This is an optimization exercise on Yosys and OpenROAD, whose aim is small area, not a production implementation.
At most, simulation tests tie the RTL to the original design; equivalence was not proved.
Not every run is shown, and edits may drop behaviour that the tests do not exercise.
Only the layout flow was run in runs 9 to 12; the RTL was not checked for function there.
The flow treats the clock pin as an ideal source, which a real chip does not have.
Power figures rest on the tool's default switching activity, not on a simulated workload.

File: flow/run.sh
#!/bin/bash
# synth_recipe.tcl (not shown) runs the flow's synth.tcl, then flattens the netlist and writes it again
# the make line also repeats each setting of config.mk as NAME=value (left out here)
make -C /OpenROAD-flow-scripts/flow DESIGN_CONFIG=/design/flow/config.mk WORK_HOME=/design/flow/orfs CLKGATE_MAP_FILE= SYNTH_SCRIPT=/design/flow/synth_recipe.tcl finish
File: flow/config.mk
export PLATFORM = sky130hd
export DESIGN_NAME = ALU_DESIGN
export DESIGN_NICKNAME = ALU_DESIGN
export VERILOG_FILES = /design/flow/design.v
export SDC_FILE = /design/flow/constraint.sdc
export NUM_CORES = 4
export LEC_CHECK = 0
export CAP_MARGIN = 20
export CORE_MARGIN = 2
export CORE_UTILIZATION = 40
export SLEW_MARGIN = 20
File: flow/constraint.sdc
create_clock -name core_clock -period 6.0 [get_ports {CLK}]
set_input_delay 1.2000 -clock core_clock [delete_from_list [all_inputs] [get_ports {CLK}]]
set_output_delay 1.2000 -clock core_clock [all_outputs]
set_load 0.01 [all_outputs]
File: flow/design.v
module ALU_DESIGN #(parameter DW = 8, CW = 4)(INP_VALID,OPA,OPB,CIN,CLK,RST,CMD,CE,MODE,COUT,OFLOW,RES,G,E,L,ERR);
  input [DW-1:0] OPA,OPB;
  input CLK,RST,CE,MODE,CIN;
  input [CW-1:0] CMD;
  input [1:0] INP_VALID;
  output reg [DW:0] RES;
  output reg COUT;
  output reg OFLOW;
  output reg G;
  output reg E;
  output reg L;
  output reg ERR;
  reg [DW-1:0] OPA_1, OPB_1;
  reg [DW-1:0] oprd1, oprd2;
  reg [3:0] CMD_tmp;
  reg [DW-1:0] AU_out_tmp1,AU_out_tmp2 ;
  reg [4:0] wait_counter;
  reg oprd1_valid, oprd2_valid;
  always @ (posedge CLK) begin
      if(RST) begin
        oprd1<=0;
        oprd2<=0;
        CMD_tmp<=0;
        wait_counter<=0;
        oprd1_valid<=0;
        oprd2_valid<=0;
      end
      else if (INP_VALID==2'b01)  begin    
        oprd1<=OPA;
        CMD_tmp<=CMD;
        oprd1_valid<=1;
        wait_counter<=0;
      end
      else if (INP_VALID==2'b10)  begin    
        oprd2<=OPB;
        CMD_tmp<=CMD;
        oprd2_valid<=1;
        wait_counter<=0;
      end
      else if (INP_VALID==2'b11)  begin    
        oprd1<=OPA;
        oprd2<=OPB;
        CMD_tmp<=CMD;
        oprd1_valid<=1;
        oprd2_valid<=1;
        wait_counter<=0;
      end
      else begin    
        if((oprd1_valid && !oprd2_valid) || (!oprd1_valid && oprd2_valid)) begin
          if(wait_counter < 16) begin
            wait_counter <= wait_counter + 1;
          end else begin
            wait_counter <= 16;
          end
        end
      end
    end
    always@(posedge CLK)
      begin
       if(CE)                   
        begin
         if(RST)                
          begin
            RES=9'b0;
            COUT=1'b0;
            OFLOW=1'b0;
            G=1'b0;
            E=1'b0;
            L=1'b0;
            ERR=1'b0;
            AU_out_tmp1=0;
            AU_out_tmp2=0;
          end
         else if(MODE && oprd1_valid && oprd2_valid)          
         begin
           RES=9'b0;
           COUT=1'b0;
           OFLOW=1'b0;
           G=1'b0;
           E=1'b0;
           L=1'b0;
           ERR=1'b0;
          case(CMD_tmp)             
    4'b0000:                   begin             
              RES=oprd1+oprd2;
              COUT=RES[8]?1:0;
            end
      4'b0001 :                begin
             OFLOW=(oprd1<oprd2)?1:0;
             RES=oprd1-oprd2;
            end
           4'h2:            
            begin
             RES=oprd1+oprd2+CIN;
             COUT=RES[8]?1:0;
            end
           4'b0011:             
           begin
            OFLOW=(oprd1<oprd2)?1:0;
            RES=oprd1-oprd2-CIN;
           end
           4'b0100:RES=oprd1+1;    
           4'b0101:RES=oprd1-1;    
           4'b0110:RES=oprd2+1;    
           4'b0111:RES=oprd2-1;    
           4'b1000:              
           begin
            RES=9'b0;
            if(oprd1==oprd2)
             begin
               E=1'b1;
               G=1'b0;
               L=1'b0;
             end
            else if(oprd1>oprd2)
             begin
               E=1'b0;
               G=1'b1;
               L=1'b0;
             end
            else 
             begin
               E=1'b0;
               G=1'b0;
               L=1'b1;
             end
           end
	   4'b1001: begin   
                    RES =AU_out_tmp1 * AU_out_tmp2;
                    AU_out_tmp1 = oprd1 + 1;
                    AU_out_tmp2 = oprd2 + 1;
                  end
           4'b1010: begin   
                    RES =AU_out_tmp1 * AU_out_tmp2;
                    AU_out_tmp1 = oprd1 << 1;
                    AU_out_tmp2 = oprd2;
                  end
           default:   
            begin
            RES=9'b0;
            COUT=1'b0;
            OFLOW=1'b0;
            G=1'b0;
            E=1'b0;
            L=1'b0;
            ERR=1'b0;
           end
          endcase
         end
        else if(!MODE && oprd1_valid && oprd2_valid)          
        begin 
           RES=9'b0;
           COUT=1'b0;
           OFLOW=1'b0;
           G=1'b0;
           E=1'b0;
           L=1'b0;
           ERR=1'b0;
           case(CMD_tmp)    
             4'b0000:RES={1'b0,oprd1&oprd2};     
             4'b0001:RES={1'b0,~(oprd1&oprd2)};  
             4'b0010:RES={1'b0,oprd1|oprd2};     
             4'b0011:RES={1'b0,~(oprd1|oprd2)};  
             4'b0100:RES={1'b0,oprd1^oprd2};     
             4'b0101:RES={1'b0,~(oprd1^oprd2)};  
             4'b0110:RES={1'b0,~oprd1};        
             4'b0111:RES={1'b0,~oprd2};        
             4'b1000:RES={1'b0,oprd1>>1};      
             4'b1001:RES={1'b0,oprd1<<1};      
             4'b1010:RES={1'b0,oprd2>>1};      
             4'b1011:RES={1'b0,oprd2<<1};     
             4'b1100:                        
             begin
               if(oprd2[0])
                 OPA_1 = {oprd1[6:0], oprd1[7]};
               else
                 OPA_1 = oprd1;
               if(oprd2[1])
                 OPB_1 =  {OPA_1[5:0], OPA_1[7:6]}; 
               else
                 OPB_1= OPA_1;
               if(oprd2[2])
                 RES =  {OPB_1[3:0], OPB_1[7:4]} ;
               else
                 RES = OPB_1;
               if(oprd2[4] | oprd2[5] | oprd2[6] | oprd2[7])
                 ERR=1'b1;
             end
             4'b1101:                        
             begin
               if(oprd2[0])
                 OPA_1 = {oprd1[0], oprd1[7:1]};
               else
                 OPA_1 = oprd1;
               if(oprd2[1])
                 OPB_1 =  {OPA_1[1:0], OPA_1[7:2]}; 
               else
                 OPB_1= OPA_1;
               if(oprd2[2])
                 RES =  {OPB_1[3:0], OPB_1[7:4]} ;
               else
                 RES = OPB_1;
               if(oprd2[4] | oprd2[5] | oprd2[6] | oprd2[7])
                 ERR=1'b0;
             end
             default:   
               begin
               RES=9'b0;
               COUT=1'b0;
               OFLOW=1'b0;
               G=1'b0;
               E=1'b0;
               L=1'b0;
               ERR=1'b0;
               end
          endcase
     end
    end
      if(!RST && wait_counter >= 16 &&
         ((INP_VALID==2'b01 && oprd2_valid) || (INP_VALID==2'b10 && oprd1_valid)))
        ERR = 1'b1;
   end
endmodule
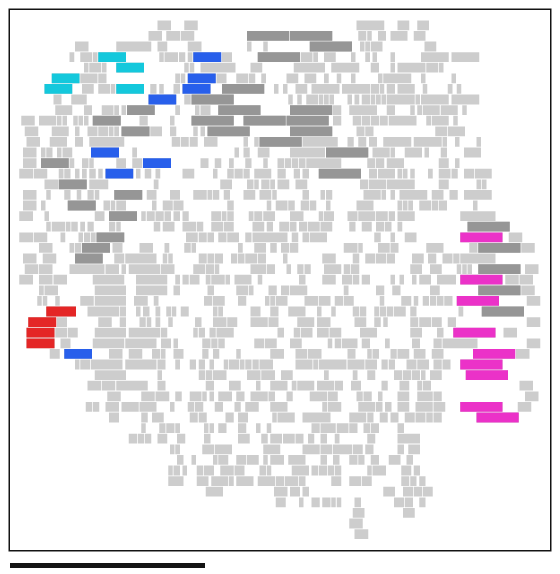
(run_1/flops_by_reg.png)
Scale bar: 50 um. Other sequential cells in the stronger gray, the rest of the logic in the fainter gray.
| color | name in the netlist | placed flops |
|---|---|---|
| magenta | RES | 9 |
| red | CMD_tmp | 4 |
| cyan | wait_counter | 5 |
| blue | oprd2 | 8 |
not colored: 32

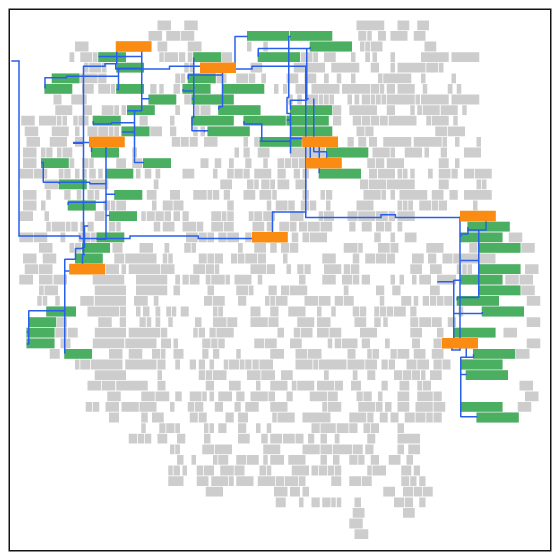
(run_1/clk_routes.png)
[orange] clock drivers | count: 9
[green] flip-flops | count: 58
[blue] clock wires | length: 900 um
routed clock nets: 10

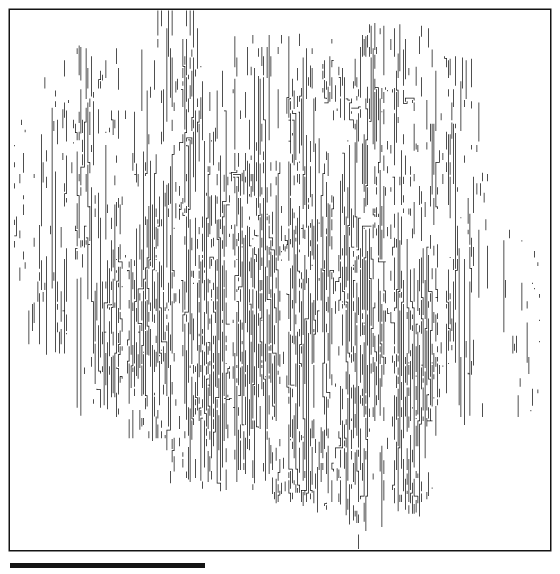
(run_1/layer_met2.png)
Scale bar: 50 um.
nets with wire on the layer: 768
longest straight run: 62.2 um
wire length on this layer: 10100 um

==> summary.txt, run 1 <==
WS Path Type=flop to flop; Clock Sinks=58; routed length on met2=10130 um; P&R area growth vs syn=12.26%; # fillers=1783; slack of the critical path=1.506 ns; via count=roughly 6700; Ant. Diodes=0; RSZ-0062 raised after global routing=no; Root Buffer=clkbuf_16; Final setup viols=0; Synth Area per Inst=8.084 um^2; per-cell routed wire length=slightly below 20 um; slew margin rel.=31.38%; Clock Path Buffers=2; Fmax=0.2225 GHz; status=timing/DRC/antenna clean; DR WL met3=1755 um; Tcrit/Tclk final=74.89%; Gate Count Post-Synth=896; largest net degree at the start of global routing=54; most frequent cells in the layout=nand2_1 (96), nor2_1 (65), inv_1 (60); IO buf count=roughly 40; Slew @ Worst Pin=~1.0 ns; CP Data Arrival Time=4.56 ns
run 1: critical path: stages, from the launching register on:
cell and delay [ns]:
edfxtp_1 0.44, nand2_1 0.12, fa_1 0.55, inv_1 0.06, fa_1 0.50, fa_1 0.54, inv_1 0.05, fa_1 0.53
inv_1 0.05, ha_1 0.32, or3_1 0.38, a32oi_1 0.21, o221ai_1 0.15, a211oi_2 0.22, o211ai_1 0.10
run 1: layout make-up:
cell class                 instances  area, um^2  area share, %
clock buffer                      14       306.5          3.770
sequential                        58        1463          17.99
multi-input combinational        715        5295          65.12
timing repair buffer              58       538.0          6.616
clock inverter                     2       13.76         0.1693
inverter                          61       229.0          2.816
tap                              229       286.5          3.524
run 1: cell families (layout without fill, tap and decap cells):
family | count (synthesis) | after routing | synth area share [%]
AOI/OAI and AO/OA | 202 | 202 | 18.45
xor gates and xnor gates | 64 | 64 | 8.033
adders and majority gates | 73 | 73 | 14.68
buffers and inverters | 123 | 135 | 6.720
DFF | 58 | 58 | 20.18
muxes | 52 | 52 | 10.02
and+or+nand+nor | 324 | 324 | 21.92
run 1: report_power, final:
group	switching, mW	total [mW]	leakage (nW)	internal [mW]
logic	0.378	0.635	2.37	0.257
clock network	0.180	0.532	0.159	0.352
registers	0.0178	0.457	0.515	0.439
total	0.576	1.62	3.05	1.05
run 1: per-layer routing:
metal,vias up,GRT usage [%]
met3,39,4.385
li1,3230,-
met1,3178,33.07
met5,-,0
met4,0,8.110
met2,258,36.66
run 1: cell usage after synthesis, types with 5 or more instances:
master	number
mux2i_1	32
fa_1	20
o211ai_1	10
nand3_1	33
and3_1	8
mux4_2	16
dfxtp_1	28
nor2_1	65
buf_2	6
or3_1	7
and2_1	26
a22oi_1	8
xnor2_1	44
clkbuf_1	45
a31oi_1	6
o21ai_0	33
nor2b_1	13
o32a_1	5
nor3_1	26
edfxtp_1	30
nor3b_1	6
nor4_1	11
nand2b_1	10
buf_1	5
ha_1	53
xor2_1	18
o22ai_1	22
nand2_1	96
a21oi_1	53
a211oi_1	8
inv_1	60
a221oi_1	5
nand4_1	7
run 1: final timing paths:
kind / startpoint / to / slack [ns]
max: AU_out_tmp1[0] / RES[7] / 1.51
min: ERR / ERR / 0.51
max reg2reg: AU_out_tmp1[0] / RES[7] / 1.51
min reg2reg: ERR / ERR / 0.51
==> run_1/worst_path.png <==
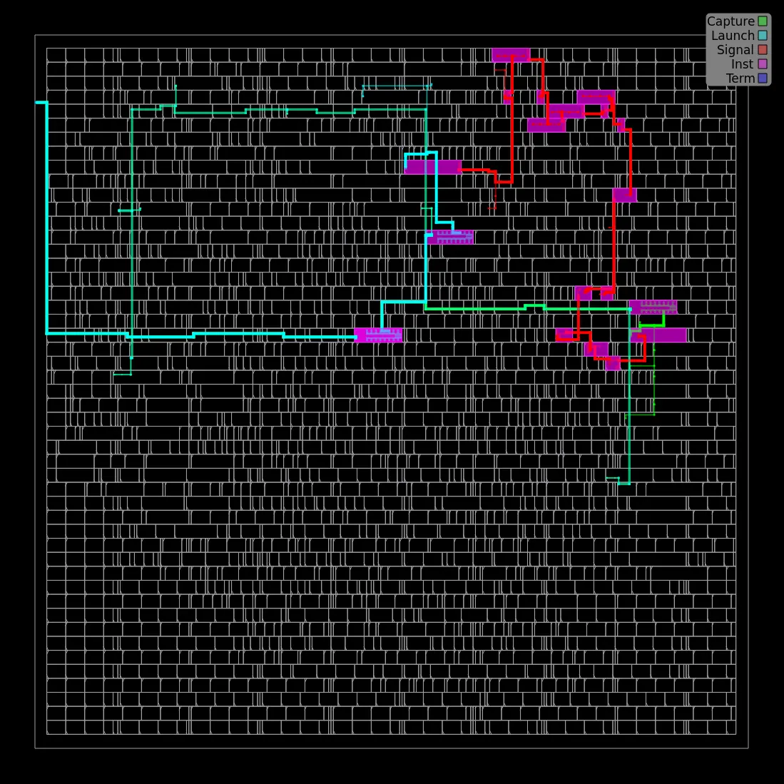

==> run 2, diff against run 1 <==
==> flow/design.v (replaced) <==
module ALU_DESIGN #(parameter DW = 8, CW = 4)(INP_VALID,OPA,OPB,CIN,CLK,RST,CMD,CE,MODE,COUT,OFLOW,RES,G,E,L,ERR);
  input [DW-1:0] OPA,OPB;
  input CLK,RST,CE,MODE,CIN;
  input [CW-1:0] CMD;
  input [1:0] INP_VALID;
  output reg [DW:0] RES;
  output reg COUT;
  output reg OFLOW;
  output reg G;
  output reg E;
  output reg L;
  output reg ERR;
  reg [7:0] A, B;
  reg [3:0] C;
  reg       VA, VB;
  reg [4:0] W;
  reg [8:0] P;
  always @(posedge CLK) begin
    if (INP_VALID[0]) A <= OPA;
    if (INP_VALID[1]) B <= OPB;
    if (|INP_VALID)   C <= CMD;
    if (RST) begin
      VA <= 1'b0;
      VB <= 1'b0;
      W  <= 5'd0;
    end else begin
      if (INP_VALID[0]) VA <= 1'b1;
      if (INP_VALID[1]) VB <= 1'b1;
      if (|INP_VALID) W <= 5'd0;
      else if ((VA ^ VB) && !W[4]) W <= W + 5'd1;
    end
  end
  wire both = VA & VB;
  wire tmo  = !RST && W[4] && ((INP_VALID == 2'b01 && VB) || (INP_VALID == 2'b10 && VA));
  wire [15:0] k = 16'd1 << C;
  wire am = MODE;
  wire lm = !MODE;
  wire selB = (am & (k[6] | k[7])) | (lm & (k[10] | k[11]));
  wire yB   = k[0] | k[1] | k[2] | k[3] | k[8];
  wire yI   = k[1] | k[3] | k[5] | k[7] | k[8];
  wire cin  = k[0] ? 1'b0 : k[1] ? 1'b1 : k[2] ? CIN : k[3] ? ~CIN :
              (k[4] | k[6] | k[9]);
  wire [7:0] X = selB ? B : A;
  wire [7:0] Y = ({8{yB}} & B) ^ {8{yI}};
  wire [8:0] sum = X + Y + cin;
  wire allff = &sum[7:0];
  wire cy = sum[8];
  wire lt = ~cy & ~(allff & ~cin);
  wire s9 = C[0];
  wire [7:0] U = s9 ? A + 8'd1 : {A[6:0], 1'b0};
  wire [7:0] V = B + {7'd0, s9};
  wire [8:0] prod = U * V;
  wire rot  = lm & (k[12] | k[13]);
  wire [2:0] amt = (lm & (k[8] | k[10])) ? 3'd7 :
                   (lm & (k[9] | k[11])) ? 3'd1 :
                   k[13] ? (3'd0 - B[2:0]) : B[2:0];
  wire [7:0] r1 = amt[0] ? {X[6:0], X[7]} : X;
  wire [7:0] r2 = amt[1] ? {r1[5:0], r1[7:6]} : r1;
  wire [7:0] r3 = amt[2] ? {r2[3:0], r2[7:4]} : r2;
  wire shr = lm & (k[8] | k[10]);
  wire shl = lm & (k[9] | k[11]);
  wire [7:0] rmask = {~shr, 6'b111111, ~shl};
  wire useR = lm & (C[3] & ~(C[2] & C[1]));
  wire [7:0] rv = r3 & rmask & {8{useR}};
  wire [3:0] lut = {4{lm}} & {k[0] | k[2] | k[5],
                               k[1] | k[2] | k[4] | k[7],
                               k[1] | k[2] | k[4] | k[6],
                               k[1] | k[3] | k[5] | k[6] | k[7]};
  wire [7:0] lv;
  genvar i;
  generate for (i = 0; i < 8; i = i + 1) begin : g
    assign lv[i] = lut[{A[i], B[i]}];
  end endgenerate
  wire useS = am & (k[0] | k[1] | k[2] | k[3] | k[4] | k[5] | k[6] | k[7]);
  wire useP = am & (k[9] | k[10]);
  wire [8:0] res_n = ({9{useS}} & {cy ^ yI, sum[7:0]}) | ({9{useP}} & P) | {1'b0, lv | rv};
  wire step = CE & (RST | both);
  wire mul  = am & (k[9] | k[10]);
  always @(posedge CLK) begin
    if (step) begin
      RES   <= RST ? 9'd0 : res_n;
      COUT  <= !RST & am & (k[0] | k[2]) & cy;
      OFLOW <= !RST & am & (k[1] | k[3]) & lt;
      G     <= !RST & am & k[8] & cy;
      E     <= !RST & am & k[8] & allff;
      L     <= !RST & am & k[8] & lt;
      ERR   <= !RST & lm & k[12] & (|B[7:4]);
      if (RST) P <= 9'd0;
      else if (mul) P <= prod;
    end
    if (tmo) ERR <= 1'b1;
  end
endmodule
--- a/flow/config.mk
+++ b/flow/config.mk
@@ -7,2 +7,3 @@
 export LEC_CHECK = 0
+export ABC_AREA = 1
 export CAP_MARGIN = 20
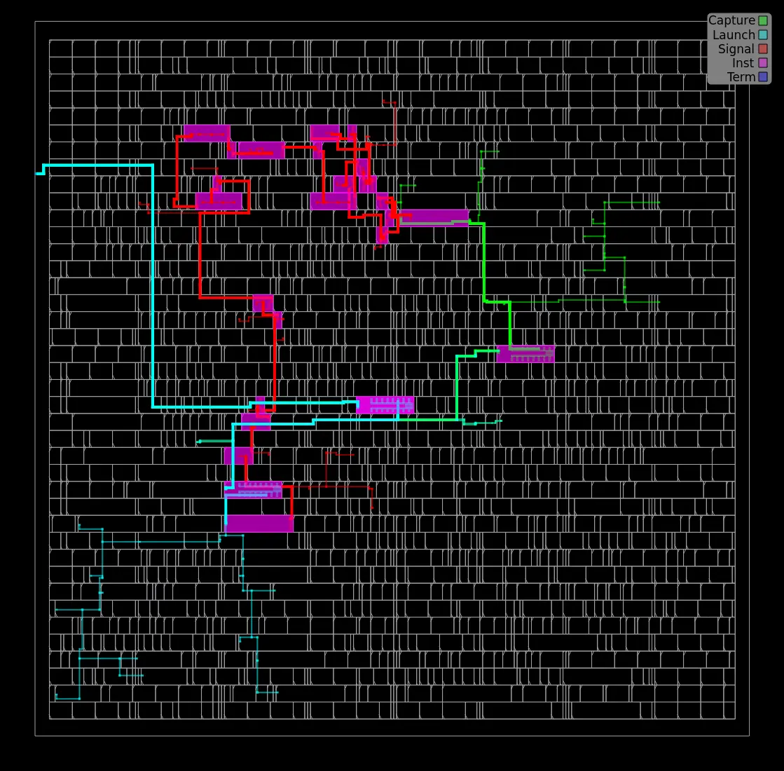
(run_2/worst_path.png)
crit path time final: 5.301 ns
Final Non-Filler Cells: 859

==> run 2 against run 1 <==
  * Highest routed layer unchanged
  * Non-clock buffer count shrank 15
  * Global-route usage shrank 2.5 points
  * Still clean
  * Largest power group unchanged
  * Sequential share of layout area grew 8.0 points
  * Synthesized cell count shrank 25%
  * Largest cell class unchanged
  * Die area shrank 32%
  * Clock power shrank 42%
==> summary.txt, run 2 <==
status=timing/DRC/antenna clean; CP max-delay cell=fa_1; Fmax=0.1886 GHz (-15%); top-count cell post-synth=nand2_1; RR Endpoint=P[8]; WS Path Type=flop to flop; R2R setup slack=0.70 ns (-0.81 ns); biggest regs=P x9, RES x9; CP peak stage delay=0.54 ns (about the same); Worst Hold Endpoint=VB; Tcrit/Tclk final=88.35% (+13 points); via count=4576 (-32%); Comb power frac=51.4% (+12 points); die span in x=114.5 um; IO buf count=41 (unchanged); Clock Sinks=51 (-12%); r2r startpoint=B[0]; Root Buffer=clkbuf_16; largest net degree at the start of global routing=24 (-56%); part of the power in the clock network=19.6% (-13 points); P&R area growth vs syn=14.52%; Clock Path Buffers=2 (unchanged); CP Launch Point=B[0]; per-cell routed wire length=15.53 um (-21%); Psw=0.6682 mW (+16%); slew margin rel.=35.32% (+3.9 points); most frequent cells in the layout=nand2_1 (163), inv_1 (109), nor2_1 (68); Final setup viols=0 (unchanged); RSZ-0062 raised after global routing=no; sequential share of power=29.0% (+0.9 points); worst-path cell chain=ha_1, ha_1, nand2_1, nor2_1, xor2_1, nand2_1, fa_1, fa_1, inv_1, fa_1, inv_1, fa_1, inv_1, ha_1, nand2_1, nand2_1, a21oi_1, xnor2_1, nand3_1, a21oi_1, nor2_1; Commonest cells post-synth=nand2_1 (163), inv_1 (109), nor2_1 (68), nand3_1 (64); CP Data Arrival Time=5.35 ns (+0.79 ns); Slew @ Worst Pin=0.9702 ns (-0.05136 ns); Synth Area per Inst=7.260 um^2 (-10%)
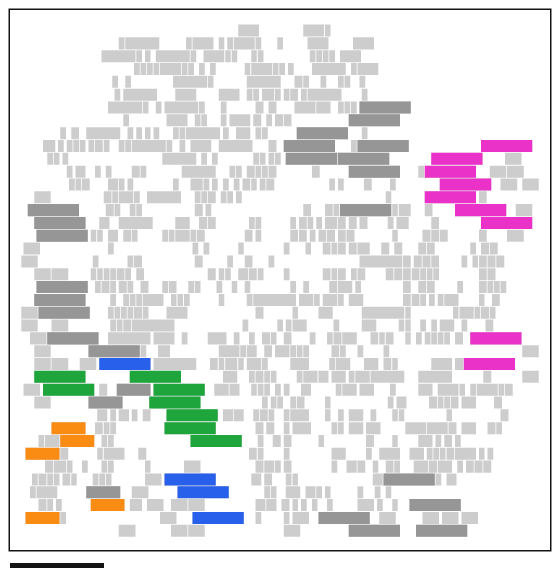
(run_2/flops_by_reg.png)
Scale bar: 20 um. Other sequential cells in the stronger gray, the rest of the logic in the fainter gray.
| color | name in the netlist | placed flops |
|---|---|---|
| blue | C | 4 |
| orange | W | 5 |
| magenta | RES | 9 |
| green | B | 8 |

-- run 2: worst max-delay path by stage --
stage,end,slack (ns),cells past startpoint
finish,P[8],0.70,21
global route,P[8],0.38,23
CTS,P[8],0.73,21
detailed placement,P[8],0.76,21
global placement,P[8],0.94,21
floorplan,P[8],1.21,21
-- run 2: metal layers --
metal / share of wire (%) / vias up / track usage, % / wire (um)
li1: - / 2275 / - / -
met3: 5.2 / 17 / 2.700 / 687
met4: 1.6 / 0 / 4.878 / 212
met5: 0 / - / 0 / 0
met2: 46 / 148 / 35.07 / 6172
met1: 47 / 2136 / 29.29 / 6267
-- run 2: area by class of cell --
type	instances	area (um^2)	share of cell area, %
timing repair buffer	43	425.4	7.603
clock inverter	2	13.76	0.2460
clock buffer	6	150.1	2.683
tap	147	183.9	3.287
multi-input combinational	498	2950	52.73
inverter	112	420.4	7.513
sequential	51	1451	25.94
-- run 2: stage by stage --
stage	std cells	util, %	power (mW)	hold WS [ns]
floorplan	673	-	1.061	0.4503
global placement	851	45.41	1.260	0.4639
detailed placement	851	45.41	1.270	0.4770
CTS	859	46.78	1.585	0.4898
global route	859	46.78	1.723	0.5135
finish	859	46.78	1.584	0.4845
-- run 2: cells by family (layout without fill, tap and decap cells) --
group                      count (synthesis)  count (layout)  synth area share (%)
AOI/OAI and AO/OA                        100             100                 11.98
and+or+nand+nor                          327             327                 28.76
DFF                                       51              51                 29.71
adders and majority gates                 50              50                 15.88
xor gates and xnor gates                  21              21                 3.764
buffers and inverters                    124             163                 9.910
-- run 2: power groups by stage --
stage	Clock, mW	Combinational, mW	Sequential (mW)
after floorplan	0	0.609	0.452
after global placement	0	0.793	0.466
after detailed placement	0	0.804	0.467
after CTS	0.315	0.812	0.459
after global routing	0.327	0.933	0.462
final	0.311	0.814	0.459
-- run 2: worst max-delay path, delay by kind of cell (launching register included) --
| kind | cells | cell delay [ns] |
|---|---|---|
| buffers and inverters | 3 | 0.15 |
| AO/OA/AOI/OAI | 2 | 0.31 |
| AND/OR/NAND/NOR | 7 | 0.68 |
| adder cells (fa/ha/maj) | 7 | 2.84 |
| XOR/XNOR | 2 | 0.60 |
| flip-flops | 1 | 0.47 |
==> run_2/layer_met2.png <==
Scale bar: 20 um.
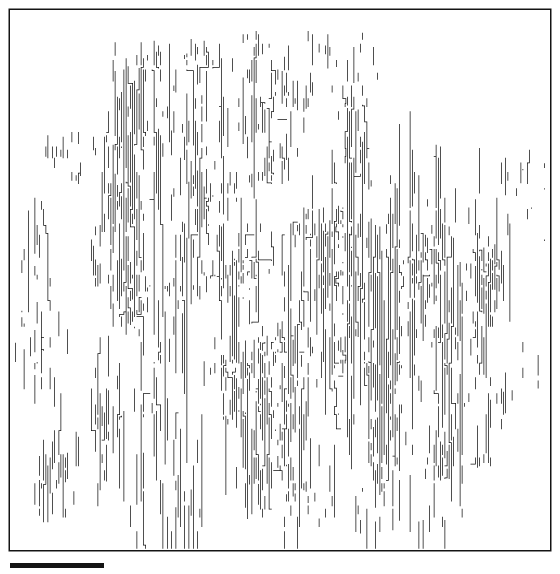

==> run 3, diff against run 2 <==
==> flow/flow/run.sh (new file) <==
#!/bin/bash
# Own layout flow: the standard ORFS flow (standard.sh), with two changes:
#  - synthesis maps logic with an area-only ABC script (flow/abc_area.script);
#    everything else in synthesis, including flip-flop mapping, is the standard one;
#  - every input and output port still gets a buffer, but a buf_1 one.
# Each step's full output goes to a log file in the work folder.
set -euo pipefail
W="$(pwd)"
S="SYNTH_SCRIPT=$W/flow/synth_area.tcl"
bash standard.sh "$S" synth > "$W/log_synth.txt" 2>&1
bash standard.sh "$S" "BUFFER_PORTS_ARGS=-buffer_cell sky130_fd_sc_hd__buf_1" finish > "$W/log_layout.txt" 2>&1
==> flow/flow/abc_area.script (new file) <==
strash
dch -f
amap
strash
dc2
dch -f
amap
topo
==> flow/flow/synth_area.tcl (new file) <==
# Standard synthesis (synth_recipe.tcl), except that the final ABC mapping uses
# an area-only script without a delay target.
set ::own_flow_dir [file dirname [file normalize [info script]]]
proc abc {args} {
  set i [lsearch -exact $args -script]
  if {$i >= 0} {
    set args [lreplace $args [expr {$i + 1}] [expr {$i + 1}] [file join $::own_flow_dir abc_area.script]]
  }
  set j [lsearch -exact $args -D]
  if {$j >= 0} { set args [lreplace $args $j [expr {$j + 1}]] }
  yosys abc {*}$args
}
source [file join [file dirname $::own_flow_dir] synth_recipe.tcl]
==> flow/standard.sh (new file) <==
#!/bin/bash
# synth_recipe.tcl (not shown) runs the flow's synth.tcl, then flattens the netlist and writes it again
# the make line also repeats each setting of config.mk as NAME=value (left out here)
make -C /OpenROAD-flow-scripts/flow DESIGN_CONFIG=/design/flow/config.mk WORK_HOME=/design/flow/orfs CLKGATE_MAP_FILE= SYNTH_SCRIPT=/design/flow/synth_recipe.tcl "${@:-finish}"
removed: flow/run.sh
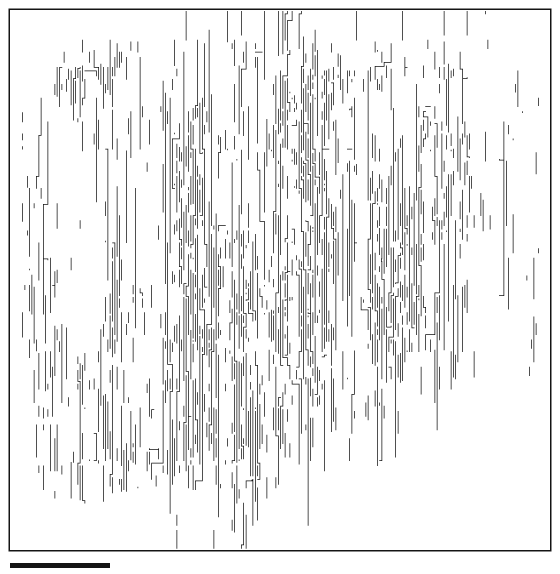
(run_3/layer_met2.png)
Scale bar: 20 um.
main direction: vertical
longest straight run: 38.1 um
wire length on this layer: 5660 um
nets with wire on the layer: 532
share of all routed wire: 45%

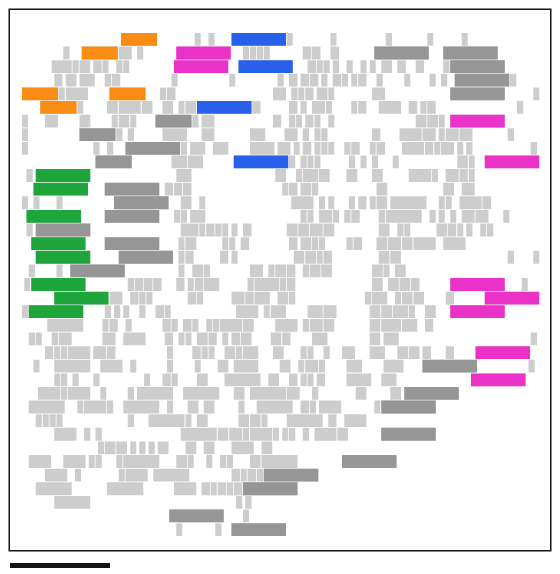
(run_3/flops_by_reg.png)
Scale bar: 20 um. Other sequential cells in the stronger gray, the rest of the logic in the fainter gray.
| color | name in the netlist | placed flops |
|---|---|---|
| orange | W | 5 |
| magenta | RES | 9 |
| blue | C | 4 |
| green | B | 8 |

==> run 3 against run 2 <==
  * Still clean
  * Wire length fell by 6.3%
  * Die area fell by 11%
  * First-iteration DRC count rose by 12%
  * Global-route usage rose by 1.6 points
  * Critical path type unchanged
  * Critical endpoint unchanged
  * Largest power group unchanged
  * Highest routed layer unchanged
==> summary.txt, run 3 <==
Critical Path End=P[8]; Fmax=0.1771 GHz (-6.1%); Post-synth ARST share=0%; Stages on worst setup path=22 (+4.8%); post-CTS sizing=0; RR Endpoint=P[8]; Worst path top cell family by delay=adder cells; post-CTS setup buffers=0; Clock Path Buffers=2 (unchanged); CP Launch Point=C[0]; # Max-Cap Violations=0; Final Skew=0.01718 ns; P&R area growth vs syn=11.28%; top-count cell post-synth=nor2_1; biggest regs=P x9, RES x9; crit path time final=5.646 ns (+0.3447 ns); die span in x=107.9 um (-5.8%); per-cell routed wire length=17.53 um (+13%); CP bufs+invs=4 (+1); via count=4061 (-11%); Clock Sinks=51 (unchanged); Final Non-Filler Cells=713 (-17%); Tcrit/Tclk final=94.10% (+5.7 points); Root Buffer=clkbuf_8; status=timing/DRC/antenna clean; Synth Area per Inst=8.315 um^2 (+15%); IO buf count=41 (unchanged); setup TNS=0 ns; slew margin rel.=35.34% (about the same); Worst Hold Slack=0.4877 ns (+0.003172 ns); Commonest cells post-synth=nor2_1 (109), clkinv_1 (80), edfxtp_1 (43), a21oi_1 (40), o22ai_1 (38); largest net degree at the start of global routing=25 (+4.2%); CP max-delay cell=edfxtp_1; most frequent cells in the layout=nor2_1 (109), clkinv_1 (80), edfxtp_1 (43); Tot Pwr=1.392 mW (-12%); r2r startpoint=C[0]; P_leak=1.675 nW; largest area contributor in the netlist=edfxtp_1; worst-path cell chain=ha_1, ha_1, clkinv_1, nor3_1, clkinv_1, nor3_1, o21ai_0, or2_0, fa_1, fa_1, fa_1, fa_1, clkinv_1, ha_1, clkinv_1, nor2_1, nor2_1, nor2_1, a21oi_1, o21ai_0, o21ai_0, a21oi_1; ys flop type=edfxtp_1; sequential-to-total area share from yosys stat=33.63%; Cell Pwr Density=289.9 nW/um^2; Slew @ Worst Pin=0.9455 ns (-0.02466 ns); nets@finish=653; CP peak stage delay=0.60 ns (+0.06 ns); synthesized area=4315 um^2; WS Path Type=flop to flop; Clock transition at path regs=0.11 ns; slack of the critical path=between 0.3 and 0.4 ns; CP Data Arrival Time=5.73 ns (+0.38 ns); R2R setup slack=0.35 ns (-0.34 ns); Placed Cells=705 (-17%); first-pass GRT wire length=just over 20000 um; RSZ-0062 raised after global routing=no; Final setup viols=0 (unchanged); most common cell after layout, fill and taps aside=nor2_1
run 3: final cells by class:
cell class / instances / area, um^2
clock buffers: 5 / 68.82
clock inverters: 3 / 26.28
fillers: 1052 / 5614
inverters: 80 / 300.3
multi-input cells: 388 / 2564
flip-flops and latches: 51 / 1451
well taps: 136 / 170.2
repair buffers: 50 / 221.5
run 3: how the worst min path moves through the flow:
stage                     startpoint  endpoint  slack (ns)  cells past startpoint
after global routing             ERR       ERR        0.50                      2
after global placement           ERR       ERR        0.46                      2
after floorplan                 W[2]      W[2]        0.45                      2
after CTS                        ERR       ERR        0.49                      2
after detailed placement         ERR       ERR        0.47                      2
final                            ERR       ERR        0.49                      2
run 3: kinds of logic after synthesis:
family / Yosys count / synth area share, %
compound gates: 150 / 22.06
simple gates: 188 / 19.37
buf+inv: 80 / 6.959
flops: 51 / 33.63
fa+ha+maj: 50 / 17.98
run 3: power by group:
part           switching [mW]  total, mW  internal, mW
registers              0.0239      0.450         0.426
clock network           0.132      0.218        0.0862
logic                   0.450      0.724         0.274
run 3: routing by layer:
metal	global-route usage, %	part of all wire (%)	up-vias
met5	0	0	-
met4	6.044	1.4	0
met3	3.450	7.1	18
met2	36.34	45	186
met1	32.02	46	1880
li1	-	-	1977
run 3: stage by stage:
step                cell area, um^2  util, %
global placement               4707    45.19
CTS                            4802    46.10
global route                   4802    46.10
floorplan                      4315        -
detailed placement             4707    45.19
finish                         4802    46.10
run 3: tightest hold or removal path: stages, from the launching register on:
cell and delay [ns]:
dfxtp_1 0.34, clkinv_1 0.04, o22ai_1 0.07
==> run_3/layout.png <==
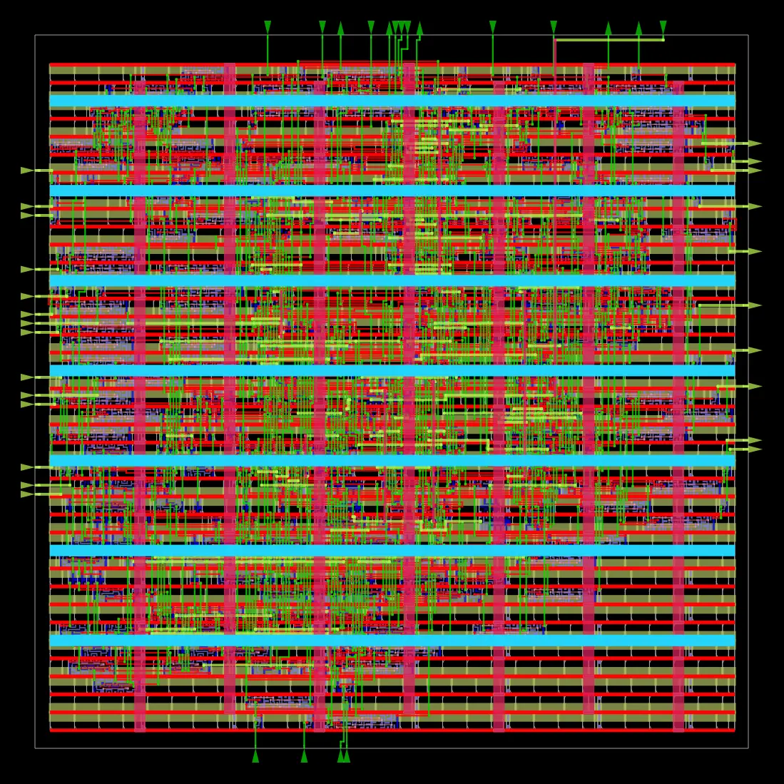

## Run 4: files that changed since run 3, shown whole
==> flow/design.v <==
module ALU_DESIGN #(parameter DW = 8, CW = 4)(INP_VALID,OPA,OPB,CIN,CLK,RST,CMD,CE,MODE,COUT,OFLOW,RES,G,E,L,ERR);
  input [DW-1:0] OPA,OPB;
  input CLK,RST,CE,MODE,CIN;
  input [CW-1:0] CMD;
  input [1:0] INP_VALID;
  output reg [DW:0] RES;
  output reg COUT;
  output reg OFLOW;
  output reg G;
  output reg E;
  output reg L;
  output reg ERR;
  reg [7:0] A, B;
  reg [3:0] C;
  reg       VA, VB;
  reg [4:0] W;
  reg [8:0] P;
  always @(posedge CLK) begin
    if (INP_VALID[0]) A <= OPA;
    if (INP_VALID[1]) B <= OPB;
    if (|INP_VALID)   C <= CMD;
    if (RST) begin
      VA <= 1'b0;
      VB <= 1'b0;
      W  <= 5'd0;
    end else begin
      if (INP_VALID[0]) VA <= 1'b1;
      if (INP_VALID[1]) VB <= 1'b1;
      if (|INP_VALID) W <= 5'd0;
      else if ((VA ^ VB) && !W[4]) W <= W + 5'd1;
    end
  end
  wire both = VA & VB;
  wire tmo  = !RST && W[4] && ((INP_VALID == 2'b01 && VB) || (INP_VALID == 2'b10 && VA));
  wire [15:0] k = 16'd1 << C;
  wire am = MODE;
  wire lm = !MODE;
  wire selB = k[6] | k[7] | k[10] | k[11];
  wire yB   = k[0] | k[1] | k[2] | k[3] | k[8];
  wire yI   = k[1] | k[3] | k[5] | k[7] | k[8];
  wire cin  = k[0] ? 1'b0 : k[1] ? 1'b1 : k[2] ? CIN : k[3] ? ~CIN :
              (k[4] | k[6] | k[9]);
  wire [7:0] X = selB ? B : A;
  wire [7:0] Y = ({8{yB}} & B) ^ {8{yI}};
  wire [8:0] cc;
  wire [7:0] sum;
  assign cc[0] = cin;
  genvar i;
  generate for (i = 0; i < 8; i = i + 1) begin : add
    fa_m f(.a(X[i]), .b(Y[i]), .c(cc[i]), .s(sum[i]), .co(cc[i+1]));
  end endgenerate
  wire cy = cc[8];
  wire allff = &sum;
  wire lt = ~cy & ~(allff & ~cin);
  wire s9 = C[0];
  wire [7:0] U = s9 ? A + 8'd1 : {A[6:0], 1'b0};
  wire [7:0] V = B + {7'd0, s9};
  wire [8:0] prod;
  wire mp0_0 = U[0] & V[0];
  wire mp0_1 = U[0] & V[1];
  wire mp0_2 = U[0] & V[2];
  wire mp0_3 = U[0] & V[3];
  wire mp0_4 = U[0] & V[4];
  wire mp0_5 = U[0] & V[5];
  wire mp0_6 = U[0] & V[6];
  wire mp0_7 = U[0] & V[7];
  wire mp1_0 = U[1] & V[0];
  wire mp1_1 = U[1] & V[1];
  wire mp1_2 = U[1] & V[2];
  wire mp1_3 = U[1] & V[3];
  wire mp1_4 = U[1] & V[4];
  wire mp1_5 = U[1] & V[5];
  wire mp1_6 = U[1] & V[6];
  wire mp1_7 = U[1] & V[7];
  wire mp2_0 = U[2] & V[0];
  wire mp2_1 = U[2] & V[1];
  wire mp2_2 = U[2] & V[2];
  wire mp2_3 = U[2] & V[3];
  wire mp2_4 = U[2] & V[4];
  wire mp2_5 = U[2] & V[5];
  wire mp2_6 = U[2] & V[6];
  wire mp3_0 = U[3] & V[0];
  wire mp3_1 = U[3] & V[1];
  wire mp3_2 = U[3] & V[2];
  wire mp3_3 = U[3] & V[3];
  wire mp3_4 = U[3] & V[4];
  wire mp3_5 = U[3] & V[5];
  wire mp4_0 = U[4] & V[0];
  wire mp4_1 = U[4] & V[1];
  wire mp4_2 = U[4] & V[2];
  wire mp4_3 = U[4] & V[3];
  wire mp4_4 = U[4] & V[4];
  wire mp5_0 = U[5] & V[0];
  wire mp5_1 = U[5] & V[1];
  wire mp5_2 = U[5] & V[2];
  wire mp5_3 = U[5] & V[3];
  wire mp6_0 = U[6] & V[0];
  wire mp6_1 = U[6] & V[1];
  wire mp6_2 = U[6] & V[2];
  wire mp7_0 = U[7] & V[0];
  wire mp7_1 = U[7] & V[1];
  wire ms0, mc0;
  ha_m u1(.a(mp0_1), .b(mp1_0), .s(ms0), .co(mc0));
  wire ms1, mc1;
  fa_m u2(.a(mp0_2), .b(mp1_1), .c(mp2_0), .s(ms1), .co(mc1));
  wire ms2, mc2;
  ha_m u3(.a(mc0), .b(ms1), .s(ms2), .co(mc2));
  wire ms3, mc3;
  fa_m u4(.a(mp0_3), .b(mp1_2), .c(mp2_1), .s(ms3), .co(mc3));
  wire ms4, mc4;
  fa_m u5(.a(mp3_0), .b(mc1), .c(ms3), .s(ms4), .co(mc4));
  wire ms5, mc5;
  ha_m u6(.a(mc2), .b(ms4), .s(ms5), .co(mc5));
  wire ms6, mc6;
  fa_m u7(.a(mp0_4), .b(mp1_3), .c(mp2_2), .s(ms6), .co(mc6));
  wire ms7, mc7;
  fa_m u8(.a(mp3_1), .b(mp4_0), .c(mc3), .s(ms7), .co(mc7));
  wire ms8, mc8;
  fa_m u9(.a(ms6), .b(mc4), .c(ms7), .s(ms8), .co(mc8));
  wire ms9, mc9;
  ha_m u10(.a(mc5), .b(ms8), .s(ms9), .co(mc9));
  wire ms10, mc10;
  fa_m u11(.a(mp0_5), .b(mp1_4), .c(mp2_3), .s(ms10), .co(mc10));
  wire ms11, mc11;
  fa_m u12(.a(mp3_2), .b(mp4_1), .c(mp5_0), .s(ms11), .co(mc11));
  wire ms12, mc12;
  fa_m u13(.a(mc6), .b(ms10), .c(ms11), .s(ms12), .co(mc12));
  wire ms13, mc13;
  fa_m u14(.a(mc7), .b(ms12), .c(mc8), .s(ms13), .co(mc13));
  wire ms14, mc14;
  ha_m u15(.a(mc9), .b(ms13), .s(ms14), .co(mc14));
  wire ms15, mc15;
  fa_m u16(.a(mp0_6), .b(mp1_5), .c(mp2_4), .s(ms15), .co(mc15));
  wire ms16, mc16;
  fa_m u17(.a(mp3_3), .b(mp4_2), .c(mp5_1), .s(ms16), .co(mc16));
  wire ms17, mc17;
  fa_m u18(.a(mp6_0), .b(mc10), .c(mc11), .s(ms17), .co(mc17));
  wire ms18, mc18;
  fa_m u19(.a(ms15), .b(ms16), .c(mc12), .s(ms18), .co(mc18));
  wire ms19, mc19;
  fa_m u20(.a(ms17), .b(ms18), .c(mc13), .s(ms19), .co(mc19));
  wire ms20, mc20;
  ha_m u21(.a(mc14), .b(ms19), .s(ms20), .co(mc20));
  wire ms21, mc21;
  fa_m u22(.a(mp0_7), .b(mp1_6), .c(mp2_5), .s(ms21), .co(mc21));
  wire ms22, mc22;
  fa_m u23(.a(mp3_4), .b(mp4_3), .c(mp5_2), .s(ms22), .co(mc22));
  wire ms23, mc23;
  fa_m u24(.a(mp6_1), .b(mp7_0), .c(mc15), .s(ms23), .co(mc23));
  wire ms24, mc24;
  fa_m u25(.a(mc16), .b(ms21), .c(ms22), .s(ms24), .co(mc24));
  wire ms25, mc25;
  fa_m u26(.a(mc17), .b(ms23), .c(ms24), .s(ms25), .co(mc25));
  wire ms26, mc26;
  fa_m u27(.a(mc18), .b(ms25), .c(mc19), .s(ms26), .co(mc26));
  wire ms27, mc27;
  ha_m u28(.a(mc20), .b(ms26), .s(ms27), .co(mc27));
  wire mx28 = mp1_7 ^ mp2_6;
  wire mx29 = mp3_5 ^ mp4_4;
  wire mx30 = mp5_3 ^ mp6_2;
  wire mx31 = mp7_1 ^ mx28;
  wire mx32 = mx29 ^ mx30;
  wire mx33 = mc21 ^ mc22;
  wire mx34 = mx31 ^ mx32;
  wire mx35 = mx33 ^ mx34;
  wire mx36 = mc23 ^ mc24;
  wire mx37 = mx35 ^ mx36;
  wire mx38 = mc25 ^ mx37;
  wire mx39 = mx38 ^ mc26;
  wire mx40 = mx39 ^ mc27;
  assign prod = {mx40, ms27, ms20, ms14, ms9, ms5, ms2, ms0, mp0_0};
  wire [2:0] amt = (lm & (k[8] | k[10])) ? 3'd7 :
                   (lm & (k[9] | k[11])) ? 3'd1 :
                   k[13] ? (3'd0 - B[2:0]) : B[2:0];
  wire [7:0] r1 = amt[0] ? {X[6:0], X[7]} : X;
  wire [7:0] r2 = amt[1] ? {r1[5:0], r1[7:6]} : r1;
  wire [7:0] r3 = amt[2] ? {r2[3:0], r2[7:4]} : r2;
  wire shr = lm & (k[8] | k[10]);
  wire shl = lm & (k[9] | k[11]);
  wire [7:0] rmask = {~shr, 6'b111111, ~shl};
  wire useR = lm & (C[3] & ~(C[2] & C[1]));
  wire [7:0] rv = r3 & rmask & {8{useR}};
  wire [3:0] lut = {4{lm}} & {k[0] | k[2] | k[5],
                               k[1] | k[2] | k[4] | k[7],
                               k[1] | k[2] | k[4] | k[6],
                               k[1] | k[3] | k[5] | k[6] | k[7]};
  wire [7:0] lv;
  generate for (i = 0; i < 8; i = i + 1) begin : g
    assign lv[i] = lut[{A[i], B[i]}];
  end endgenerate
  wire useS = am & (k[0] | k[1] | k[2] | k[3] | k[4] | k[5] | k[6] | k[7]);
  wire useP = am & (k[9] | k[10]);
  wire [8:0] res_n = ({9{useS}} & {cy ^ yI, sum}) | ({9{useP}} & P) | {1'b0, lv | rv};
  wire step = CE & (RST | both);
  wire mul  = am & (k[9] | k[10]);
  always @(posedge CLK) begin
    if (step) begin
      RES   <= RST ? 9'd0 : res_n;
      COUT  <= !RST & am & (k[0] | k[2]) & cy;
      OFLOW <= !RST & am & (k[1] | k[3]) & lt;
      G     <= !RST & am & k[8] & cy;
      E     <= !RST & am & k[8] & allff;
      L     <= !RST & am & k[8] & lt;
      ERR   <= !RST & lm & k[12] & (|B[7:4]);
      if (RST) P <= 9'd0;
      else if (mul) P <= prod;
    end
    if (tmo) ERR <= 1'b1;
  end
endmodule
module fa_m(input a, input b, input c, output s, output co);
  assign s = a ^ b ^ c;
  assign co = (a & b) | (a & c) | (b & c);
endmodule
module ha_m(input a, input b, output s, output co);
  assign s = a ^ b;
  assign co = a & b;
endmodule
==> flow/flow/run.sh <==
#!/bin/bash
# Own layout flow: the standard ORFS flow (standard.sh), with two changes:
#  - synthesis maps logic with an area-only ABC script (flow/abc_area.script);
#    everything else in synthesis, including flip-flop mapping, is the standard one;
#  - every input and output port still gets a buffer, but a buf_1 one.
# Each step's full output goes to a log file in the work folder.
set -euo pipefail
W="$(pwd)"
S="SYNTH_SCRIPT=$W/flow/synth_area.tcl"
bash standard.sh "$S" synth > "$W/log_synth.txt" 2>&1
bash standard.sh "$S" "BUFFER_PORTS_ARGS=-buffer_cell sky130_fd_sc_hd__buf_1" "CTS_ARGS=-sink_clustering_enable -repair_clock_nets -dont_use_dummy_load" finish > "$W/log_layout.txt" 2>&1
==> flow/config.mk <==
export PLATFORM = sky130hd
export DESIGN_NAME = ALU_DESIGN
export DESIGN_NICKNAME = ALU_DESIGN
export VERILOG_FILES = /design/flow/design.v
export SDC_FILE = /design/flow/constraint.sdc
export NUM_CORES = 4
export LEC_CHECK = 0
export ABC_AREA = 1
export CAP_MARGIN = 0
export CORE_MARGIN = 2
export CORE_UTILIZATION = 40
export GPL_TIMING_DRIVEN = 0
export SLEW_MARGIN = 0
export SYNTH_HIERARCHICAL = 1
export SYNTH_MINIMUM_KEEP_SIZE = 0
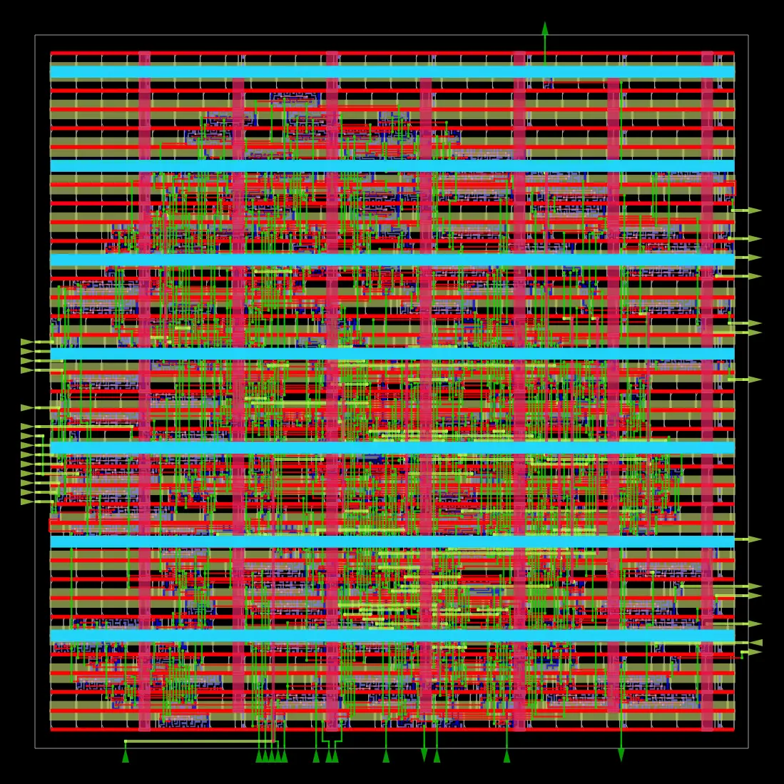
(run_4/layout.png)
drt total wl: 10510 um
die span in x: 103.3 um
Die ar.: 10660 um^2
Die Y: 103.3 um
# rows: 36

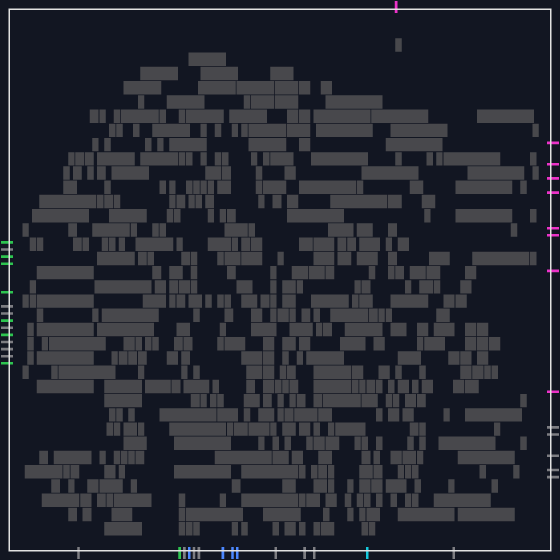
(run_4/io_placement.png)
Pins as bars across the die edge, other pins in gray.
| color | port | pins | direction | edge |
|---|---|---|---|---|
| green | OPA | 8 | input | 7 west, 1 south |
| blue | CMD | 4 | input | south |
| magenta | RES | 9 | output | 8 east, 1 north |
| cyan | CIN | 1 | input | south |
all pins by edge: 14 south, 14 west, 13 east, 1 north

==> run 4 against run 3 <==
  * Sequential power up 1%
  * Sequential cell count is the same
  * Combinational power shrank 14%
  * Count of clock-buffer cells in the layout did not move
  * Critical path type unchanged
  * Critical endpoint is now L
  * Cell area down 7.3%
  * Critical path depth decreased by 5
  * Still clean on timing, DRC and antenna
  * Total power down 9.4%
  * Die area down 8.3%
==> summary.txt, run 4 <==
biggest regs=P x9, RES x9; r2r startpoint=C[2]; mux contribution to synthesized area=0% (unchanged); most common cell after layout, fill and taps aside=nor2_1; Stages on worst setup path=17 (-23%); Synth Area per Inst=9.040 um^2 (+8.7%); Commonest cells post-synth=nor2_1 (111), edfxtp_1 (43), clkinv_1 (42), a21oi_1 (31), o22ai_1 (30); IO buf count=41 (unchanged); top sig layer=met4; CP Data Arrival Time=5.87 ns (+0.14 ns); Critical Path End=L; Fmax=0.1717 GHz (-3.0%); CP Launch Point=C[2]; Post-synth ARST share=0% (unchanged); CP bufs+invs=2 (-2); Area after DPL=4262 um^2 (-9.5%); Tcrit/Tclk final=97.04% (+2.9 points); xor and xnor area share after synthesis=0.2222% (+0.22 points); Worst path top cell family by delay=adder cells; P_leak=1.601 nW (-4.4%); RR Endpoint=L; Final Skew=0.02267 ns (+0.005487 ns); main combinational cell family by area after synthesis=compound AO/OA/AOI/OAI gates; most frequent cells in the layout=nor2_1 (109), edfxtp_1 (43), buf_1 (41); routed length on met2=4772 um (-16%); worst-path cell chain=buf_4, nor2_2, clkinv_1, o211ai_1, o22ai_2, fa_1, fa_1, fa_1, fa_1, fa_1, fa_1, fa_1, fa_1, nand4_1, or2_0, o211ai_1, nor2_1; Final setup viols=0 (unchanged); largest net degree at the start of global routing=25 (unchanged); status=timing/DRC/antenna clean; Clock Path Buffers=2 (unchanged); DR WL met3=608 um (-32%); DRT met1 WL=4836 um (-16%); nets@finish=565 (-13%); ys flop type=edfxtp_1; Clock transition at path regs=0.10 ns (about the same); Clock Sinks=51 (unchanged); per-cell routed wire length=16.75 um (-4.4%); top-count cell post-synth=nor2_1; first-pass GRT wire length=16920 um (-16%); crit path time final=5.823 ns (+0.1766 ns); Slew @ Worst Pin=1.183 ns (+0.2370 ns); largest area contributor in the netlist=edfxtp_1; P&R area growth vs syn=12.95%; sequential-to-total area share from yosys stat=36.83% (+3.2 points); setup TNS=0 ns (unchanged); via count=3546 (-13%); post-synthesis compound-gate area fraction=21.78% (-0.29 points); CP peak stage delay=0.53 ns (-0.07 ns); synthesized area=3941 um^2 (-8.7%); Final Instance Area=4452 um^2 (-7.3%)
-- run 4: changes by cell type in the layout (fill, tap and decap cells not counted), sizes merged, moves of 5 or more --
cell and change:
nand2 +8, fa +9, ha -17, o21ai -9, o22ai -8, o221a +10, or3 -5, a21oi -9
or2 -19, nor3 -6, a221oi -5, clkinv -40
-- run 4: per-module statistics from Yosys, one instance, submodules excluded --
module / flip-flops and latches / cells inside / cell area, um^2
ALU_DESIGN: 51 / 400 / 3273
fa_m: 0 / 1 / 20.02
ha_m: 0 / 1 / 12.51
-- run 4: kinds of logic after synthesis --
family	count (synthesis)
AOI/OAI and AO/OA	126
adders and majority gates	42
buffers and inverters	42
xor gates and xnor gates	1
and+or+nand+nor	174
DFF	51
-- run 4: per-layer routing --
metal | global-route usage (%) | vias up
met5 | 0 | -
met4 | 6.984 | 0
met3 | 4.503 | 23
met2 | 33.37 | 134
met1 | 28.63 | 1668
li1 | - | 1721
-- run 4: per-stage QoR --
stage / util [%] / hold slack, ns / cells / setup slack, ns
after CTS: 45.03 / 0.4637 / 617 / 0.009420
after global routing: 45.97 / 0.4984 / 627 / -0.07933
after detailed placement: 44.01 / 0.4481 / 610 / -0.6331
after global placement: 44.01 / 0.4370 / 610 / -0.5563
final: 45.97 / 0.4601 / 627 / 0.1775
after floorplan: - / 0.4221 / 436 / 0.2857
-- run 4: worst min-delay path by stage --
stage,start,endpoint,slack (ns)
finish,W[3],W[3],0.46
CTS,W[3],W[3],0.46
global placement,W[3],W[3],0.44
global route,W[3],W[3],0.50
floorplan,W[3],W[3],0.42
detailed placement,W[3],W[3],0.45
-- run 4: timing repair --
action / 4_1_cts / 5_1_grt
endpoints found under the hold margin: 0 / 0
setup endpoints to repair: 8 / 5
resized for setup: 4 / 6
pin swaps: 0 / 1
setup buffers: 2 / 9
-- run 4: final cells by class --
class	count	area [um^2]
fillers	975	5233
well taps	133	166.4
repair buffers	53	241.5
inverters	42	158.9
flip-flops and latches	51	1451
clock buffers	5	68.82
multi-input cells	343	2365
-- run 4: power by group --
group | internal, mW | total, mW | switching [mW]
combinational | 0.257 | 0.625 | 0.368
sequential | 0.431 | 0.456 | 0.0244
clock | 0.0755 | 0.181 | 0.105
==> run_4/clk_routes.png <==
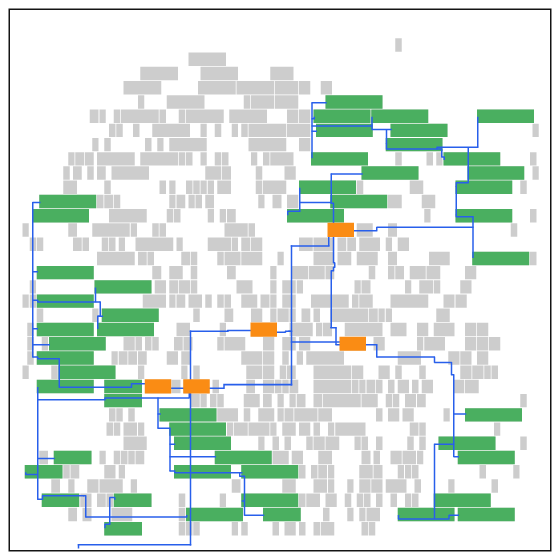

==> run 5, diff against run 4 <==
--- a/flow/flow/run.sh
+++ b/flow/flow/run.sh
@@ -10,2 +10,2 @@
 bash standard.sh "$S" synth > "$W/log_synth.txt" 2>&1
-bash standard.sh "$S" "BUFFER_PORTS_ARGS=-buffer_cell sky130_fd_sc_hd__buf_1" "CTS_ARGS=-sink_clustering_enable -repair_clock_nets -dont_use_dummy_load" finish > "$W/log_layout.txt" 2>&1
+bash standard.sh "$S" "BUFFER_PORTS_ARGS=-buffer_cell sky130_fd_sc_hd__buf_1" finish > "$W/log_layout.txt" 2>&1
--- a/flow/config.mk
+++ b/flow/config.mk
@@ -8,7 +8,6 @@
 export ABC_AREA = 1
-export CAP_MARGIN = 0
+export CAP_MARGIN = 20
 export CORE_MARGIN = 2
 export CORE_UTILIZATION = 40
-export GPL_TIMING_DRIVEN = 0
-export SLEW_MARGIN = 0
+export SLEW_MARGIN = 20
 export SYNTH_HIERARCHICAL = 1
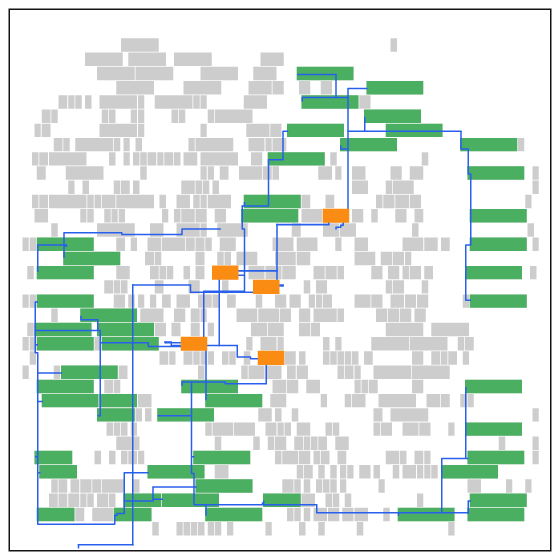
(run_5/clk_routes.png)
[orange] clock drivers | count: 5
[green] flip-flops | count: 51
[blue] clock wires | length: 698 um
routed clock nets: 6

==> run 5 against run 4 <==
  * Non-clock buffer count grew 3
  * Total power grew 4.5%
  * First-iteration DRC count grew 62%
  * Largest cell class unchanged
==> summary.txt, run 5 <==
ys flop type=edfxtp_1; IO buf count=41 (unchanged); P&R area growth vs syn=13.59%; largest net degree at the start of global routing=25 (unchanged); Final setup viols=0 (unchanged); per-cell routed wire length=16.79 um (+0.18%); nets@finish=568 (+0.53%); post-CTS sizing=0 (-4); Final Skew=0.01054 ns (-0.01213 ns); status=timing/DRC/antenna clean; sequential-to-total area share from yosys stat=36.83% (unchanged); sequential share of power=34.6% (-1.5 points); crit path time final=5.645 ns (-0.1779 ns); Die Y=103.3 um (unchanged); Worst Hold Slack=0.4614 ns (+0.001338 ns); largest area contributor in the netlist=edfxtp_1; setup TNS=0 ns (unchanged); part of the power in the clock network=17.1% (+2.8 points); Die ar.=10660 um^2 (unchanged); most common cell after layout, fill and taps aside=nor2_1; Slew @ Worst Pin=0.8079 ns (-0.3747 ns); slack of the critical path=0.3553 ns (+0.1779 ns); Post-synth ARST share=0% (unchanged); Commonest cells post-synth=nor2_1 (111), edfxtp_1 (43), clkinv_1 (42), a21oi_1 (31), o22ai_1 (30); pre-CTS setup slack=0.2856 ns (+0.9187 ns); first-pass GRT wire length=17460 um (+3.2%); Fmax=0.1772 GHz (+3.2%); # fillers=979 (+0.41%); synthesized area=3941 um^2 (unchanged)
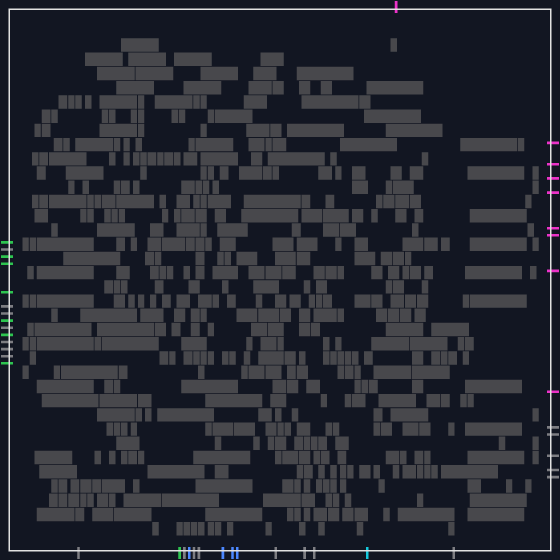
(run_5/io_placement.png)
Pins as bars across the die edge, other pins in gray.
| color | port | pins | direction | edge |
|---|---|---|---|---|
| magenta | RES | 9 | output | 8 east, 1 north |
| cyan | CIN | 1 | input | south |
| green | OPA | 8 | input | 7 west, 1 south |
| blue | CMD | 4 | input | south |
all pins by edge: 14 south, 14 west, 13 east, 1 north

run 5: cell counts after synthesis:
Identical to the previous run, type by type.
run 5: modules after synthesis (local to each module, per instance):
module      cell area, um^2  flip-flops and latches
ALU_DESIGN             3273                      51
ha_m                  12.51                       0
fa_m                  20.02                       0
run 5: final timing paths:
check	startpoint	end	slack, ns	cells after the start
worst max register to register	C[0]	L	0.36	16
worst min register to register	W[3]	W[3]	0.46	1
worst min-delay path	W[3]	W[3]	0.46	1
worst max-delay path	C[0]	L	0.36	16
run 5: metal layers:
metal / GRT usage [%] / vias up / part of all wire [%]
met4: 5.567 / 0 / 1.6
met1: 30.97 / 1634 / 45
li1: - / 1734 / -
met5: 0 / - / 0
met2: 35.11 / 150 / 47
met3: 2.218 / 15 / 6.3
run 5: power by group through the flow:
stage                     logic [mW]  registers (mW)  clock network [mW]
after floorplan                0.442           0.458                   0
after global placement         0.632           0.464                   0
after detailed placement       0.626           0.465                   0
after CTS                      0.633           0.457               0.233
after global routing           0.721           0.460               0.248
final                          0.636           0.456               0.225
run 5: cell families after synthesis:
logic type | count (synthesis) | synth area share [%]
AOI/OAI and AO/OA | 126 | 21.78
xor gates and xnor gates | 1 | 0.2223
adders and majority gates | 42 | 18.86
buffers and inverters | 42 | 4.000
DFF | 51 | 36.83
and+or+nand+nor | 174 | 18.32
run 5: per-stage QoR:
stage,util (%),cells
6_report,46.23,633
5_1_grt,46.23,633
4_1_cts,46.23,633
3_5_place_dp,45.17,625
3_3_place_gp,45.17,625
2_1_floorplan,-,436
run 5: area by class of cell:
class / instances / area, um^2 / share of cell area, %
clock buffer: 5 / 68.82 / 1.537
clock inverter: 3 / 33.78 / 0.7546
inverter: 42 / 157.7 / 3.522
multi-input combinational: 343 / 2332 / 52.10
sequential: 51 / 1451 / 32.42
tap: 133 / 166.4 / 3.717
timing repair buffer: 56 / 266.5 / 5.953
run 5: worst max-delay path: stages (launching register included):
cell and delay [ns]:
edfxtp_1 0.51, nor2_1 0.22, nand3_1 0.17, o21ai_1 0.34, a21oi_1 0.18, fa_1 0.44, fa_1 0.40, fa_1 0.40
fa_1 0.39, fa_1 0.40, fa_1 0.41, fa_1 0.40, fa_1 0.52, nand4_1 0.10, or2_0 0.26, o211ai_1 0.21
nor2_1 0.07
==> run_5/layout.png <==
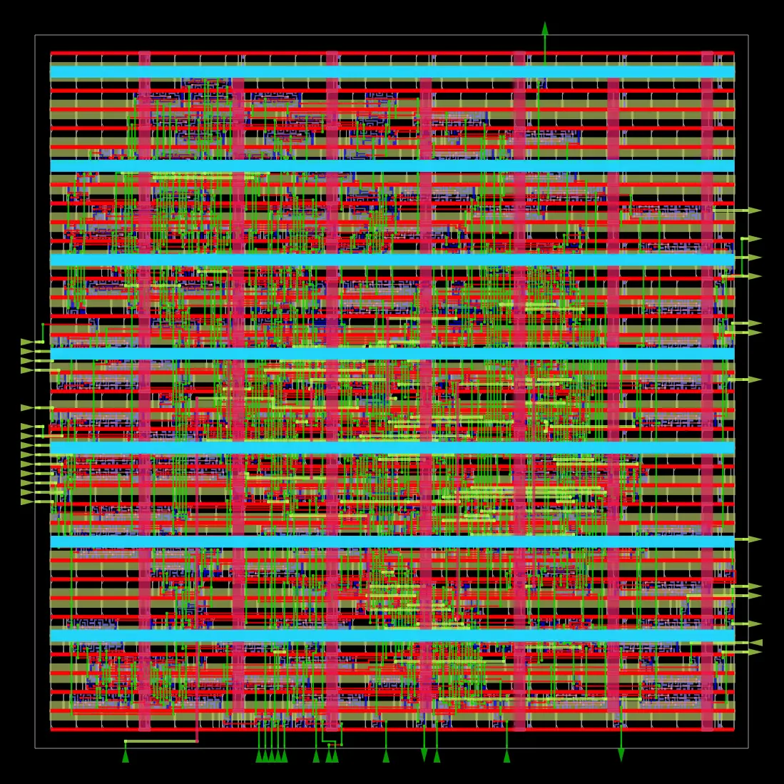

==> run 6, diff against run 5 <==
--- a/flow/design.v
+++ b/flow/design.v
@@ -6,7 +6,7 @@
   output reg [DW:0] RES;
-  output reg COUT;
-  output reg OFLOW;
-  output reg G;
-  output reg E;
-  output reg L;
+  output COUT;
+  output OFLOW;
+  output G;
+  output E;
+  output L;
   output reg ERR;
@@ -17,2 +17,8 @@
   reg [8:0] P;
+  reg [2:0] F;
+  assign COUT  = F[0] & ~F[2];
+  assign OFLOW = F[1] & ~F[2];
+  assign G     = F[0] & F[2];
+  assign L     = F[1] & F[2];
+  assign E     = F[2] & ~F[0] & ~F[1];
   always @(posedge CLK) begin
@@ -198,7 +204,5 @@
       RES   <= RST ? 9'd0 : res_n;
-      COUT  <= !RST & am & (k[0] | k[2]) & cy;
-      OFLOW <= !RST & am & (k[1] | k[3]) & lt;
-      G     <= !RST & am & k[8] & cy;
-      E     <= !RST & am & k[8] & allff;
-      L     <= !RST & am & k[8] & lt;
+      F[0]  <= !RST & am & (k[0] | k[2] | k[8]) & cy;
+      F[1]  <= !RST & am & (k[1] | k[3] | k[8]) & lt;
+      F[2]  <= !RST & am & k[8];
       ERR   <= !RST & lm & k[12] & (|B[7:4]);
==> flow/flow/run.sh (replaced) <==
#!/bin/bash
# Own layout flow: the standard ORFS flow (standard.sh), with three changes:
#  - synthesis maps logic with an area-only ABC script (flow/abc_area.script);
#    everything else in synthesis, including flip-flop mapping, is the standard one;
#  - every input and output port still gets a buffer, but a buf_1 one;
#  - clock tree synthesis adds no dummy loads.
# Each step's full output goes to a log file in the work folder.
set -euo pipefail
W="$(pwd)"
S="SYNTH_SCRIPT=$W/flow/synth_area.tcl"
bash standard.sh "$S" synth > "$W/log_synth.txt" 2>&1
bash standard.sh "$S" "BUFFER_PORTS_ARGS=-buffer_cell sky130_fd_sc_hd__buf_1" "CTS_ARGS=-sink_clustering_enable -repair_clock_nets -dont_use_dummy_load -buf_list sky130_fd_sc_hd__clkbuf_16 -sink_clustering_size 60 -sink_clustering_max_diameter 500" finish > "$W/log_layout.txt" 2>&1
==> flow/flow/abc_area.script (replaced) <==
strash
&get -n
&deepsyn -T 30
&put
dch -f
amap
topo
--- a/flow/config.mk
+++ b/flow/config.mk
@@ -8,6 +8,10 @@
 export ABC_AREA = 1
-export CAP_MARGIN = 20
+export CAP_MARGIN = 0
 export CORE_MARGIN = 2
 export CORE_UTILIZATION = 40
-export SLEW_MARGIN = 20
+export CTS_BUF_LIST = sky130_fd_sc_hd__clkbuf_16
+export CTS_CLUSTER_DIAMETER = 500
+export CTS_CLUSTER_SIZE = 60
+export GPL_TIMING_DRIVEN = 0
+export SLEW_MARGIN = 0
 export SYNTH_HIERARCHICAL = 1
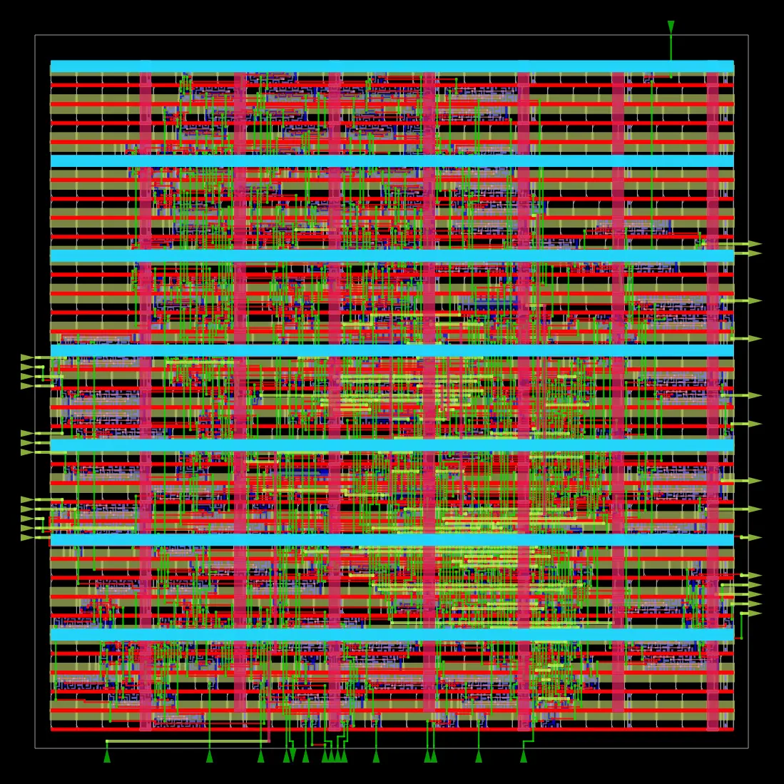
(run_6/layout.png)
# rows: 35
Die Y: 102.4 um
die span in x: 102.4 um
Final Instance Area: 4436 um^2
IO Count: 42

==> run 6 against run 5 <==
  * Clock skew grew 0.0095 ns
  * First-iteration DRC count is 9.4% lower
  * Die area fell by 1.6%
  * Non-clock buffer count shrank 7
  * Sequential cell count fell by 2
  * Combinational power fell by 8.8%
  * Sequential share of layout area down 1.1 points
  * Synthesized cell count decreased by 0.46%
  * Critical endpoint is now RES[7]
  * Setup slack got worse by 0.13 ns
  * Cell count shrank 2.5%
==> summary.txt, run 6 <==
Final setup viols=0 (unchanged); Post-synth ARST share=0% (unchanged); P&R area growth vs syn=14.50%; IO buf count=41 (unchanged); crit-path most repeated cell=fa_1; ys flop type=edfxtp_1; nets@finish=559 (-1.6%); Cell Pwr Density=roughly 290 nW/um^2; most common cell after layout, fill and taps aside=nor2_1; R2R setup slack=0.22 ns (-0.13 ns); H-tree Lvls=2; CP peak stage delay=0.45 ns (-0.07 ns); Worst path top cell family by delay=adder cells; Slew @ Worst Pin=1.246 ns (+0.4377 ns); TritonCTS clock tree=done; Fmax=0.1730 GHz (-2.3%); Clock Sinks=slightly below 50; Die ar.=10490 um^2 (-1.6%); Worst Hold Slack=0.4622 ns (+0.0008510 ns); CP max-delay cell=edfxtp_1; status=timing/DRC/antenna clean; Gate Count Post-Synth=434; # Max-Cap Violations=0; largest net degree at the start of global routing=26 (+4.0%); largest area contributor in the netlist=edfxtp_1; pre-CTS setup slack=-0.4382 ns (-0.7238 ns); CP bufs+invs=4 (+4); worst-path cell chain=clkinvlp_4, a22oi_1, nor2_4, buf_4, o22ai_2, clkinv_1, fa_1, fa_1, fa_1, fa_1, fa_1, fa_1, fa_1, fa_1, clkinv_1, o21ai_0, nor4_1, nor2_1; sequential-to-total area share from yosys stat=35.92% (-0.91 points); first-pass GRT wire length=16460 um (-5.7%); Area after DPL=4189 um^2; Commonest cells post-synth=nor2_1 (106), clkinv_1 (51), edfxtp_1 (41), o22ai_1 (32), fa_1 (29); synthesized area=3874 um^2 (-1.7%); Synth Area per Inst=8.926 um^2
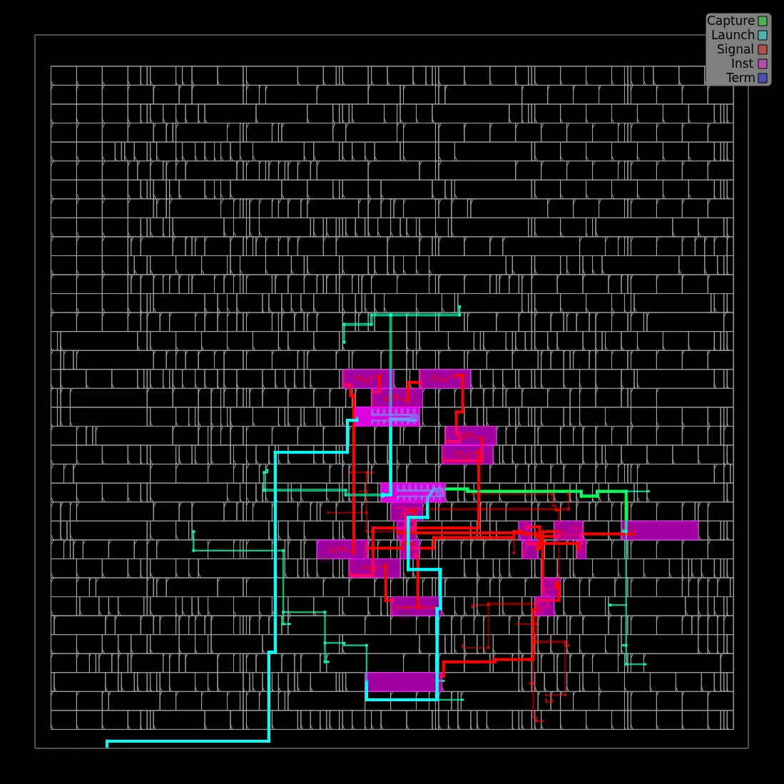
(run_6/worst_path.png)
fin util: 47.55%
setup TNS: 0 ns
crit path time final: 5.779 ns
slack of the critical path: 0.2212 ns
Final Non-Filler Cells: 617

-- run 6: cell types whose count changed after synthesis, moves of 5 or more --
cell      change
nor2_1        -5
o22a_1        +5
o21ai_0       +6
clkinv_1      +9
o221ai_1      -6
nand2_1      -10
or2_0         +7
-- run 6: worst paths after layout --
check / start / end / cells after the start
hold / removal: W[3] / W[3] / 2
hold reg to reg: W[3] / W[3] / 2
setup / recovery: C[2] / RES[7] / 18
setup reg to reg: C[2] / RES[7] / 18
-- run 6: metrics by stage --
step                      util [%]  TNS [ns]  std cells
after floorplan                  -         0        434
after global placement       44.91    -1.562        604
after detailed placement     44.91    -1.665        604
after CTS                    46.48         0        609
after global routing         47.55  -0.04000        617
final                        47.55         0        617
-- run 6: Yosys stat by module (local to each module, per instance) --
module	cells inside	flops+latches	copies in the design
ALU_DESIGN	398	49	1
ha_m	1	0	7
fa_m	1	0	29
-- run 6: final cells by class --
class | count | area [um^2]
Inverter | 51 | 200.2
Tap cell | 129 | 161.4
Sequential cell | 49 | 1391
Fill cell | 904 | 4892
Timing Repair Buffer | 49 | 214.0
Clock buffer | 5 | 125.1
Multi-Input combinational cell | 334 | 2344
-- run 6: report_power, final --
group,internal [mW],switching [mW]
registers,0.410,0.0231
logic,0.235,0.344
clock network,0.148,0.116
total,0.793,0.483
-- run 6: what timing repair did --
action                                 4_1_cts  5_1_grt
endpoints found under the hold margin        0        0
pin swaps                                    0        1
setup buffers                                0        8
setup endpoints to repair                    6        5
gates resized for setup                      7       10
-- run 6: layer usage --
layer / part of all wire [%] / up-vias / GRT usage, %
met5: 0 / - / 0
li1: - / 1680 / -
met2: 46 / 148 / 33.76
met3: 7.2 / 15 / 3.762
met1: 45 / 1648 / 28.35
met4: 1.6 / 0 / 4.615
-- run 6: cells by family (layout without fill, tap and decap cells) --
kind of cell	after synthesis	after routing	synth area share, %
flops	49	49	35.92
fa+ha+maj	42	42	19.19
compound gates	121	121	20.74
simple gates	170	170	18.99
buf+inv	51	105	4.942
xor+xnor	1	1	0.2261
==> run_6/clk_routes.png <==
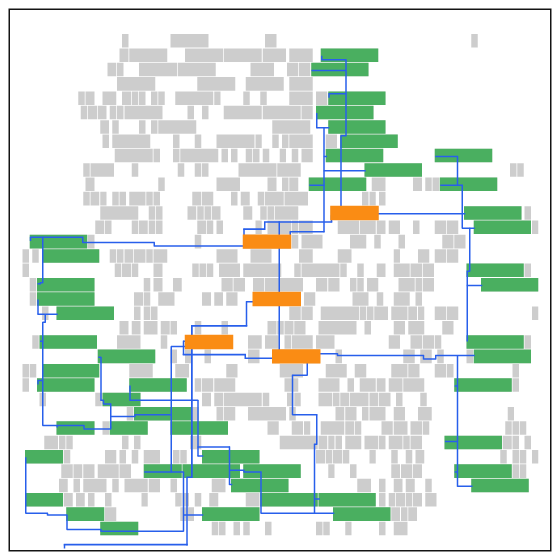

==> run 7, diff against run 6 <==
--- a/flow/flow/run.sh
+++ b/flow/flow/run.sh
@@ -11,2 +11,2 @@
 bash standard.sh "$S" synth > "$W/log_synth.txt" 2>&1
-bash standard.sh "$S" "BUFFER_PORTS_ARGS=-buffer_cell sky130_fd_sc_hd__buf_1" "CTS_ARGS=-sink_clustering_enable -repair_clock_nets -dont_use_dummy_load -buf_list sky130_fd_sc_hd__clkbuf_16 -sink_clustering_size 60 -sink_clustering_max_diameter 500" finish > "$W/log_layout.txt" 2>&1
+bash standard.sh "$S" "BUFFER_PORTS_ARGS=-buffer_cell sky130_fd_sc_hd__buf_1" "CTS_ARGS=-sink_clustering_enable -repair_clock_nets -dont_use_dummy_load -buf_list {sky130_fd_sc_hd__clkbuf_4 sky130_fd_sc_hd__clkbuf_8}" finish > "$W/log_layout.txt" 2>&1
--- a/flow/config.mk
+++ b/flow/config.mk
@@ -11,5 +11,2 @@
 export CORE_UTILIZATION = 40
-export CTS_BUF_LIST = sky130_fd_sc_hd__clkbuf_16
-export CTS_CLUSTER_DIAMETER = 500
-export CTS_CLUSTER_SIZE = 60
 export GPL_TIMING_DRIVEN = 0
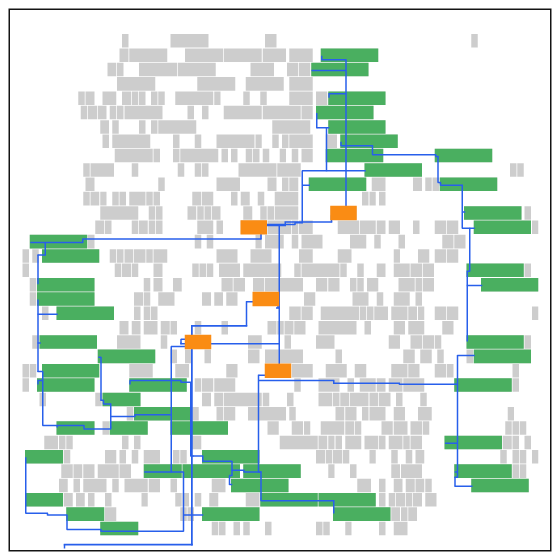
(run_7/clk_routes.png)
[green] flip-flops | count: 49
[blue] clock wires | length: 704 um
[orange] clock drivers | count: 5
flops lie: spread over the die

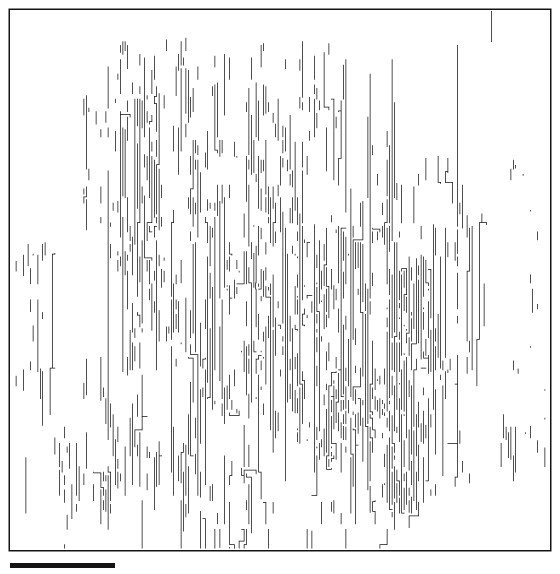
(run_7/layer_met2.png)
Scale bar: 20 um.
wire length on this layer: 4700 um
longest straight run: 51.0 um
main direction: vertical
share of all routed wire: 46%
nets with wire on the layer: 463

==> run 7 against run 6 <==
  * Still clean
  * Wire length down 0.36%
  * Critical path depth unchanged
  * Cell area is 1.2% lower
  * First-iteration DRC count fell by 16%
  * Largest cell class unchanged
  * Largest power group unchanged
==> summary.txt, run 7 <==
ys flop type=edfxtp_1; Synth Area per Inst=8.926 um^2 (unchanged); Slew @ Worst Pin=1.248 ns (+0.002949 ns); largest area contributor in the netlist=edfxtp_1; RR Endpoint=RES[7]; r2r startpoint=C[2]; min-delay src=W[3]; Commonest cells post-synth=nor2_1 (106), clkinv_1 (51), edfxtp_1 (41), o22ai_1 (32), fa_1 (29); synthesized area=3874 um^2 (unchanged); sequential-to-total area share from yosys stat=35.92% (unchanged); Gate Count Post-Synth=434 (unchanged); # rows=35 (unchanged); Worst Reg-to-Reg Cells=18 (unchanged); most common cell after layout, fill and taps aside=nor2_1; status=timing/DRC/antenna clean; crit-path most repeated cell=fa_1; Die Y=102.4 um (unchanged); worst-path cell chain=clkinvlp_4, a22oi_1, nor2_4, clkinvlp_4, o22ai_2, clkinv_1, fa_1, fa_1, fa_1, fa_1, fa_1, fa_1, fa_1, fa_1, clkinv_1, o21ai_0, nor4_1, nor2_1; P&R area growth vs syn=13.08%; xor and xnor area share after synthesis=0.2261% (unchanged); post-synthesis compound-gate area fraction=20.74% (unchanged); main combinational cell family by area after synthesis=compound AO/OA/AOI/OAI gates; nets@finish=558 (-0.18%); Final setup viols=0 (unchanged); largest net degree at the start of global routing=26 (unchanged); Cell Pwr Density=272.4 nW/um^2 (-5.3%); TritonCTS clock tree=done; CP peak stage delay=0.49 ns (+0.04 ns); Clock Sinks=49 (unchanged); DR WL met3=766 um (+4.2%); CP max-delay cell=edfxtp_1; Final Non-Filler Cells=616 (-0.16%); global routing usage on met1=28.17% (-0.17 points); # Max-Cap Violations=0 (unchanged); simple-gate share of the synthesized area=18.99% (unchanged); top sig layer=met4; GRT busiest layer=met2; post-synthesis adder-cell area fraction=19.19% (unchanged); Die ar.=10490 um^2 (unchanged); H-tree Lvls=2 (unchanged); Fmax=0.1713 GHz (-0.98%); routed length on met2=4700 um (-1.0%); Placed Cells=604 (unchanged); Post-synth ARST share=0% (unchanged); die span in x=102.4 um (unchanged); DRT met1 WL=4539 um (-0.53%)
==> run 7: cell counts after synthesis <==
Identical to the previous run, type by type.
==> run 7: modules after synthesis, one instance, submodules excluded <==
module	cell area [um^2]	cells	times used	flip-flops and latches
ALU_DESIGN	3206	398	1	49
fa_m	20.02	1	29	0
ha_m	12.51	1	7	0
==> run 7: metrics by stage <==
stage / util [%] / area, um^2 / worst slack, ns / hold slack [ns] / setup TNS (ns)
2_1_floorplan: - / 3874 / 0.4994 / 0.4372 / 0
3_3_place_gp: 44.91 / 4189 / -0.4374 / 0.4512 / -1.562
3_5_place_dp: 44.91 / 4189 / -0.4382 / 0.4527 / -1.665
4_1_cts: 45.88 / 4279 / 0.007524 / 0.4715 / 0
5_1_grt: 46.96 / 4380 / -0.02692 / 0.4857 / -0.02692
6_report: 46.96 / 4380 / 0.1637 / 0.4669 / 0
==> run 7: timing repair <==
action,in CTS,in global routing
gates resized for setup,7,12
hold buffers,0,0
endpoints found under the setup margin,6,5
endpoints found under the hold margin,0,0
pin swaps,0,1
buffers inserted,0,7
==> run 7: cell type report <==
type	instances	area [um^2]
clock buffer	5	68.82
timing repair buffer	48	206.4
inverter	51	200.2
sequential	49	1391
tap	129	161.4
fill	917	4947
multi-input combinational	334	2352
==> run 7: cells by family after synthesis <==
kind of cell / after synthesis
AO/OA/AOI/OAI: 121
XOR/XNOR: 1
adder cells (fa/ha/maj): 42
buffers and inverters: 51
flip-flops: 49
AND/OR/NAND/NOR: 170
==> run 7: how the worst max path moves through the flow <==
| stage | start | end | slack (ns) | depth (start not counted) |
|---|---|---|---|---|
| 2_1_floorplan | C[2] | RES[7] | 0.50 | 18 |
| 3_3_place_gp | C[2] | RES[7] | -0.44 | 18 |
| 3_5_place_dp | C[2] | RES[7] | -0.44 | 18 |
| 4_1_cts | C[2] | RES[7] | 0.008 | 18 |
| 5_1_grt | C[0] | P[8] | -0.03 | 22 |
| 6_report | C[2] | RES[7] | 0.16 | 18 |
==> run 7: critical path: cells and delay by family, from the launching register on <==
kind	cells	cell delay (ns)
compound gates	3	0.45
buf+inv	4	0.66
flops	1	0.49
fa+ha+maj	8	3.31
simple gates	3	0.64
==> run 7: power breakdown <==
group          leakage [nW]  internal, mW  switching [mW]
clock                0.0359        0.0756           0.106
sequential            0.468         0.409          0.0232
combinational          1.03         0.235           0.344
==> run 8, diff against run 7 <==
--- a/flow/flow/run.sh
+++ b/flow/flow/run.sh
@@ -11,2 +11,2 @@
 bash standard.sh "$S" synth > "$W/log_synth.txt" 2>&1
-bash standard.sh "$S" "BUFFER_PORTS_ARGS=-buffer_cell sky130_fd_sc_hd__buf_1" "CTS_ARGS=-sink_clustering_enable -repair_clock_nets -dont_use_dummy_load -buf_list {sky130_fd_sc_hd__clkbuf_4 sky130_fd_sc_hd__clkbuf_8}" finish > "$W/log_layout.txt" 2>&1
+bash standard.sh "$S" "BUFFER_PORTS_ARGS=-buffer_cell sky130_fd_sc_hd__buf_1" "CTS_ARGS=-sink_clustering_enable -repair_clock_nets -dont_use_dummy_load" finish > "$W/log_layout.txt" 2>&1
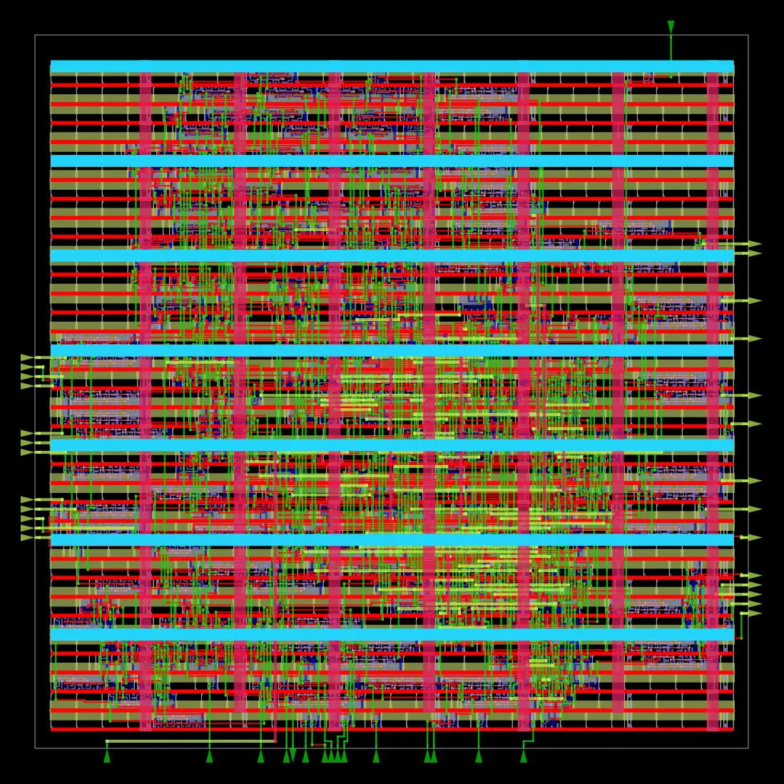
(run_8/layout.png)
fin util: 46.96%
Final Non-Filler Cells: 616

==> run 8 against run 7 <==
  * Critical path type unchanged
  * Area after synthesis unchanged
  * Setup slack did not move
  * Highest routed layer unchanged
  * Register-to-register slack hardly changed
  * Die area unchanged
  * Synthesized cell count stayed put
  * Hold slack unchanged
  * Largest cell class unchanged
  * Sequential cell count unchanged
  * Clock power barely moved
==> summary.txt, run 8 <==
largest net degree at the start of global routing=26 (unchanged); slack of the critical path=0.1637 ns (unchanged); hold buffers post-CTS=0 (unchanged); nets@finish=558 (unchanged); Die Y=102.4 um (unchanged); global routing usage on met1=28.17% (unchanged); P&R area growth vs syn=13.08% (unchanged); CP max-delay cell=edfxtp_1; Die ar.=10490 um^2 (unchanged); main combinational cell family by area after synthesis=compound AO/OA/AOI/OAI gates; largest area contributor in the netlist=edfxtp_1; Final setup viols=0 (unchanged); H-tree Lvls=2 (unchanged); post-synthesis compound-gate area fraction=20.74% (unchanged); post-synthesis adder-cell area fraction=19.19% (unchanged); Placed Cells=604 (unchanged); # Max-Cap Violations=0 (unchanged); # rows=35 (unchanged); # fillers=917 (unchanged); ys flop type=edfxtp_1; pre-CTS setup slack=-0.4382 ns (unchanged); Commonest cells post-synth=nor2_1 (106), clkinv_1 (51), edfxtp_1 (41), o22ai_1 (32), fa_1 (29); Slew @ Worst Pin=1.248 ns (unchanged); crit-path most repeated cell=fa_1; TritonCTS clock tree=done; simple-gate share of the synthesized area=18.99% (unchanged); die span in x=102.4 um (unchanged); status=timing/DRC/antenna clean; synthesized area=3874 um^2 (unchanged)
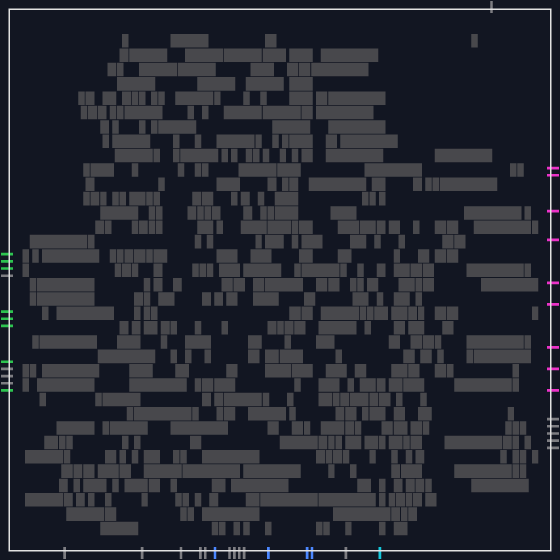
(run_8/io_placement.png)
Pins as bars across the die edge, other pins in gray.
| color | port | pins | direction | edge |
|---|---|---|---|---|
| green | OPA | 8 | input | west |
| cyan | CIN | 1 | input | south |
| magenta | RES | 9 | output | east |
| blue | CMD | 4 | input | south |
all pins by edge: 15 south, 14 east, 12 west, 1 north

==> run 8: cell counts after synthesis <==
Identical to the previous run, type by type.
==> run 8: what timing repair did <==
item / CTS / global route
gates cloned: 0 / 0
resized for setup: 7 / 12
setup endpoints to repair: 6 / 5
setup buffers: 0 / 7
pin swaps: 0 / 1
==> run 8: cells by family (layout without fill, tap and decap cells) <==
family | after synthesis | count (layout)
compound gates | 121 | 121
xor+xnor | 1 | 1
fa+ha+maj | 42 | 42
buf+inv | 51 | 104
flops | 49 | 49
simple gates | 170 | 170
==> run 8: final timing paths <==
path	to	startpoint	depth (start not counted)	slack, ns
worst max-delay path	RES[7]	C[2]	18	0.16
worst min-delay path	W[3]	W[3]	2	0.47
worst max register to register	RES[7]	C[2]	18	0.16
worst min register to register	W[3]	W[3]	2	0.47
==> run 8: metal layers <==
layer,wire (um),vias up
li1,-,1680
met1,4539,1633
met2,4700,159
met3,766,17
met4,172,0
met5,0,-
==> run 8: layout make-up <==
type / count / area, um^2 / area share, %
Clock buffer: 5 / 68.82 / 1.571
Inverter: 51 / 200.2 / 4.570
Multi-Input combinational cell: 334 / 2352 / 53.70
Sequential cell: 49 / 1391 / 31.76
Tap cell: 129 / 161.4 / 3.685
Timing Repair Buffer: 48 / 206.4 / 4.713
==> run 8: report_power, final <==
group | total [mW] | switching [mW] | internal (mW)
Sequential | 0.432 | 0.0232 | 0.409
Clock | 0.182 | 0.106 | 0.0756
Combinational | 0.579 | 0.344 | 0.235
Total | 1.19 | 0.473 | 0.720
==> run 8: stage by stage <==
step | TNS [ns] | total power [mW] | cell area [um^2]
2_1_floorplan | 0 | 0.8531 | 3874
3_3_place_gp | -1.562 | 0.9914 | 4189
3_5_place_dp | -1.665 | 0.9943 | 4189
4_1_cts | 0 | 1.182 | 4279
5_1_grt | -0.02692 | 1.303 | 4380
6_report | 0 | 1.193 | 4380
==> run 8: worst max-delay path: cells and delay by family, from the launching register on <==
kind,cells,cell delay (ns)
adder cells (fa/ha/maj),8,3.31
buffers and inverters,4,0.66
AND/OR/NAND/NOR,3,0.64
flip-flops,1,0.49
AO/OA/AOI/OAI,3,0.45
==> run 8: modules after synthesis, one instance, submodules excluded <==
module      flops+latches  copies in the design  cell area [um^2]
fa_m                    0                    29             20.02
ha_m                    0                     7             12.51
ALU_DESIGN             49                     1              3206
==> run_8/worst_path.png <==
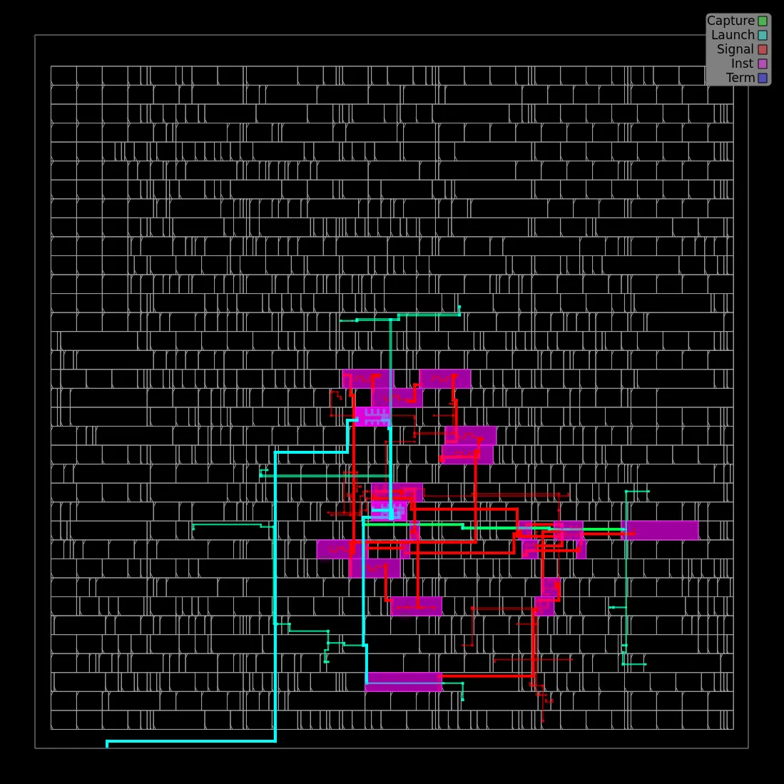

==> run 9, diff against run 8 <==
--- a/flow/design.v
+++ b/flow/design.v
@@ -201,9 +201,11 @@
   wire mul  = am & (k[9] | k[10]);
+  wire hold = ~step;
+  wire ld   = step & ~RST;
   always @(posedge CLK) begin
+    RES  <= ({9{hold}} & RES) | ({9{ld}} & res_n);
+    F[0] <= (hold & F[0]) | (ld & am & (k[0] | k[2] | k[8]) & cy);
+    F[1] <= (hold & F[1]) | (ld & am & (k[1] | k[3] | k[8]) & lt);
+    F[2] <= (hold & F[2]) | (ld & am & k[8]);
+    ERR  <= tmo | (hold & ERR) | (ld & lm & k[12] & (|B[7:4]));
     if (step) begin
-      RES   <= RST ? 9'd0 : res_n;
-      F[0]  <= !RST & am & (k[0] | k[2] | k[8]) & cy;
-      F[1]  <= !RST & am & (k[1] | k[3] | k[8]) & lt;
-      F[2]  <= !RST & am & k[8];
-      ERR   <= !RST & lm & k[12] & (|B[7:4]);
       if (RST) P <= 9'd0;
@@ -211,3 +213,2 @@
     end
-    if (tmo) ERR <= 1'b1;
   end
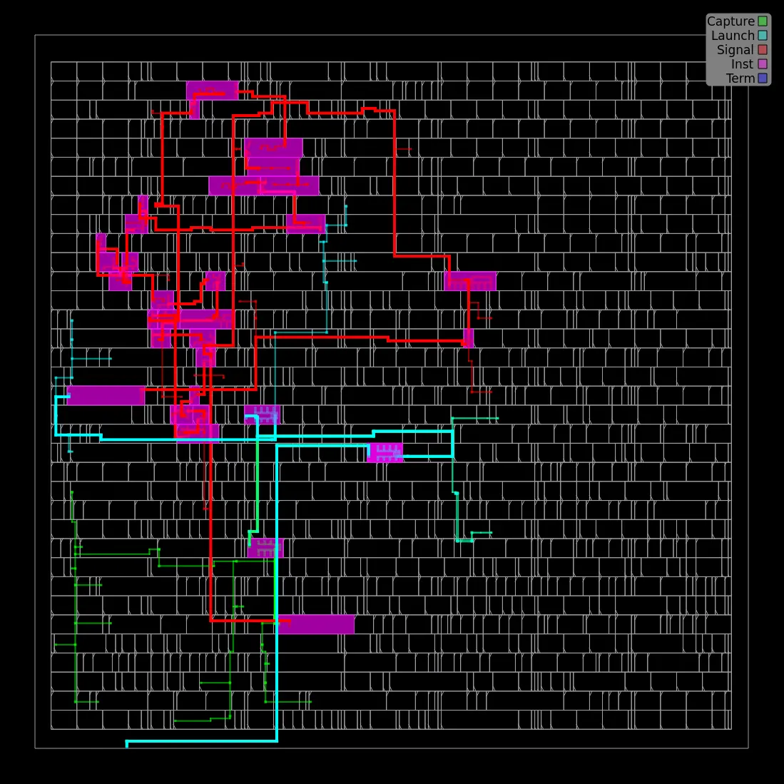
(run_9/worst_path.png)
Final Non-Filler Cells: 621
slack of the critical path: 0.1553 ns
fin util: 50.55%
crit path time final: 5.845 ns

==> run 9 against run 8 <==
  * Still clean
  * Fmax shrank 0.15%
  * Sequential share of layout area decreased by 4.5 points
  * Sequential power fell by 4.9%
  * Critical path type unchanged
  * Critical endpoint is now P[8]
==> summary.txt, run 9 <==
CP Launch Point=A[0]; register area=1271 um^2 (-8.6%); min-delay src=RES[8]; Die ar.=10360 um^2 (-1.2%); IO Count=42; largest net degree at the start of global routing=19 (-27%); setup TNS=0 ns (unchanged); nets@finish=563 (+0.90%); largest area contributor in the netlist=edfxtp_1; Final Skew=0.02823 ns; r2r startpoint=A[0]; Final setup viols=0 (unchanged); RR Endpoint=P[8]; Slew @ Worst Pin=1.279 ns (+0.03039 ns); post-CTS setup buffers=12 (+12); per-cell routed wire length=17.62 um; area taken by multi-input logic gates=2644 um^2 (+12%); WHS Path Cells=2 (unchanged); die span in x=101.8 um (-0.62%); # Max-Cap Violations=0 (unchanged); hold buffers post-CTS=0 (unchanged); synthesized area=3824 um^2 (-1.3%); # fillers=888 (-3.2%); H-tree Lvls=2 (unchanged); Final Instance Area=4671 um^2 (+6.6%); ys flop type=edfxtp_1; Die Y=101.8 um (-0.62%); TritonCTS clock tree=done; Commonest cells post-synth=nor2_1 (100), clkinv_1 (45), edfxtp_1 (29), fa_1 (29), o22ai_1 (24); Fmax=0.1711 GHz; # rows=35 (unchanged); post-CTS sizing=22 (+15); Area after DPL=4145 um^2 (-1.0%); status=timing/DRC/antenna clean; P&R area growth vs syn=22.15%; Worst Reg-to-Reg Cells=27 (+9)
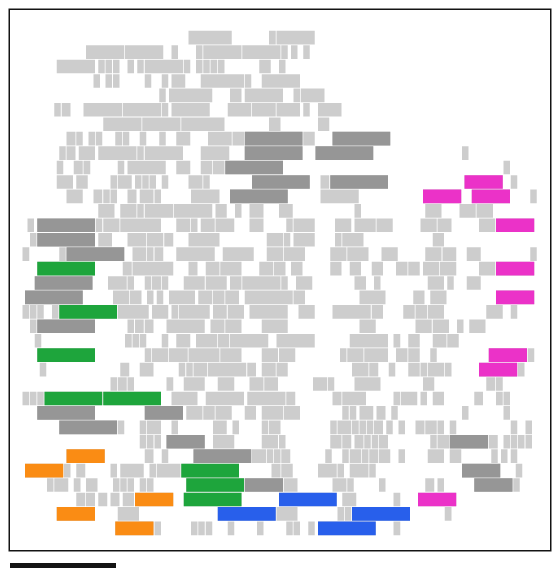
(run_9/flops_by_reg.png)
Scale bar: 20 um. Other sequential cells in the stronger gray, the rest of the logic in the fainter gray.
| color | name in the netlist | placed flops |
|---|---|---|
| blue | C | 4 |
| magenta | RES | 9 |
| orange | W | 5 |
| green | B | 8 |

run 9: cell types whose count changed after synthesis, moves of 6 or more:
| cell | before | now |
|---|---|---|
| a22o_1 | 0 | 6 |
| o22a_1 | 5 | 15 |
| o22ai_1 | 32 | 24 |
| nor2_1 | 106 | 100 |
| dfxtp_1 | 8 | 20 |
| edfxtp_1 | 41 | 29 |
| nand2_1 | 17 | 10 |
| a21oi_1 | 28 | 21 |
| clkinv_1 | 51 | 45 |
| or2_0 | 8 | 2 |
run 9: worst max-delay path: cells and delay by family, from the launching register on:
family / cells / cell delay, ns
adder cells (fa/ha/maj): 6 / 2.38
buffers and inverters: 2 / 0.39
AND/OR/NAND/NOR: 9 / 0.94
AO/OA/AOI/OAI: 10 / 1.40
flip-flops: 1 / 0.46
run 9: logic make-up after synthesis:
family                     after synthesis  synth area share, %
and+or+nand+nor                        154                17.31
AOI/OAI and AO/OA                      133                25.59
DFF                                     49                33.25
buffers and inverters                   45                4.417
adders and majority gates               42                19.44
run 9: through the flow:
| stage | setup slack, ns | hold slack, ns | utilization (%) | instances | power [mW] |
|---|---|---|---|---|---|
| floorplan | 0.2971 | 0.4376 | - | 423 | 0.8421 |
| global placement | -0.8066 | 0.4385 | 44.79 | 593 | 0.9747 |
| detailed placement | -0.8452 | 0.4464 | 44.86 | 593 | 0.9867 |
| CTS | 0.004453 | 0.4652 | 47.53 | 610 | 1.188 |
| global route | -0.1189 | 0.4899 | 50.55 | 621 | 1.353 |
| finish | 0.1553 | 0.4583 | 50.55 | 621 | 1.251 |
run 9: final cells by class:
cell class                      instances  share of cell area, %
Sequential cell                        49                  27.22
Clock buffer                            5                  1.473
Timing Repair Buffer                   64                  7.152
Tap cell                              129                  3.456
Inverter                               45                  4.099
Multi-Input combinational cell        329                  56.60
run 9: power by group:
part	internal [mW]	switching, mW
Sequential	0.389	0.0223
Combinational	0.285	0.377
Clock	0.0754	0.102
run 9: Yosys stat by module (local to each module, per instance):
| module | cells | flip-flops and latches | times used |
|---|---|---|---|
| ALU_DESIGN | 387 | 49 | 1 |
| fa_m | 1 | 0 | 29 |
| ha_m | 1 | 0 | 7 |
run 9: layer usage:
layer | GRT usage (%) | routed length (um)
met3 | 3.313 | 646
met1 | 29.91 | 5011
met5 | 0 | 0
met2 | 35.07 | 5184
met4 | 3.742 | 102
==> run_9/clk_routes.png <==
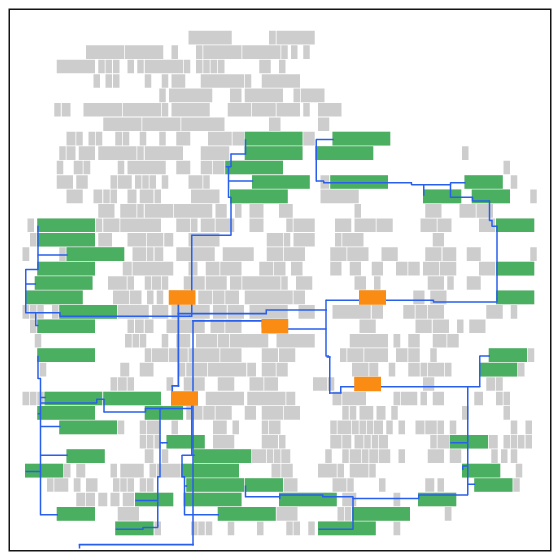

==> run 10, diff against run 9 <==
--- a/flow/design.v
+++ b/flow/design.v
@@ -182,8 +182,7 @@
   wire [7:0] r2 = amt[1] ? {r1[5:0], r1[7:6]} : r1;
-  wire [7:0] r3 = amt[2] ? {r2[3:0], r2[7:4]} : r2;
   wire shr = lm & (k[8] | k[10]);
   wire shl = lm & (k[9] | k[11]);
-  wire [7:0] rmask = {~shr, 6'b111111, ~shl};
   wire useR = lm & (C[3] & ~(C[2] & C[1]));
-  wire [7:0] rv = r3 & rmask & {8{useR}};
+  wire hi = useR & amt[2], lo = useR & ~amt[2];
+  wire [7:0] rv = (({8{hi}} & {r2[3:0], r2[7:4]}) | ({8{lo}} & r2)) & {~shr, 6'b111111, ~shl};
   wire [3:0] lut = {4{lm}} & {k[0] | k[2] | k[5],
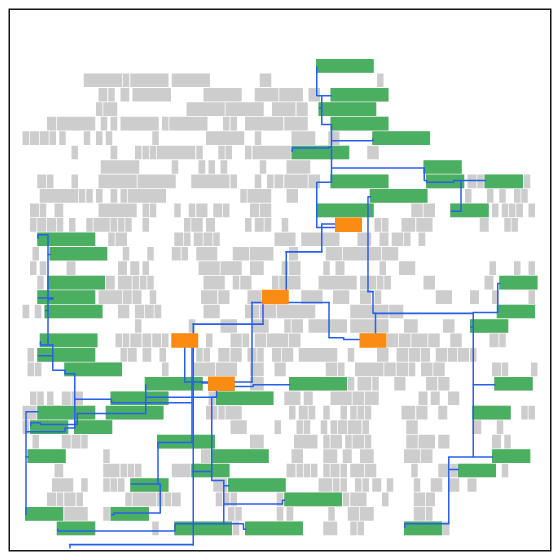
(run_10/clk_routes.png)
[blue] clock wires | length: 703 um
[orange] clock drivers | count: 5
[green] flip-flops | count: 49
flops lie: spread over the die
routed clock nets: 6

==> run 10 against run 9 <==
  * Hold slack lost 0.0052 ns
  * Synthesized cell count grew 3.5%
  * Combinational power down 7.9%
  * Area after synthesis down 0.29%
  * Register-to-register slack gained 0.16 ns
  * Sequential power increased by 5%
  * Total power fell by 2.2%
  * Die area is 0.28% lower
  * Wire length grew 0.75%
  * Largest power group unchanged
  * Highest routed layer unchanged
==> summary.txt, run 10 <==
status=timing/DRC/antenna clean; setup TNS=0 ns (unchanged); Final Instance Area=4303 um^2 (-7.9%); Worst Hold Slack=0.4531 ns (-0.005184 ns); global routing usage on met1=30.58% (+0.67 points); Die Y=101.6 um (-0.14%); Final Non-Filler Cells=625 (+0.64%); slack of the critical path=0.3171 ns (+0.1618 ns); DR WL met3=913 um (+41%); crit path time final=5.683 ns (-0.1618 ns); routed length on met2=4902 um (-5.4%); fin util=46.57% (-4.0 points); part of the power in the clock network=15.0% (+0.8 points); Slew @ Worst Pin=1.184 ns (-0.09519 ns); H-tree Lvls=2 (unchanged); Area after DPL=4135 um^2 (-0.24%); Die ar.=10330 um^2 (-0.28%); # rows=35 (unchanged); Placed Cells=609 (+2.7%); die span in x=101.6 um (-0.14%); post-synthesis compound-gate area fraction=22.87% (-2.7 points); per-cell routed wire length=17.64 um (+0.10%); largest net degree at the start of global routing=17 (-2); Commonest cells post-synth=nor2_1 (98), clkinv_1 (42), o22ai_1 (33), nand2_1 (31); Comb power frac=49.8% (-3.1 points); Post-synth ARST share=0%; met3 usage=4.624% (+1.3 points); top sig layer=met4; met2 Usage GRT=33.91% (-1.2 points); nets@finish=567 (+0.71%); Tot Pwr=1.223 mW (-2.2%); Sw Ratio=40.49% (+0.40 points); post-synthesis adder-cell area fraction=19.49% (+0.057 points); ys flop type=edfxtp_1; yosys warns=7; Fmax=0.1760 GHz (+2.8%); Final Skew=0.02474 ns (-0.003490 ns); mux contribution to synthesized area=0% (unchanged); main combinational cell family by area after synthesis=compound AO/OA/AOI/OAI gates; pre-CTS setup slack=-0.1370 ns (+0.7082 ns); Hold Path Class=flop to flop; Unique masters post-synth=34; synthesized area=3812 um^2 (-0.29%); # fillers=920 (+3.6%); P&R area growth vs syn=12.87%; IO Count=42 (unchanged); # Max-Cap Violations=0 (unchanged); internal cell power=0.7280 mW (-2.9%); Post-synth EDFFs=29; Psw=0.4954 mW (-1.2%); Final setup viols=0 (unchanged); xor and xnor area share after synthesis=0.2297% (+0.23 points); GRT busiest layer=met2
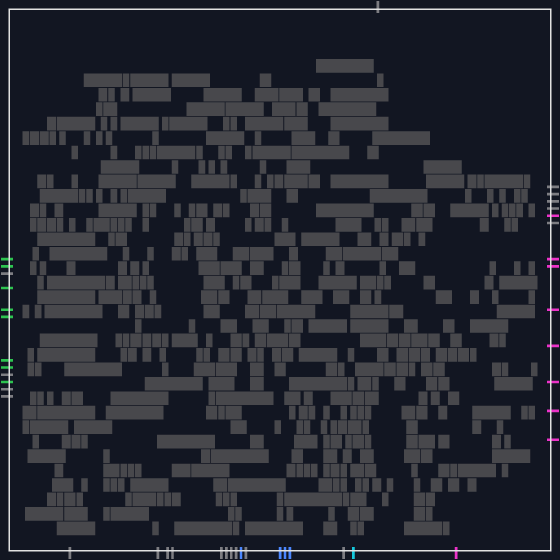
(run_10/io_placement.png)
Pins as bars across the die edge, other pins in gray.
| color | port | pins | direction | edge |
|---|---|---|---|---|
| blue | CMD | 4 | input | south |
| magenta | RES | 9 | output | 8 east, 1 south |
| cyan | CIN | 1 | input | south |
| green | OPA | 8 | input | west |

## run 10: cell count changes in the layout (fill, tap and decap cells not counted), moves of 5 or more
cell	previous run	this run
a21oi_1	12	21
buf_4	21	12
a22o_1	6	1
o21ai_0	10	25
a21oi_2	8	0
nand2_1	9	31
o22a_1	15	10
or2_0	2	10
o22ai_1	20	33
## run 10: Yosys stat by module (local to each module, per instance)
module	times used	flip-flops and latches
fa_m	29	0
ha_m	7	0
ALU_DESIGN	1	49
## run 10: final cells by class
cell class | count | area, um^2 | share of cell area [%]
sequential | 49 | 1271 | 29.54
clock buffer | 5 | 68.82 | 1.599
timing repair buffer | 53 | 244.0 | 5.670
inverter | 42 | 162.7 | 3.780
multi-input combinational | 347 | 2395 | 55.66
tap | 129 | 161.4 | 3.751
## run 10: cells by family (layout without fill, tap and decap cells)
kind of cell / Yosys count / after routing
xor gates and xnor gates: 1 / 1
AOI/OAI and AO/OA: 128 / 128
DFF: 49 / 49
adders and majority gates: 42 / 42
buffers and inverters: 42 / 100
and+or+nand+nor: 176 / 176
## run 10: path summary, 6_finish.rpt
kind | start | endpoint | slack (ns) | cells past startpoint
worst min register to register | RES[7] | RES[7] | 0.45 | 2
worst min-delay path | RES[7] | RES[7] | 0.45 | 2
worst max register to register | C[2] | RES[7] | 0.32 | 19
worst max-delay path | C[2] | RES[7] | 0.32 | 19
## run 10: critical path: stages (launching register included)
cell	delay, ns
edfxtp_1	0.43
clkinvlp_4	0.16
nor2_1	0.16
clkinv_1	0.13
nor2_2	0.14
nor2_2	0.11
inv_2	0.13
o22ai_1	0.14
fa_1	0.47
fa_1	0.40
fa_1	0.39
fa_1	0.41
fa_1	0.40
fa_1	0.39
fa_1	0.40
fa_1	0.50
a221oi_2	0.29
o21ai_0	0.13
nor4_1	0.28
o21ai_0	0.10
## run 10: power groups by stage
stage                     Clock [mW]  Sequential [mW]  Combinational [mW]
after global routing           0.201            0.434               0.683
after global placement             0            0.439               0.575
after detailed placement           0            0.440               0.583
after CTS                      0.188            0.433               0.587
after floorplan                    0            0.434               0.420
final                          0.184            0.430               0.610
## run 10: timing repair
item,in CTS,in global routing
endpoints found under the setup margin,1,3
pin swaps,0,1
setup buffers,0,11
hold buffers,0,0
gates resized for setup,1,5
==> run 11, diff against run 10 <==
==> flow/flow/run.sh (replaced) <==
#!/bin/bash
# Own layout flow: the standard ORFS flow (standard.sh), with three changes:
#  - synthesis maps logic with an area-only ABC script (flow/abc_area.script);
#    everything else in synthesis, including flip-flop mapping, is the standard one;
#  - every input and output port still gets a buffer, but a buf_1 one;
#  - the clock tree is a single clkbuf_16 (flow/cts_one_buffer.tcl, run as the
#    CTS step's pre-hook, replaces the H-tree builder).
# Each step's full output goes to a log file in the work folder.
set -euo pipefail
W="$(pwd)"
S="SYNTH_SCRIPT=$W/flow/synth_area.tcl"
bash standard.sh "$S" synth > "$W/log_synth.txt" 2>&1
bash standard.sh "$S" "BUFFER_PORTS_ARGS=-buffer_cell sky130_fd_sc_hd__buf_1" "PRE_CTS_TCL=$W/flow/cts_one_buffer.tcl" finish > "$W/log_layout.txt" 2>&1
==> flow/flow/cts_one_buffer.tcl (new file) <==
# Clock tree for this small design: a single clkbuf_16, placed at the centre
# of the flip-flops, drives every flip-flop clock pin, so the clock port drives
# only that buffer. It replaces TritonCTS's H-tree (a root and four leaf
# buffers) in the standard CTS step; the rest of that step (legalization,
# timing repair) runs as usual.
rename clock_tree_synthesis orfs_clock_tree_synthesis_unused
proc clock_tree_synthesis {args} {
  set block [ord::get_db_block]
  set dbu [$block getDbUnitsPerMicron]
  set net [$block findNet CLK]
  set sx 0.0
  set sy 0.0
  set n 0
  foreach it [$net getITerms] {
    lassign [[$it getInst] getLocation] x y
    set sx [expr {$sx + $x}]
    set sy [expr {$sy + $y}]
    incr n
  }
  set cx [expr {$sx / $n / $dbu}]
  set cy [expr {$sy / $n / $dbu}]
  puts "one-buffer clock tree: $n sinks, buffer at ($cx, $cy)"
  insert_buffer -buffer_cell sky130_fd_sc_hd__clkbuf_16 -net CLK \
    -location [list $cx $cy] -buffer_name clkbuf_root -net_name clknet_root
  [$block findNet clknet_root] setSigType CLOCK
  set_propagated_clock [all_clocks]
}
==> run 11 against run 10 <==
  * The run now fails in 4_1_cts
  * Synthesized cell count did not move
  * Area after synthesis did not move
==> summary.txt, run 11 <==
status=did not finish; Stop stage=4_1_cts; Error=Error: cts.tcl, 36 invalid command name "NULL"; top-count cell post-synth=nor2_1; Final GP Congestion=between 0.9 and 1; Post-synth ARST share=0% (unchanged); Synth Area per Inst=8.704 um^2; IO Count=42 (unchanged); Area contributors post-synth=edfxtp_1 (23%), fa_1 (15%), dfxtp_1 (11%); sequential-to-total area share from yosys stat=between 30% and 40%; Die Y=101.6 um (unchanged); Unique masters post-synth=34 (unchanged); pre-CTS setup slack=-0.1370 ns (unchanged); die span in x=101.6 um (unchanged); syn_nets=507; Commonest cells post-synth=nor2_1 (98), clkinv_1 (42), o22ai_1 (33), nand2_1 (31); IO buf count=between 40 and 50; Placed Cells=609 (unchanged); yosys warns=7 (unchanged); synthesized area=3812 um^2 (unchanged); Gate Count Post-Synth=between 400 and 500; largest area contributor in the netlist=edfxtp_1; ys flop type=edfxtp_1; # rows=35 (unchanged); Yosys top cell area share=22.84%; Post-synth EDFFs=29 (unchanged); #FFs+latches synth=49; Detail Placement HPWL=8591 um; Starting Density=41.26%
run 11: cell counts after synthesis:
Identical to the previous run, type by type.
run 11: cell families after synthesis:
logic type      Yosys count  synth area share, %
flops                    49                33.34
fa+ha+maj                42                19.49
simple gates            176                19.92
compound gates          128                22.88
xor+xnor                  1               0.2298
buf+inv                  42                4.135
run 11: per-module statistics from Yosys, one instance, submodules excluded:
module      flops+latches  cells  cell area (um^2)  copies in the design
ALU_DESIGN             49    402              3144                     1
fa_m                    0      1             20.02                    29
ha_m                    0      1             12.51                     7
run 11: how the worst max path moves through the flow:
| stage | endpoint | slack (ns) | depth (start not counted) |
|---|---|---|---|
| after floorplan | RES[7] | 0.66 | 15 |
| after global placement | RES[7] | -0.14 | 16 |
| after detailed placement | RES[7] | -0.14 | 16 |
run 11: power by group through the flow:
stage	Sequential (mW)	Combinational (mW)	Clock, mW
after floorplan	0.434	0.420	0
after global placement	0.439	0.575	0
after detailed placement	0.440	0.583	0
run 11: metrics by stage:
stage / cell area, um^2 / setup TNS (ns)
after detailed placement: 4135 / -0.1370
after global placement: 4128 / -0.1357
after floorplan: 3812 / 0
==> run 12, diff against run 11 <==
--- a/flow/flow/cts_one_buffer.tcl
+++ b/flow/flow/cts_one_buffer.tcl
@@ -23,4 +23,9 @@
   insert_buffer -buffer_cell sky130_fd_sc_hd__clkbuf_16 -net CLK \
-    -location [list $cx $cy] -buffer_name clkbuf_root -net_name clknet_root
-  [$block findNet clknet_root] setSigType CLOCK
+    -location [list $cx $cy] -buffer_name clkbuf_root
+  set buf [$block findInst clkbuf_root]
+  foreach pin {A X} {
+    set bnet [[$buf findITerm $pin] getNet]
+    $bnet setSigType CLOCK
+    puts "one-buffer clock tree: $pin on net [$bnet getName], [llength [$bnet getITerms]] pins"
+  }
   set_propagated_clock [all_clocks]
==> run 12 against run 11 <==
  * The run again fails in 4_1_cts
  * Area after synthesis unchanged
  * Synthesized cell count unchanged
==> summary.txt, run 12 <==
Area contributors post-synth=edfxtp_1 (23%), fa_1 (15%), dfxtp_1 (11%); Yosys top cell area share=22.84% (unchanged); ys flop type=edfxtp_1; Post-synth ARST share=0% (unchanged); status=did not finish; Area after DPL=4135 um^2 (unchanged); Post-synth EDFFs=29 (unchanged); IO buf count=41 (unchanged); Final GP Congestion=0.9479 (unchanged); syn_nets=507 (unchanged); #FFs+latches synth=49 (unchanged); Commonest cells post-synth=nor2_1 (98), clkinv_1 (42), o22ai_1 (33), nand2_1 (31); sequential-to-total area share from yosys stat=33.34% (unchanged); Unique masters post-synth=34 (unchanged); largest area contributor in the netlist=edfxtp_1; Detail Placement HPWL=8591 um (unchanged); # rows=35 (unchanged); Die Y=101.6 um (unchanged); Error=Error: cts.tcl, 36 invalid command name "NULL"; Gate Count Post-Synth=438 (unchanged); synthesized area=3812 um^2 (unchanged); top-count cell post-synth=nor2_1; Synth Area per Inst=8.704 um^2 (unchanged); Starting Density=41.26% (unchanged); Stop stage=4_1_cts; IO Count=42 (unchanged); die span in x=101.6 um (unchanged); yosys warns=7 (unchanged)
==> run 12: cell counts after synthesis <==
No cell type changed its count.
==> run 12: cells by family after synthesis <==
kind of cell / count (synthesis) / share of synthesized area [%]
compound gates: 128 / 22.88
fa+ha+maj: 42 / 19.49
flops: 49 / 33.34
buf+inv: 42 / 4.135
xor+xnor: 1 / 0.2298
simple gates: 176 / 19.92
==> run 12: power groups by stage <==
stage | clock network [mW] | registers, mW | logic (mW)
after detailed placement | 0 | 0.440 | 0.583
after floorplan | 0 | 0.434 | 0.420
after global placement | 0 | 0.439 | 0.575
==> run 12: through the flow <==
| stage | total power, mW | setup TNS [ns] | setup WS (ns) | util [%] | std cells |
|---|---|---|---|---|---|
| after detailed placement | 1.023 | -0.1370 | -0.1370 | 44.75 | 609 |
| after global placement | 1.014 | -0.1357 | -0.1357 | 44.67 | 608 |
| after floorplan | 0.8547 | 0 | 0.6648 | - | 438 |
==> run 12: worst max-delay path by stage <==
| stage | slack, ns | endpoint | depth (start not counted) | start |
|---|---|---|---|---|
| floorplan | 0.66 | RES[7] | 15 | CIN |
| global placement | -0.14 | RES[7] | 16 | C[0] |
| detailed placement | -0.14 | RES[7] | 16 | C[0] |
==> run 12: modules after synthesis (local to each module, per instance) <==
| module | cells | copies in the design | flops+latches |
|---|---|---|---|
| ALU_DESIGN | 402 | 1 | 49 |
| fa_m | 1 | 29 | 0 |
| ha_m | 1 | 7 | 0 |

==> notes/layouts.md <==
Pictures saved along the way, in no particular order.

I/O pins on the die edge.
Pins as bars across the die edge, other pins in gray.
picture 1
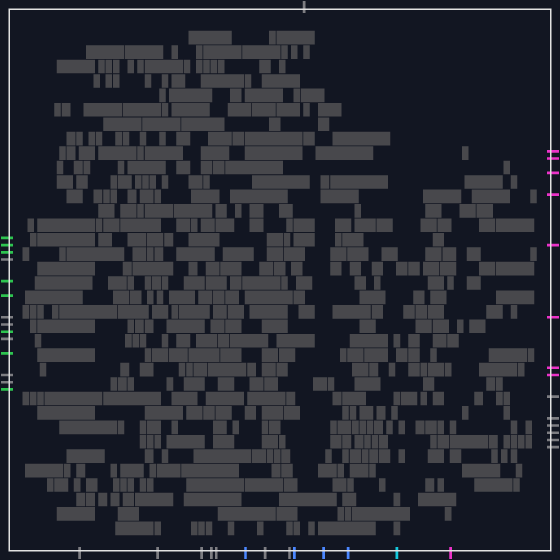
picture 2
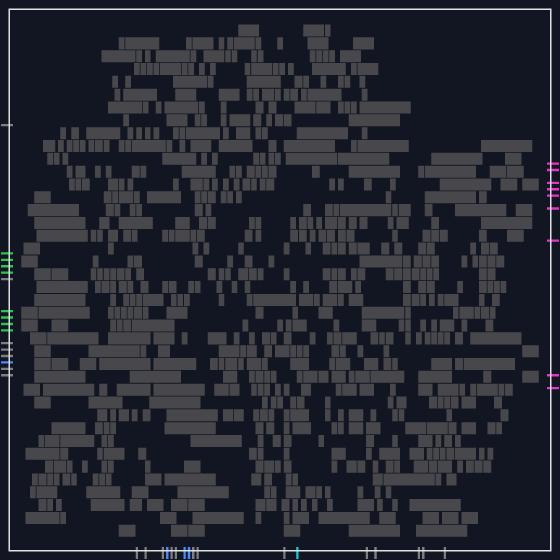
picture 3
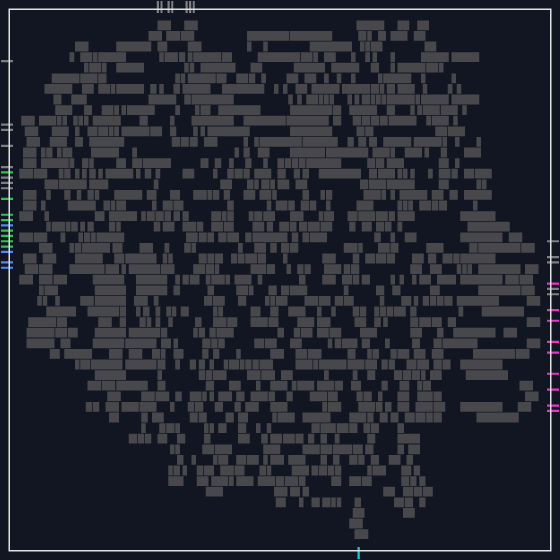
picture 4
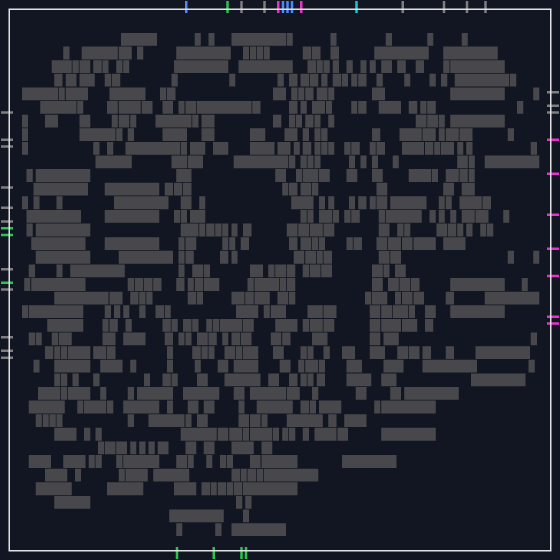
- picture 1 = run 9
- picture 4 = run 3
- picture 3 = run 1
- picture 2 = run 2


==> gallery <==
The worst timing path.
Plate I
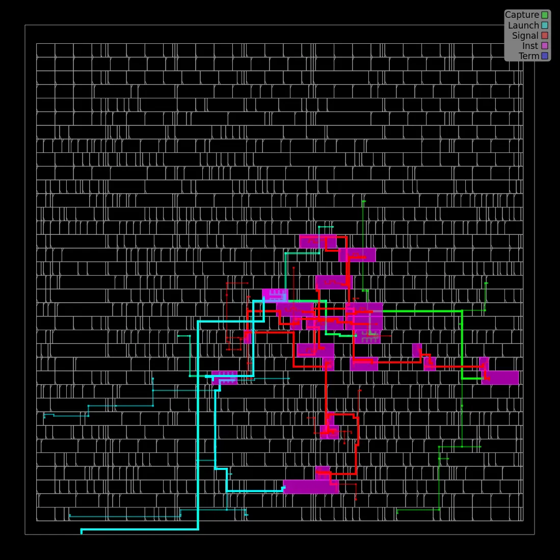
Plate II
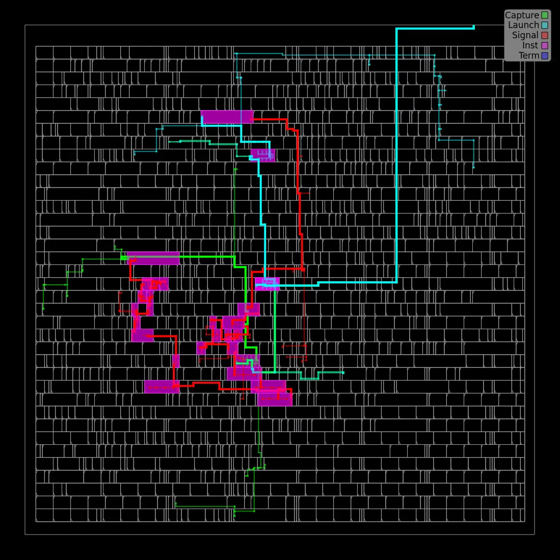
- run 10 = Plate I
- run 3 = Plate II

[separate check: timing with driven ports]
In the flow no input, the clock included, has a driving cell. The finished layouts below were timed again as built, in two steps.
Step 1 sets driving cells, clkbuf_16 on the clock port and buf_2 on the other inputs (assumed; they add their load-dependent delay and slew).
Step 2 also shifts input and output timing later by t, the mid clock arrival at the registers, as if the neighbouring blocks saw the same clock.
a / b / c = no drivers / after step 1 / after step 2; a / b = the first two.
| run | shift t [ns] | setup slack, ns | clock arrival spread, ns | slew at the worst register clock pin (ns) |
|---|---|---|---|---|
| run 1 | 0.381 | 1.506 / 1.506 / 1.506 | 0.008 / 0.007 | 0.05 / 0.05 |
| run 2 | 0.326 | 0.699 / 0.699 / 0.699 | 0.011 / 0.011 | 0.07 / 0.07 |
| run 3 | 0.349 | 0.354 / 0.354 / 0.310 | 0.017 / 0.018 | 0.11 / 0.11 |
| run 4 | 0.327 | 0.177 / 0.177 / 0.177 | 0.022 / 0.023 | 0.10 / 0.10 |
| run 5 | 0.346 | 0.355 / 0.355 / 0.256 | 0.011 / 0.011 | 0.11 / 0.11 |
| run 6 | 0.319 | 0.221 / 0.221 / 0.184 | 0.020 / 0.020 | 0.07 / 0.07 |
| run 7 | 0.328 | 0.164 / 0.164 / 0.164 | 0.033 / 0.033 | 0.11 / 0.11 |
| run 8 | 0.328 | 0.164 / 0.164 / 0.164 | 0.033 / 0.033 | 0.11 / 0.11 |
| run 9 | 0.328 | 0.155 / 0.155 / 0.107 | 0.029 / 0.028 | 0.10 / 0.10 |
| run 10 | 0.335 | 0.317 / 0.317 / 0.093 | 0.025 / 0.025 | 0.10 / 0.10 |
After both steps every run listed still meets setup and hold. The setup slack of run 10, which loses most, moves by 0.000 ns with the drivers and by -0.224 ns with both steps.
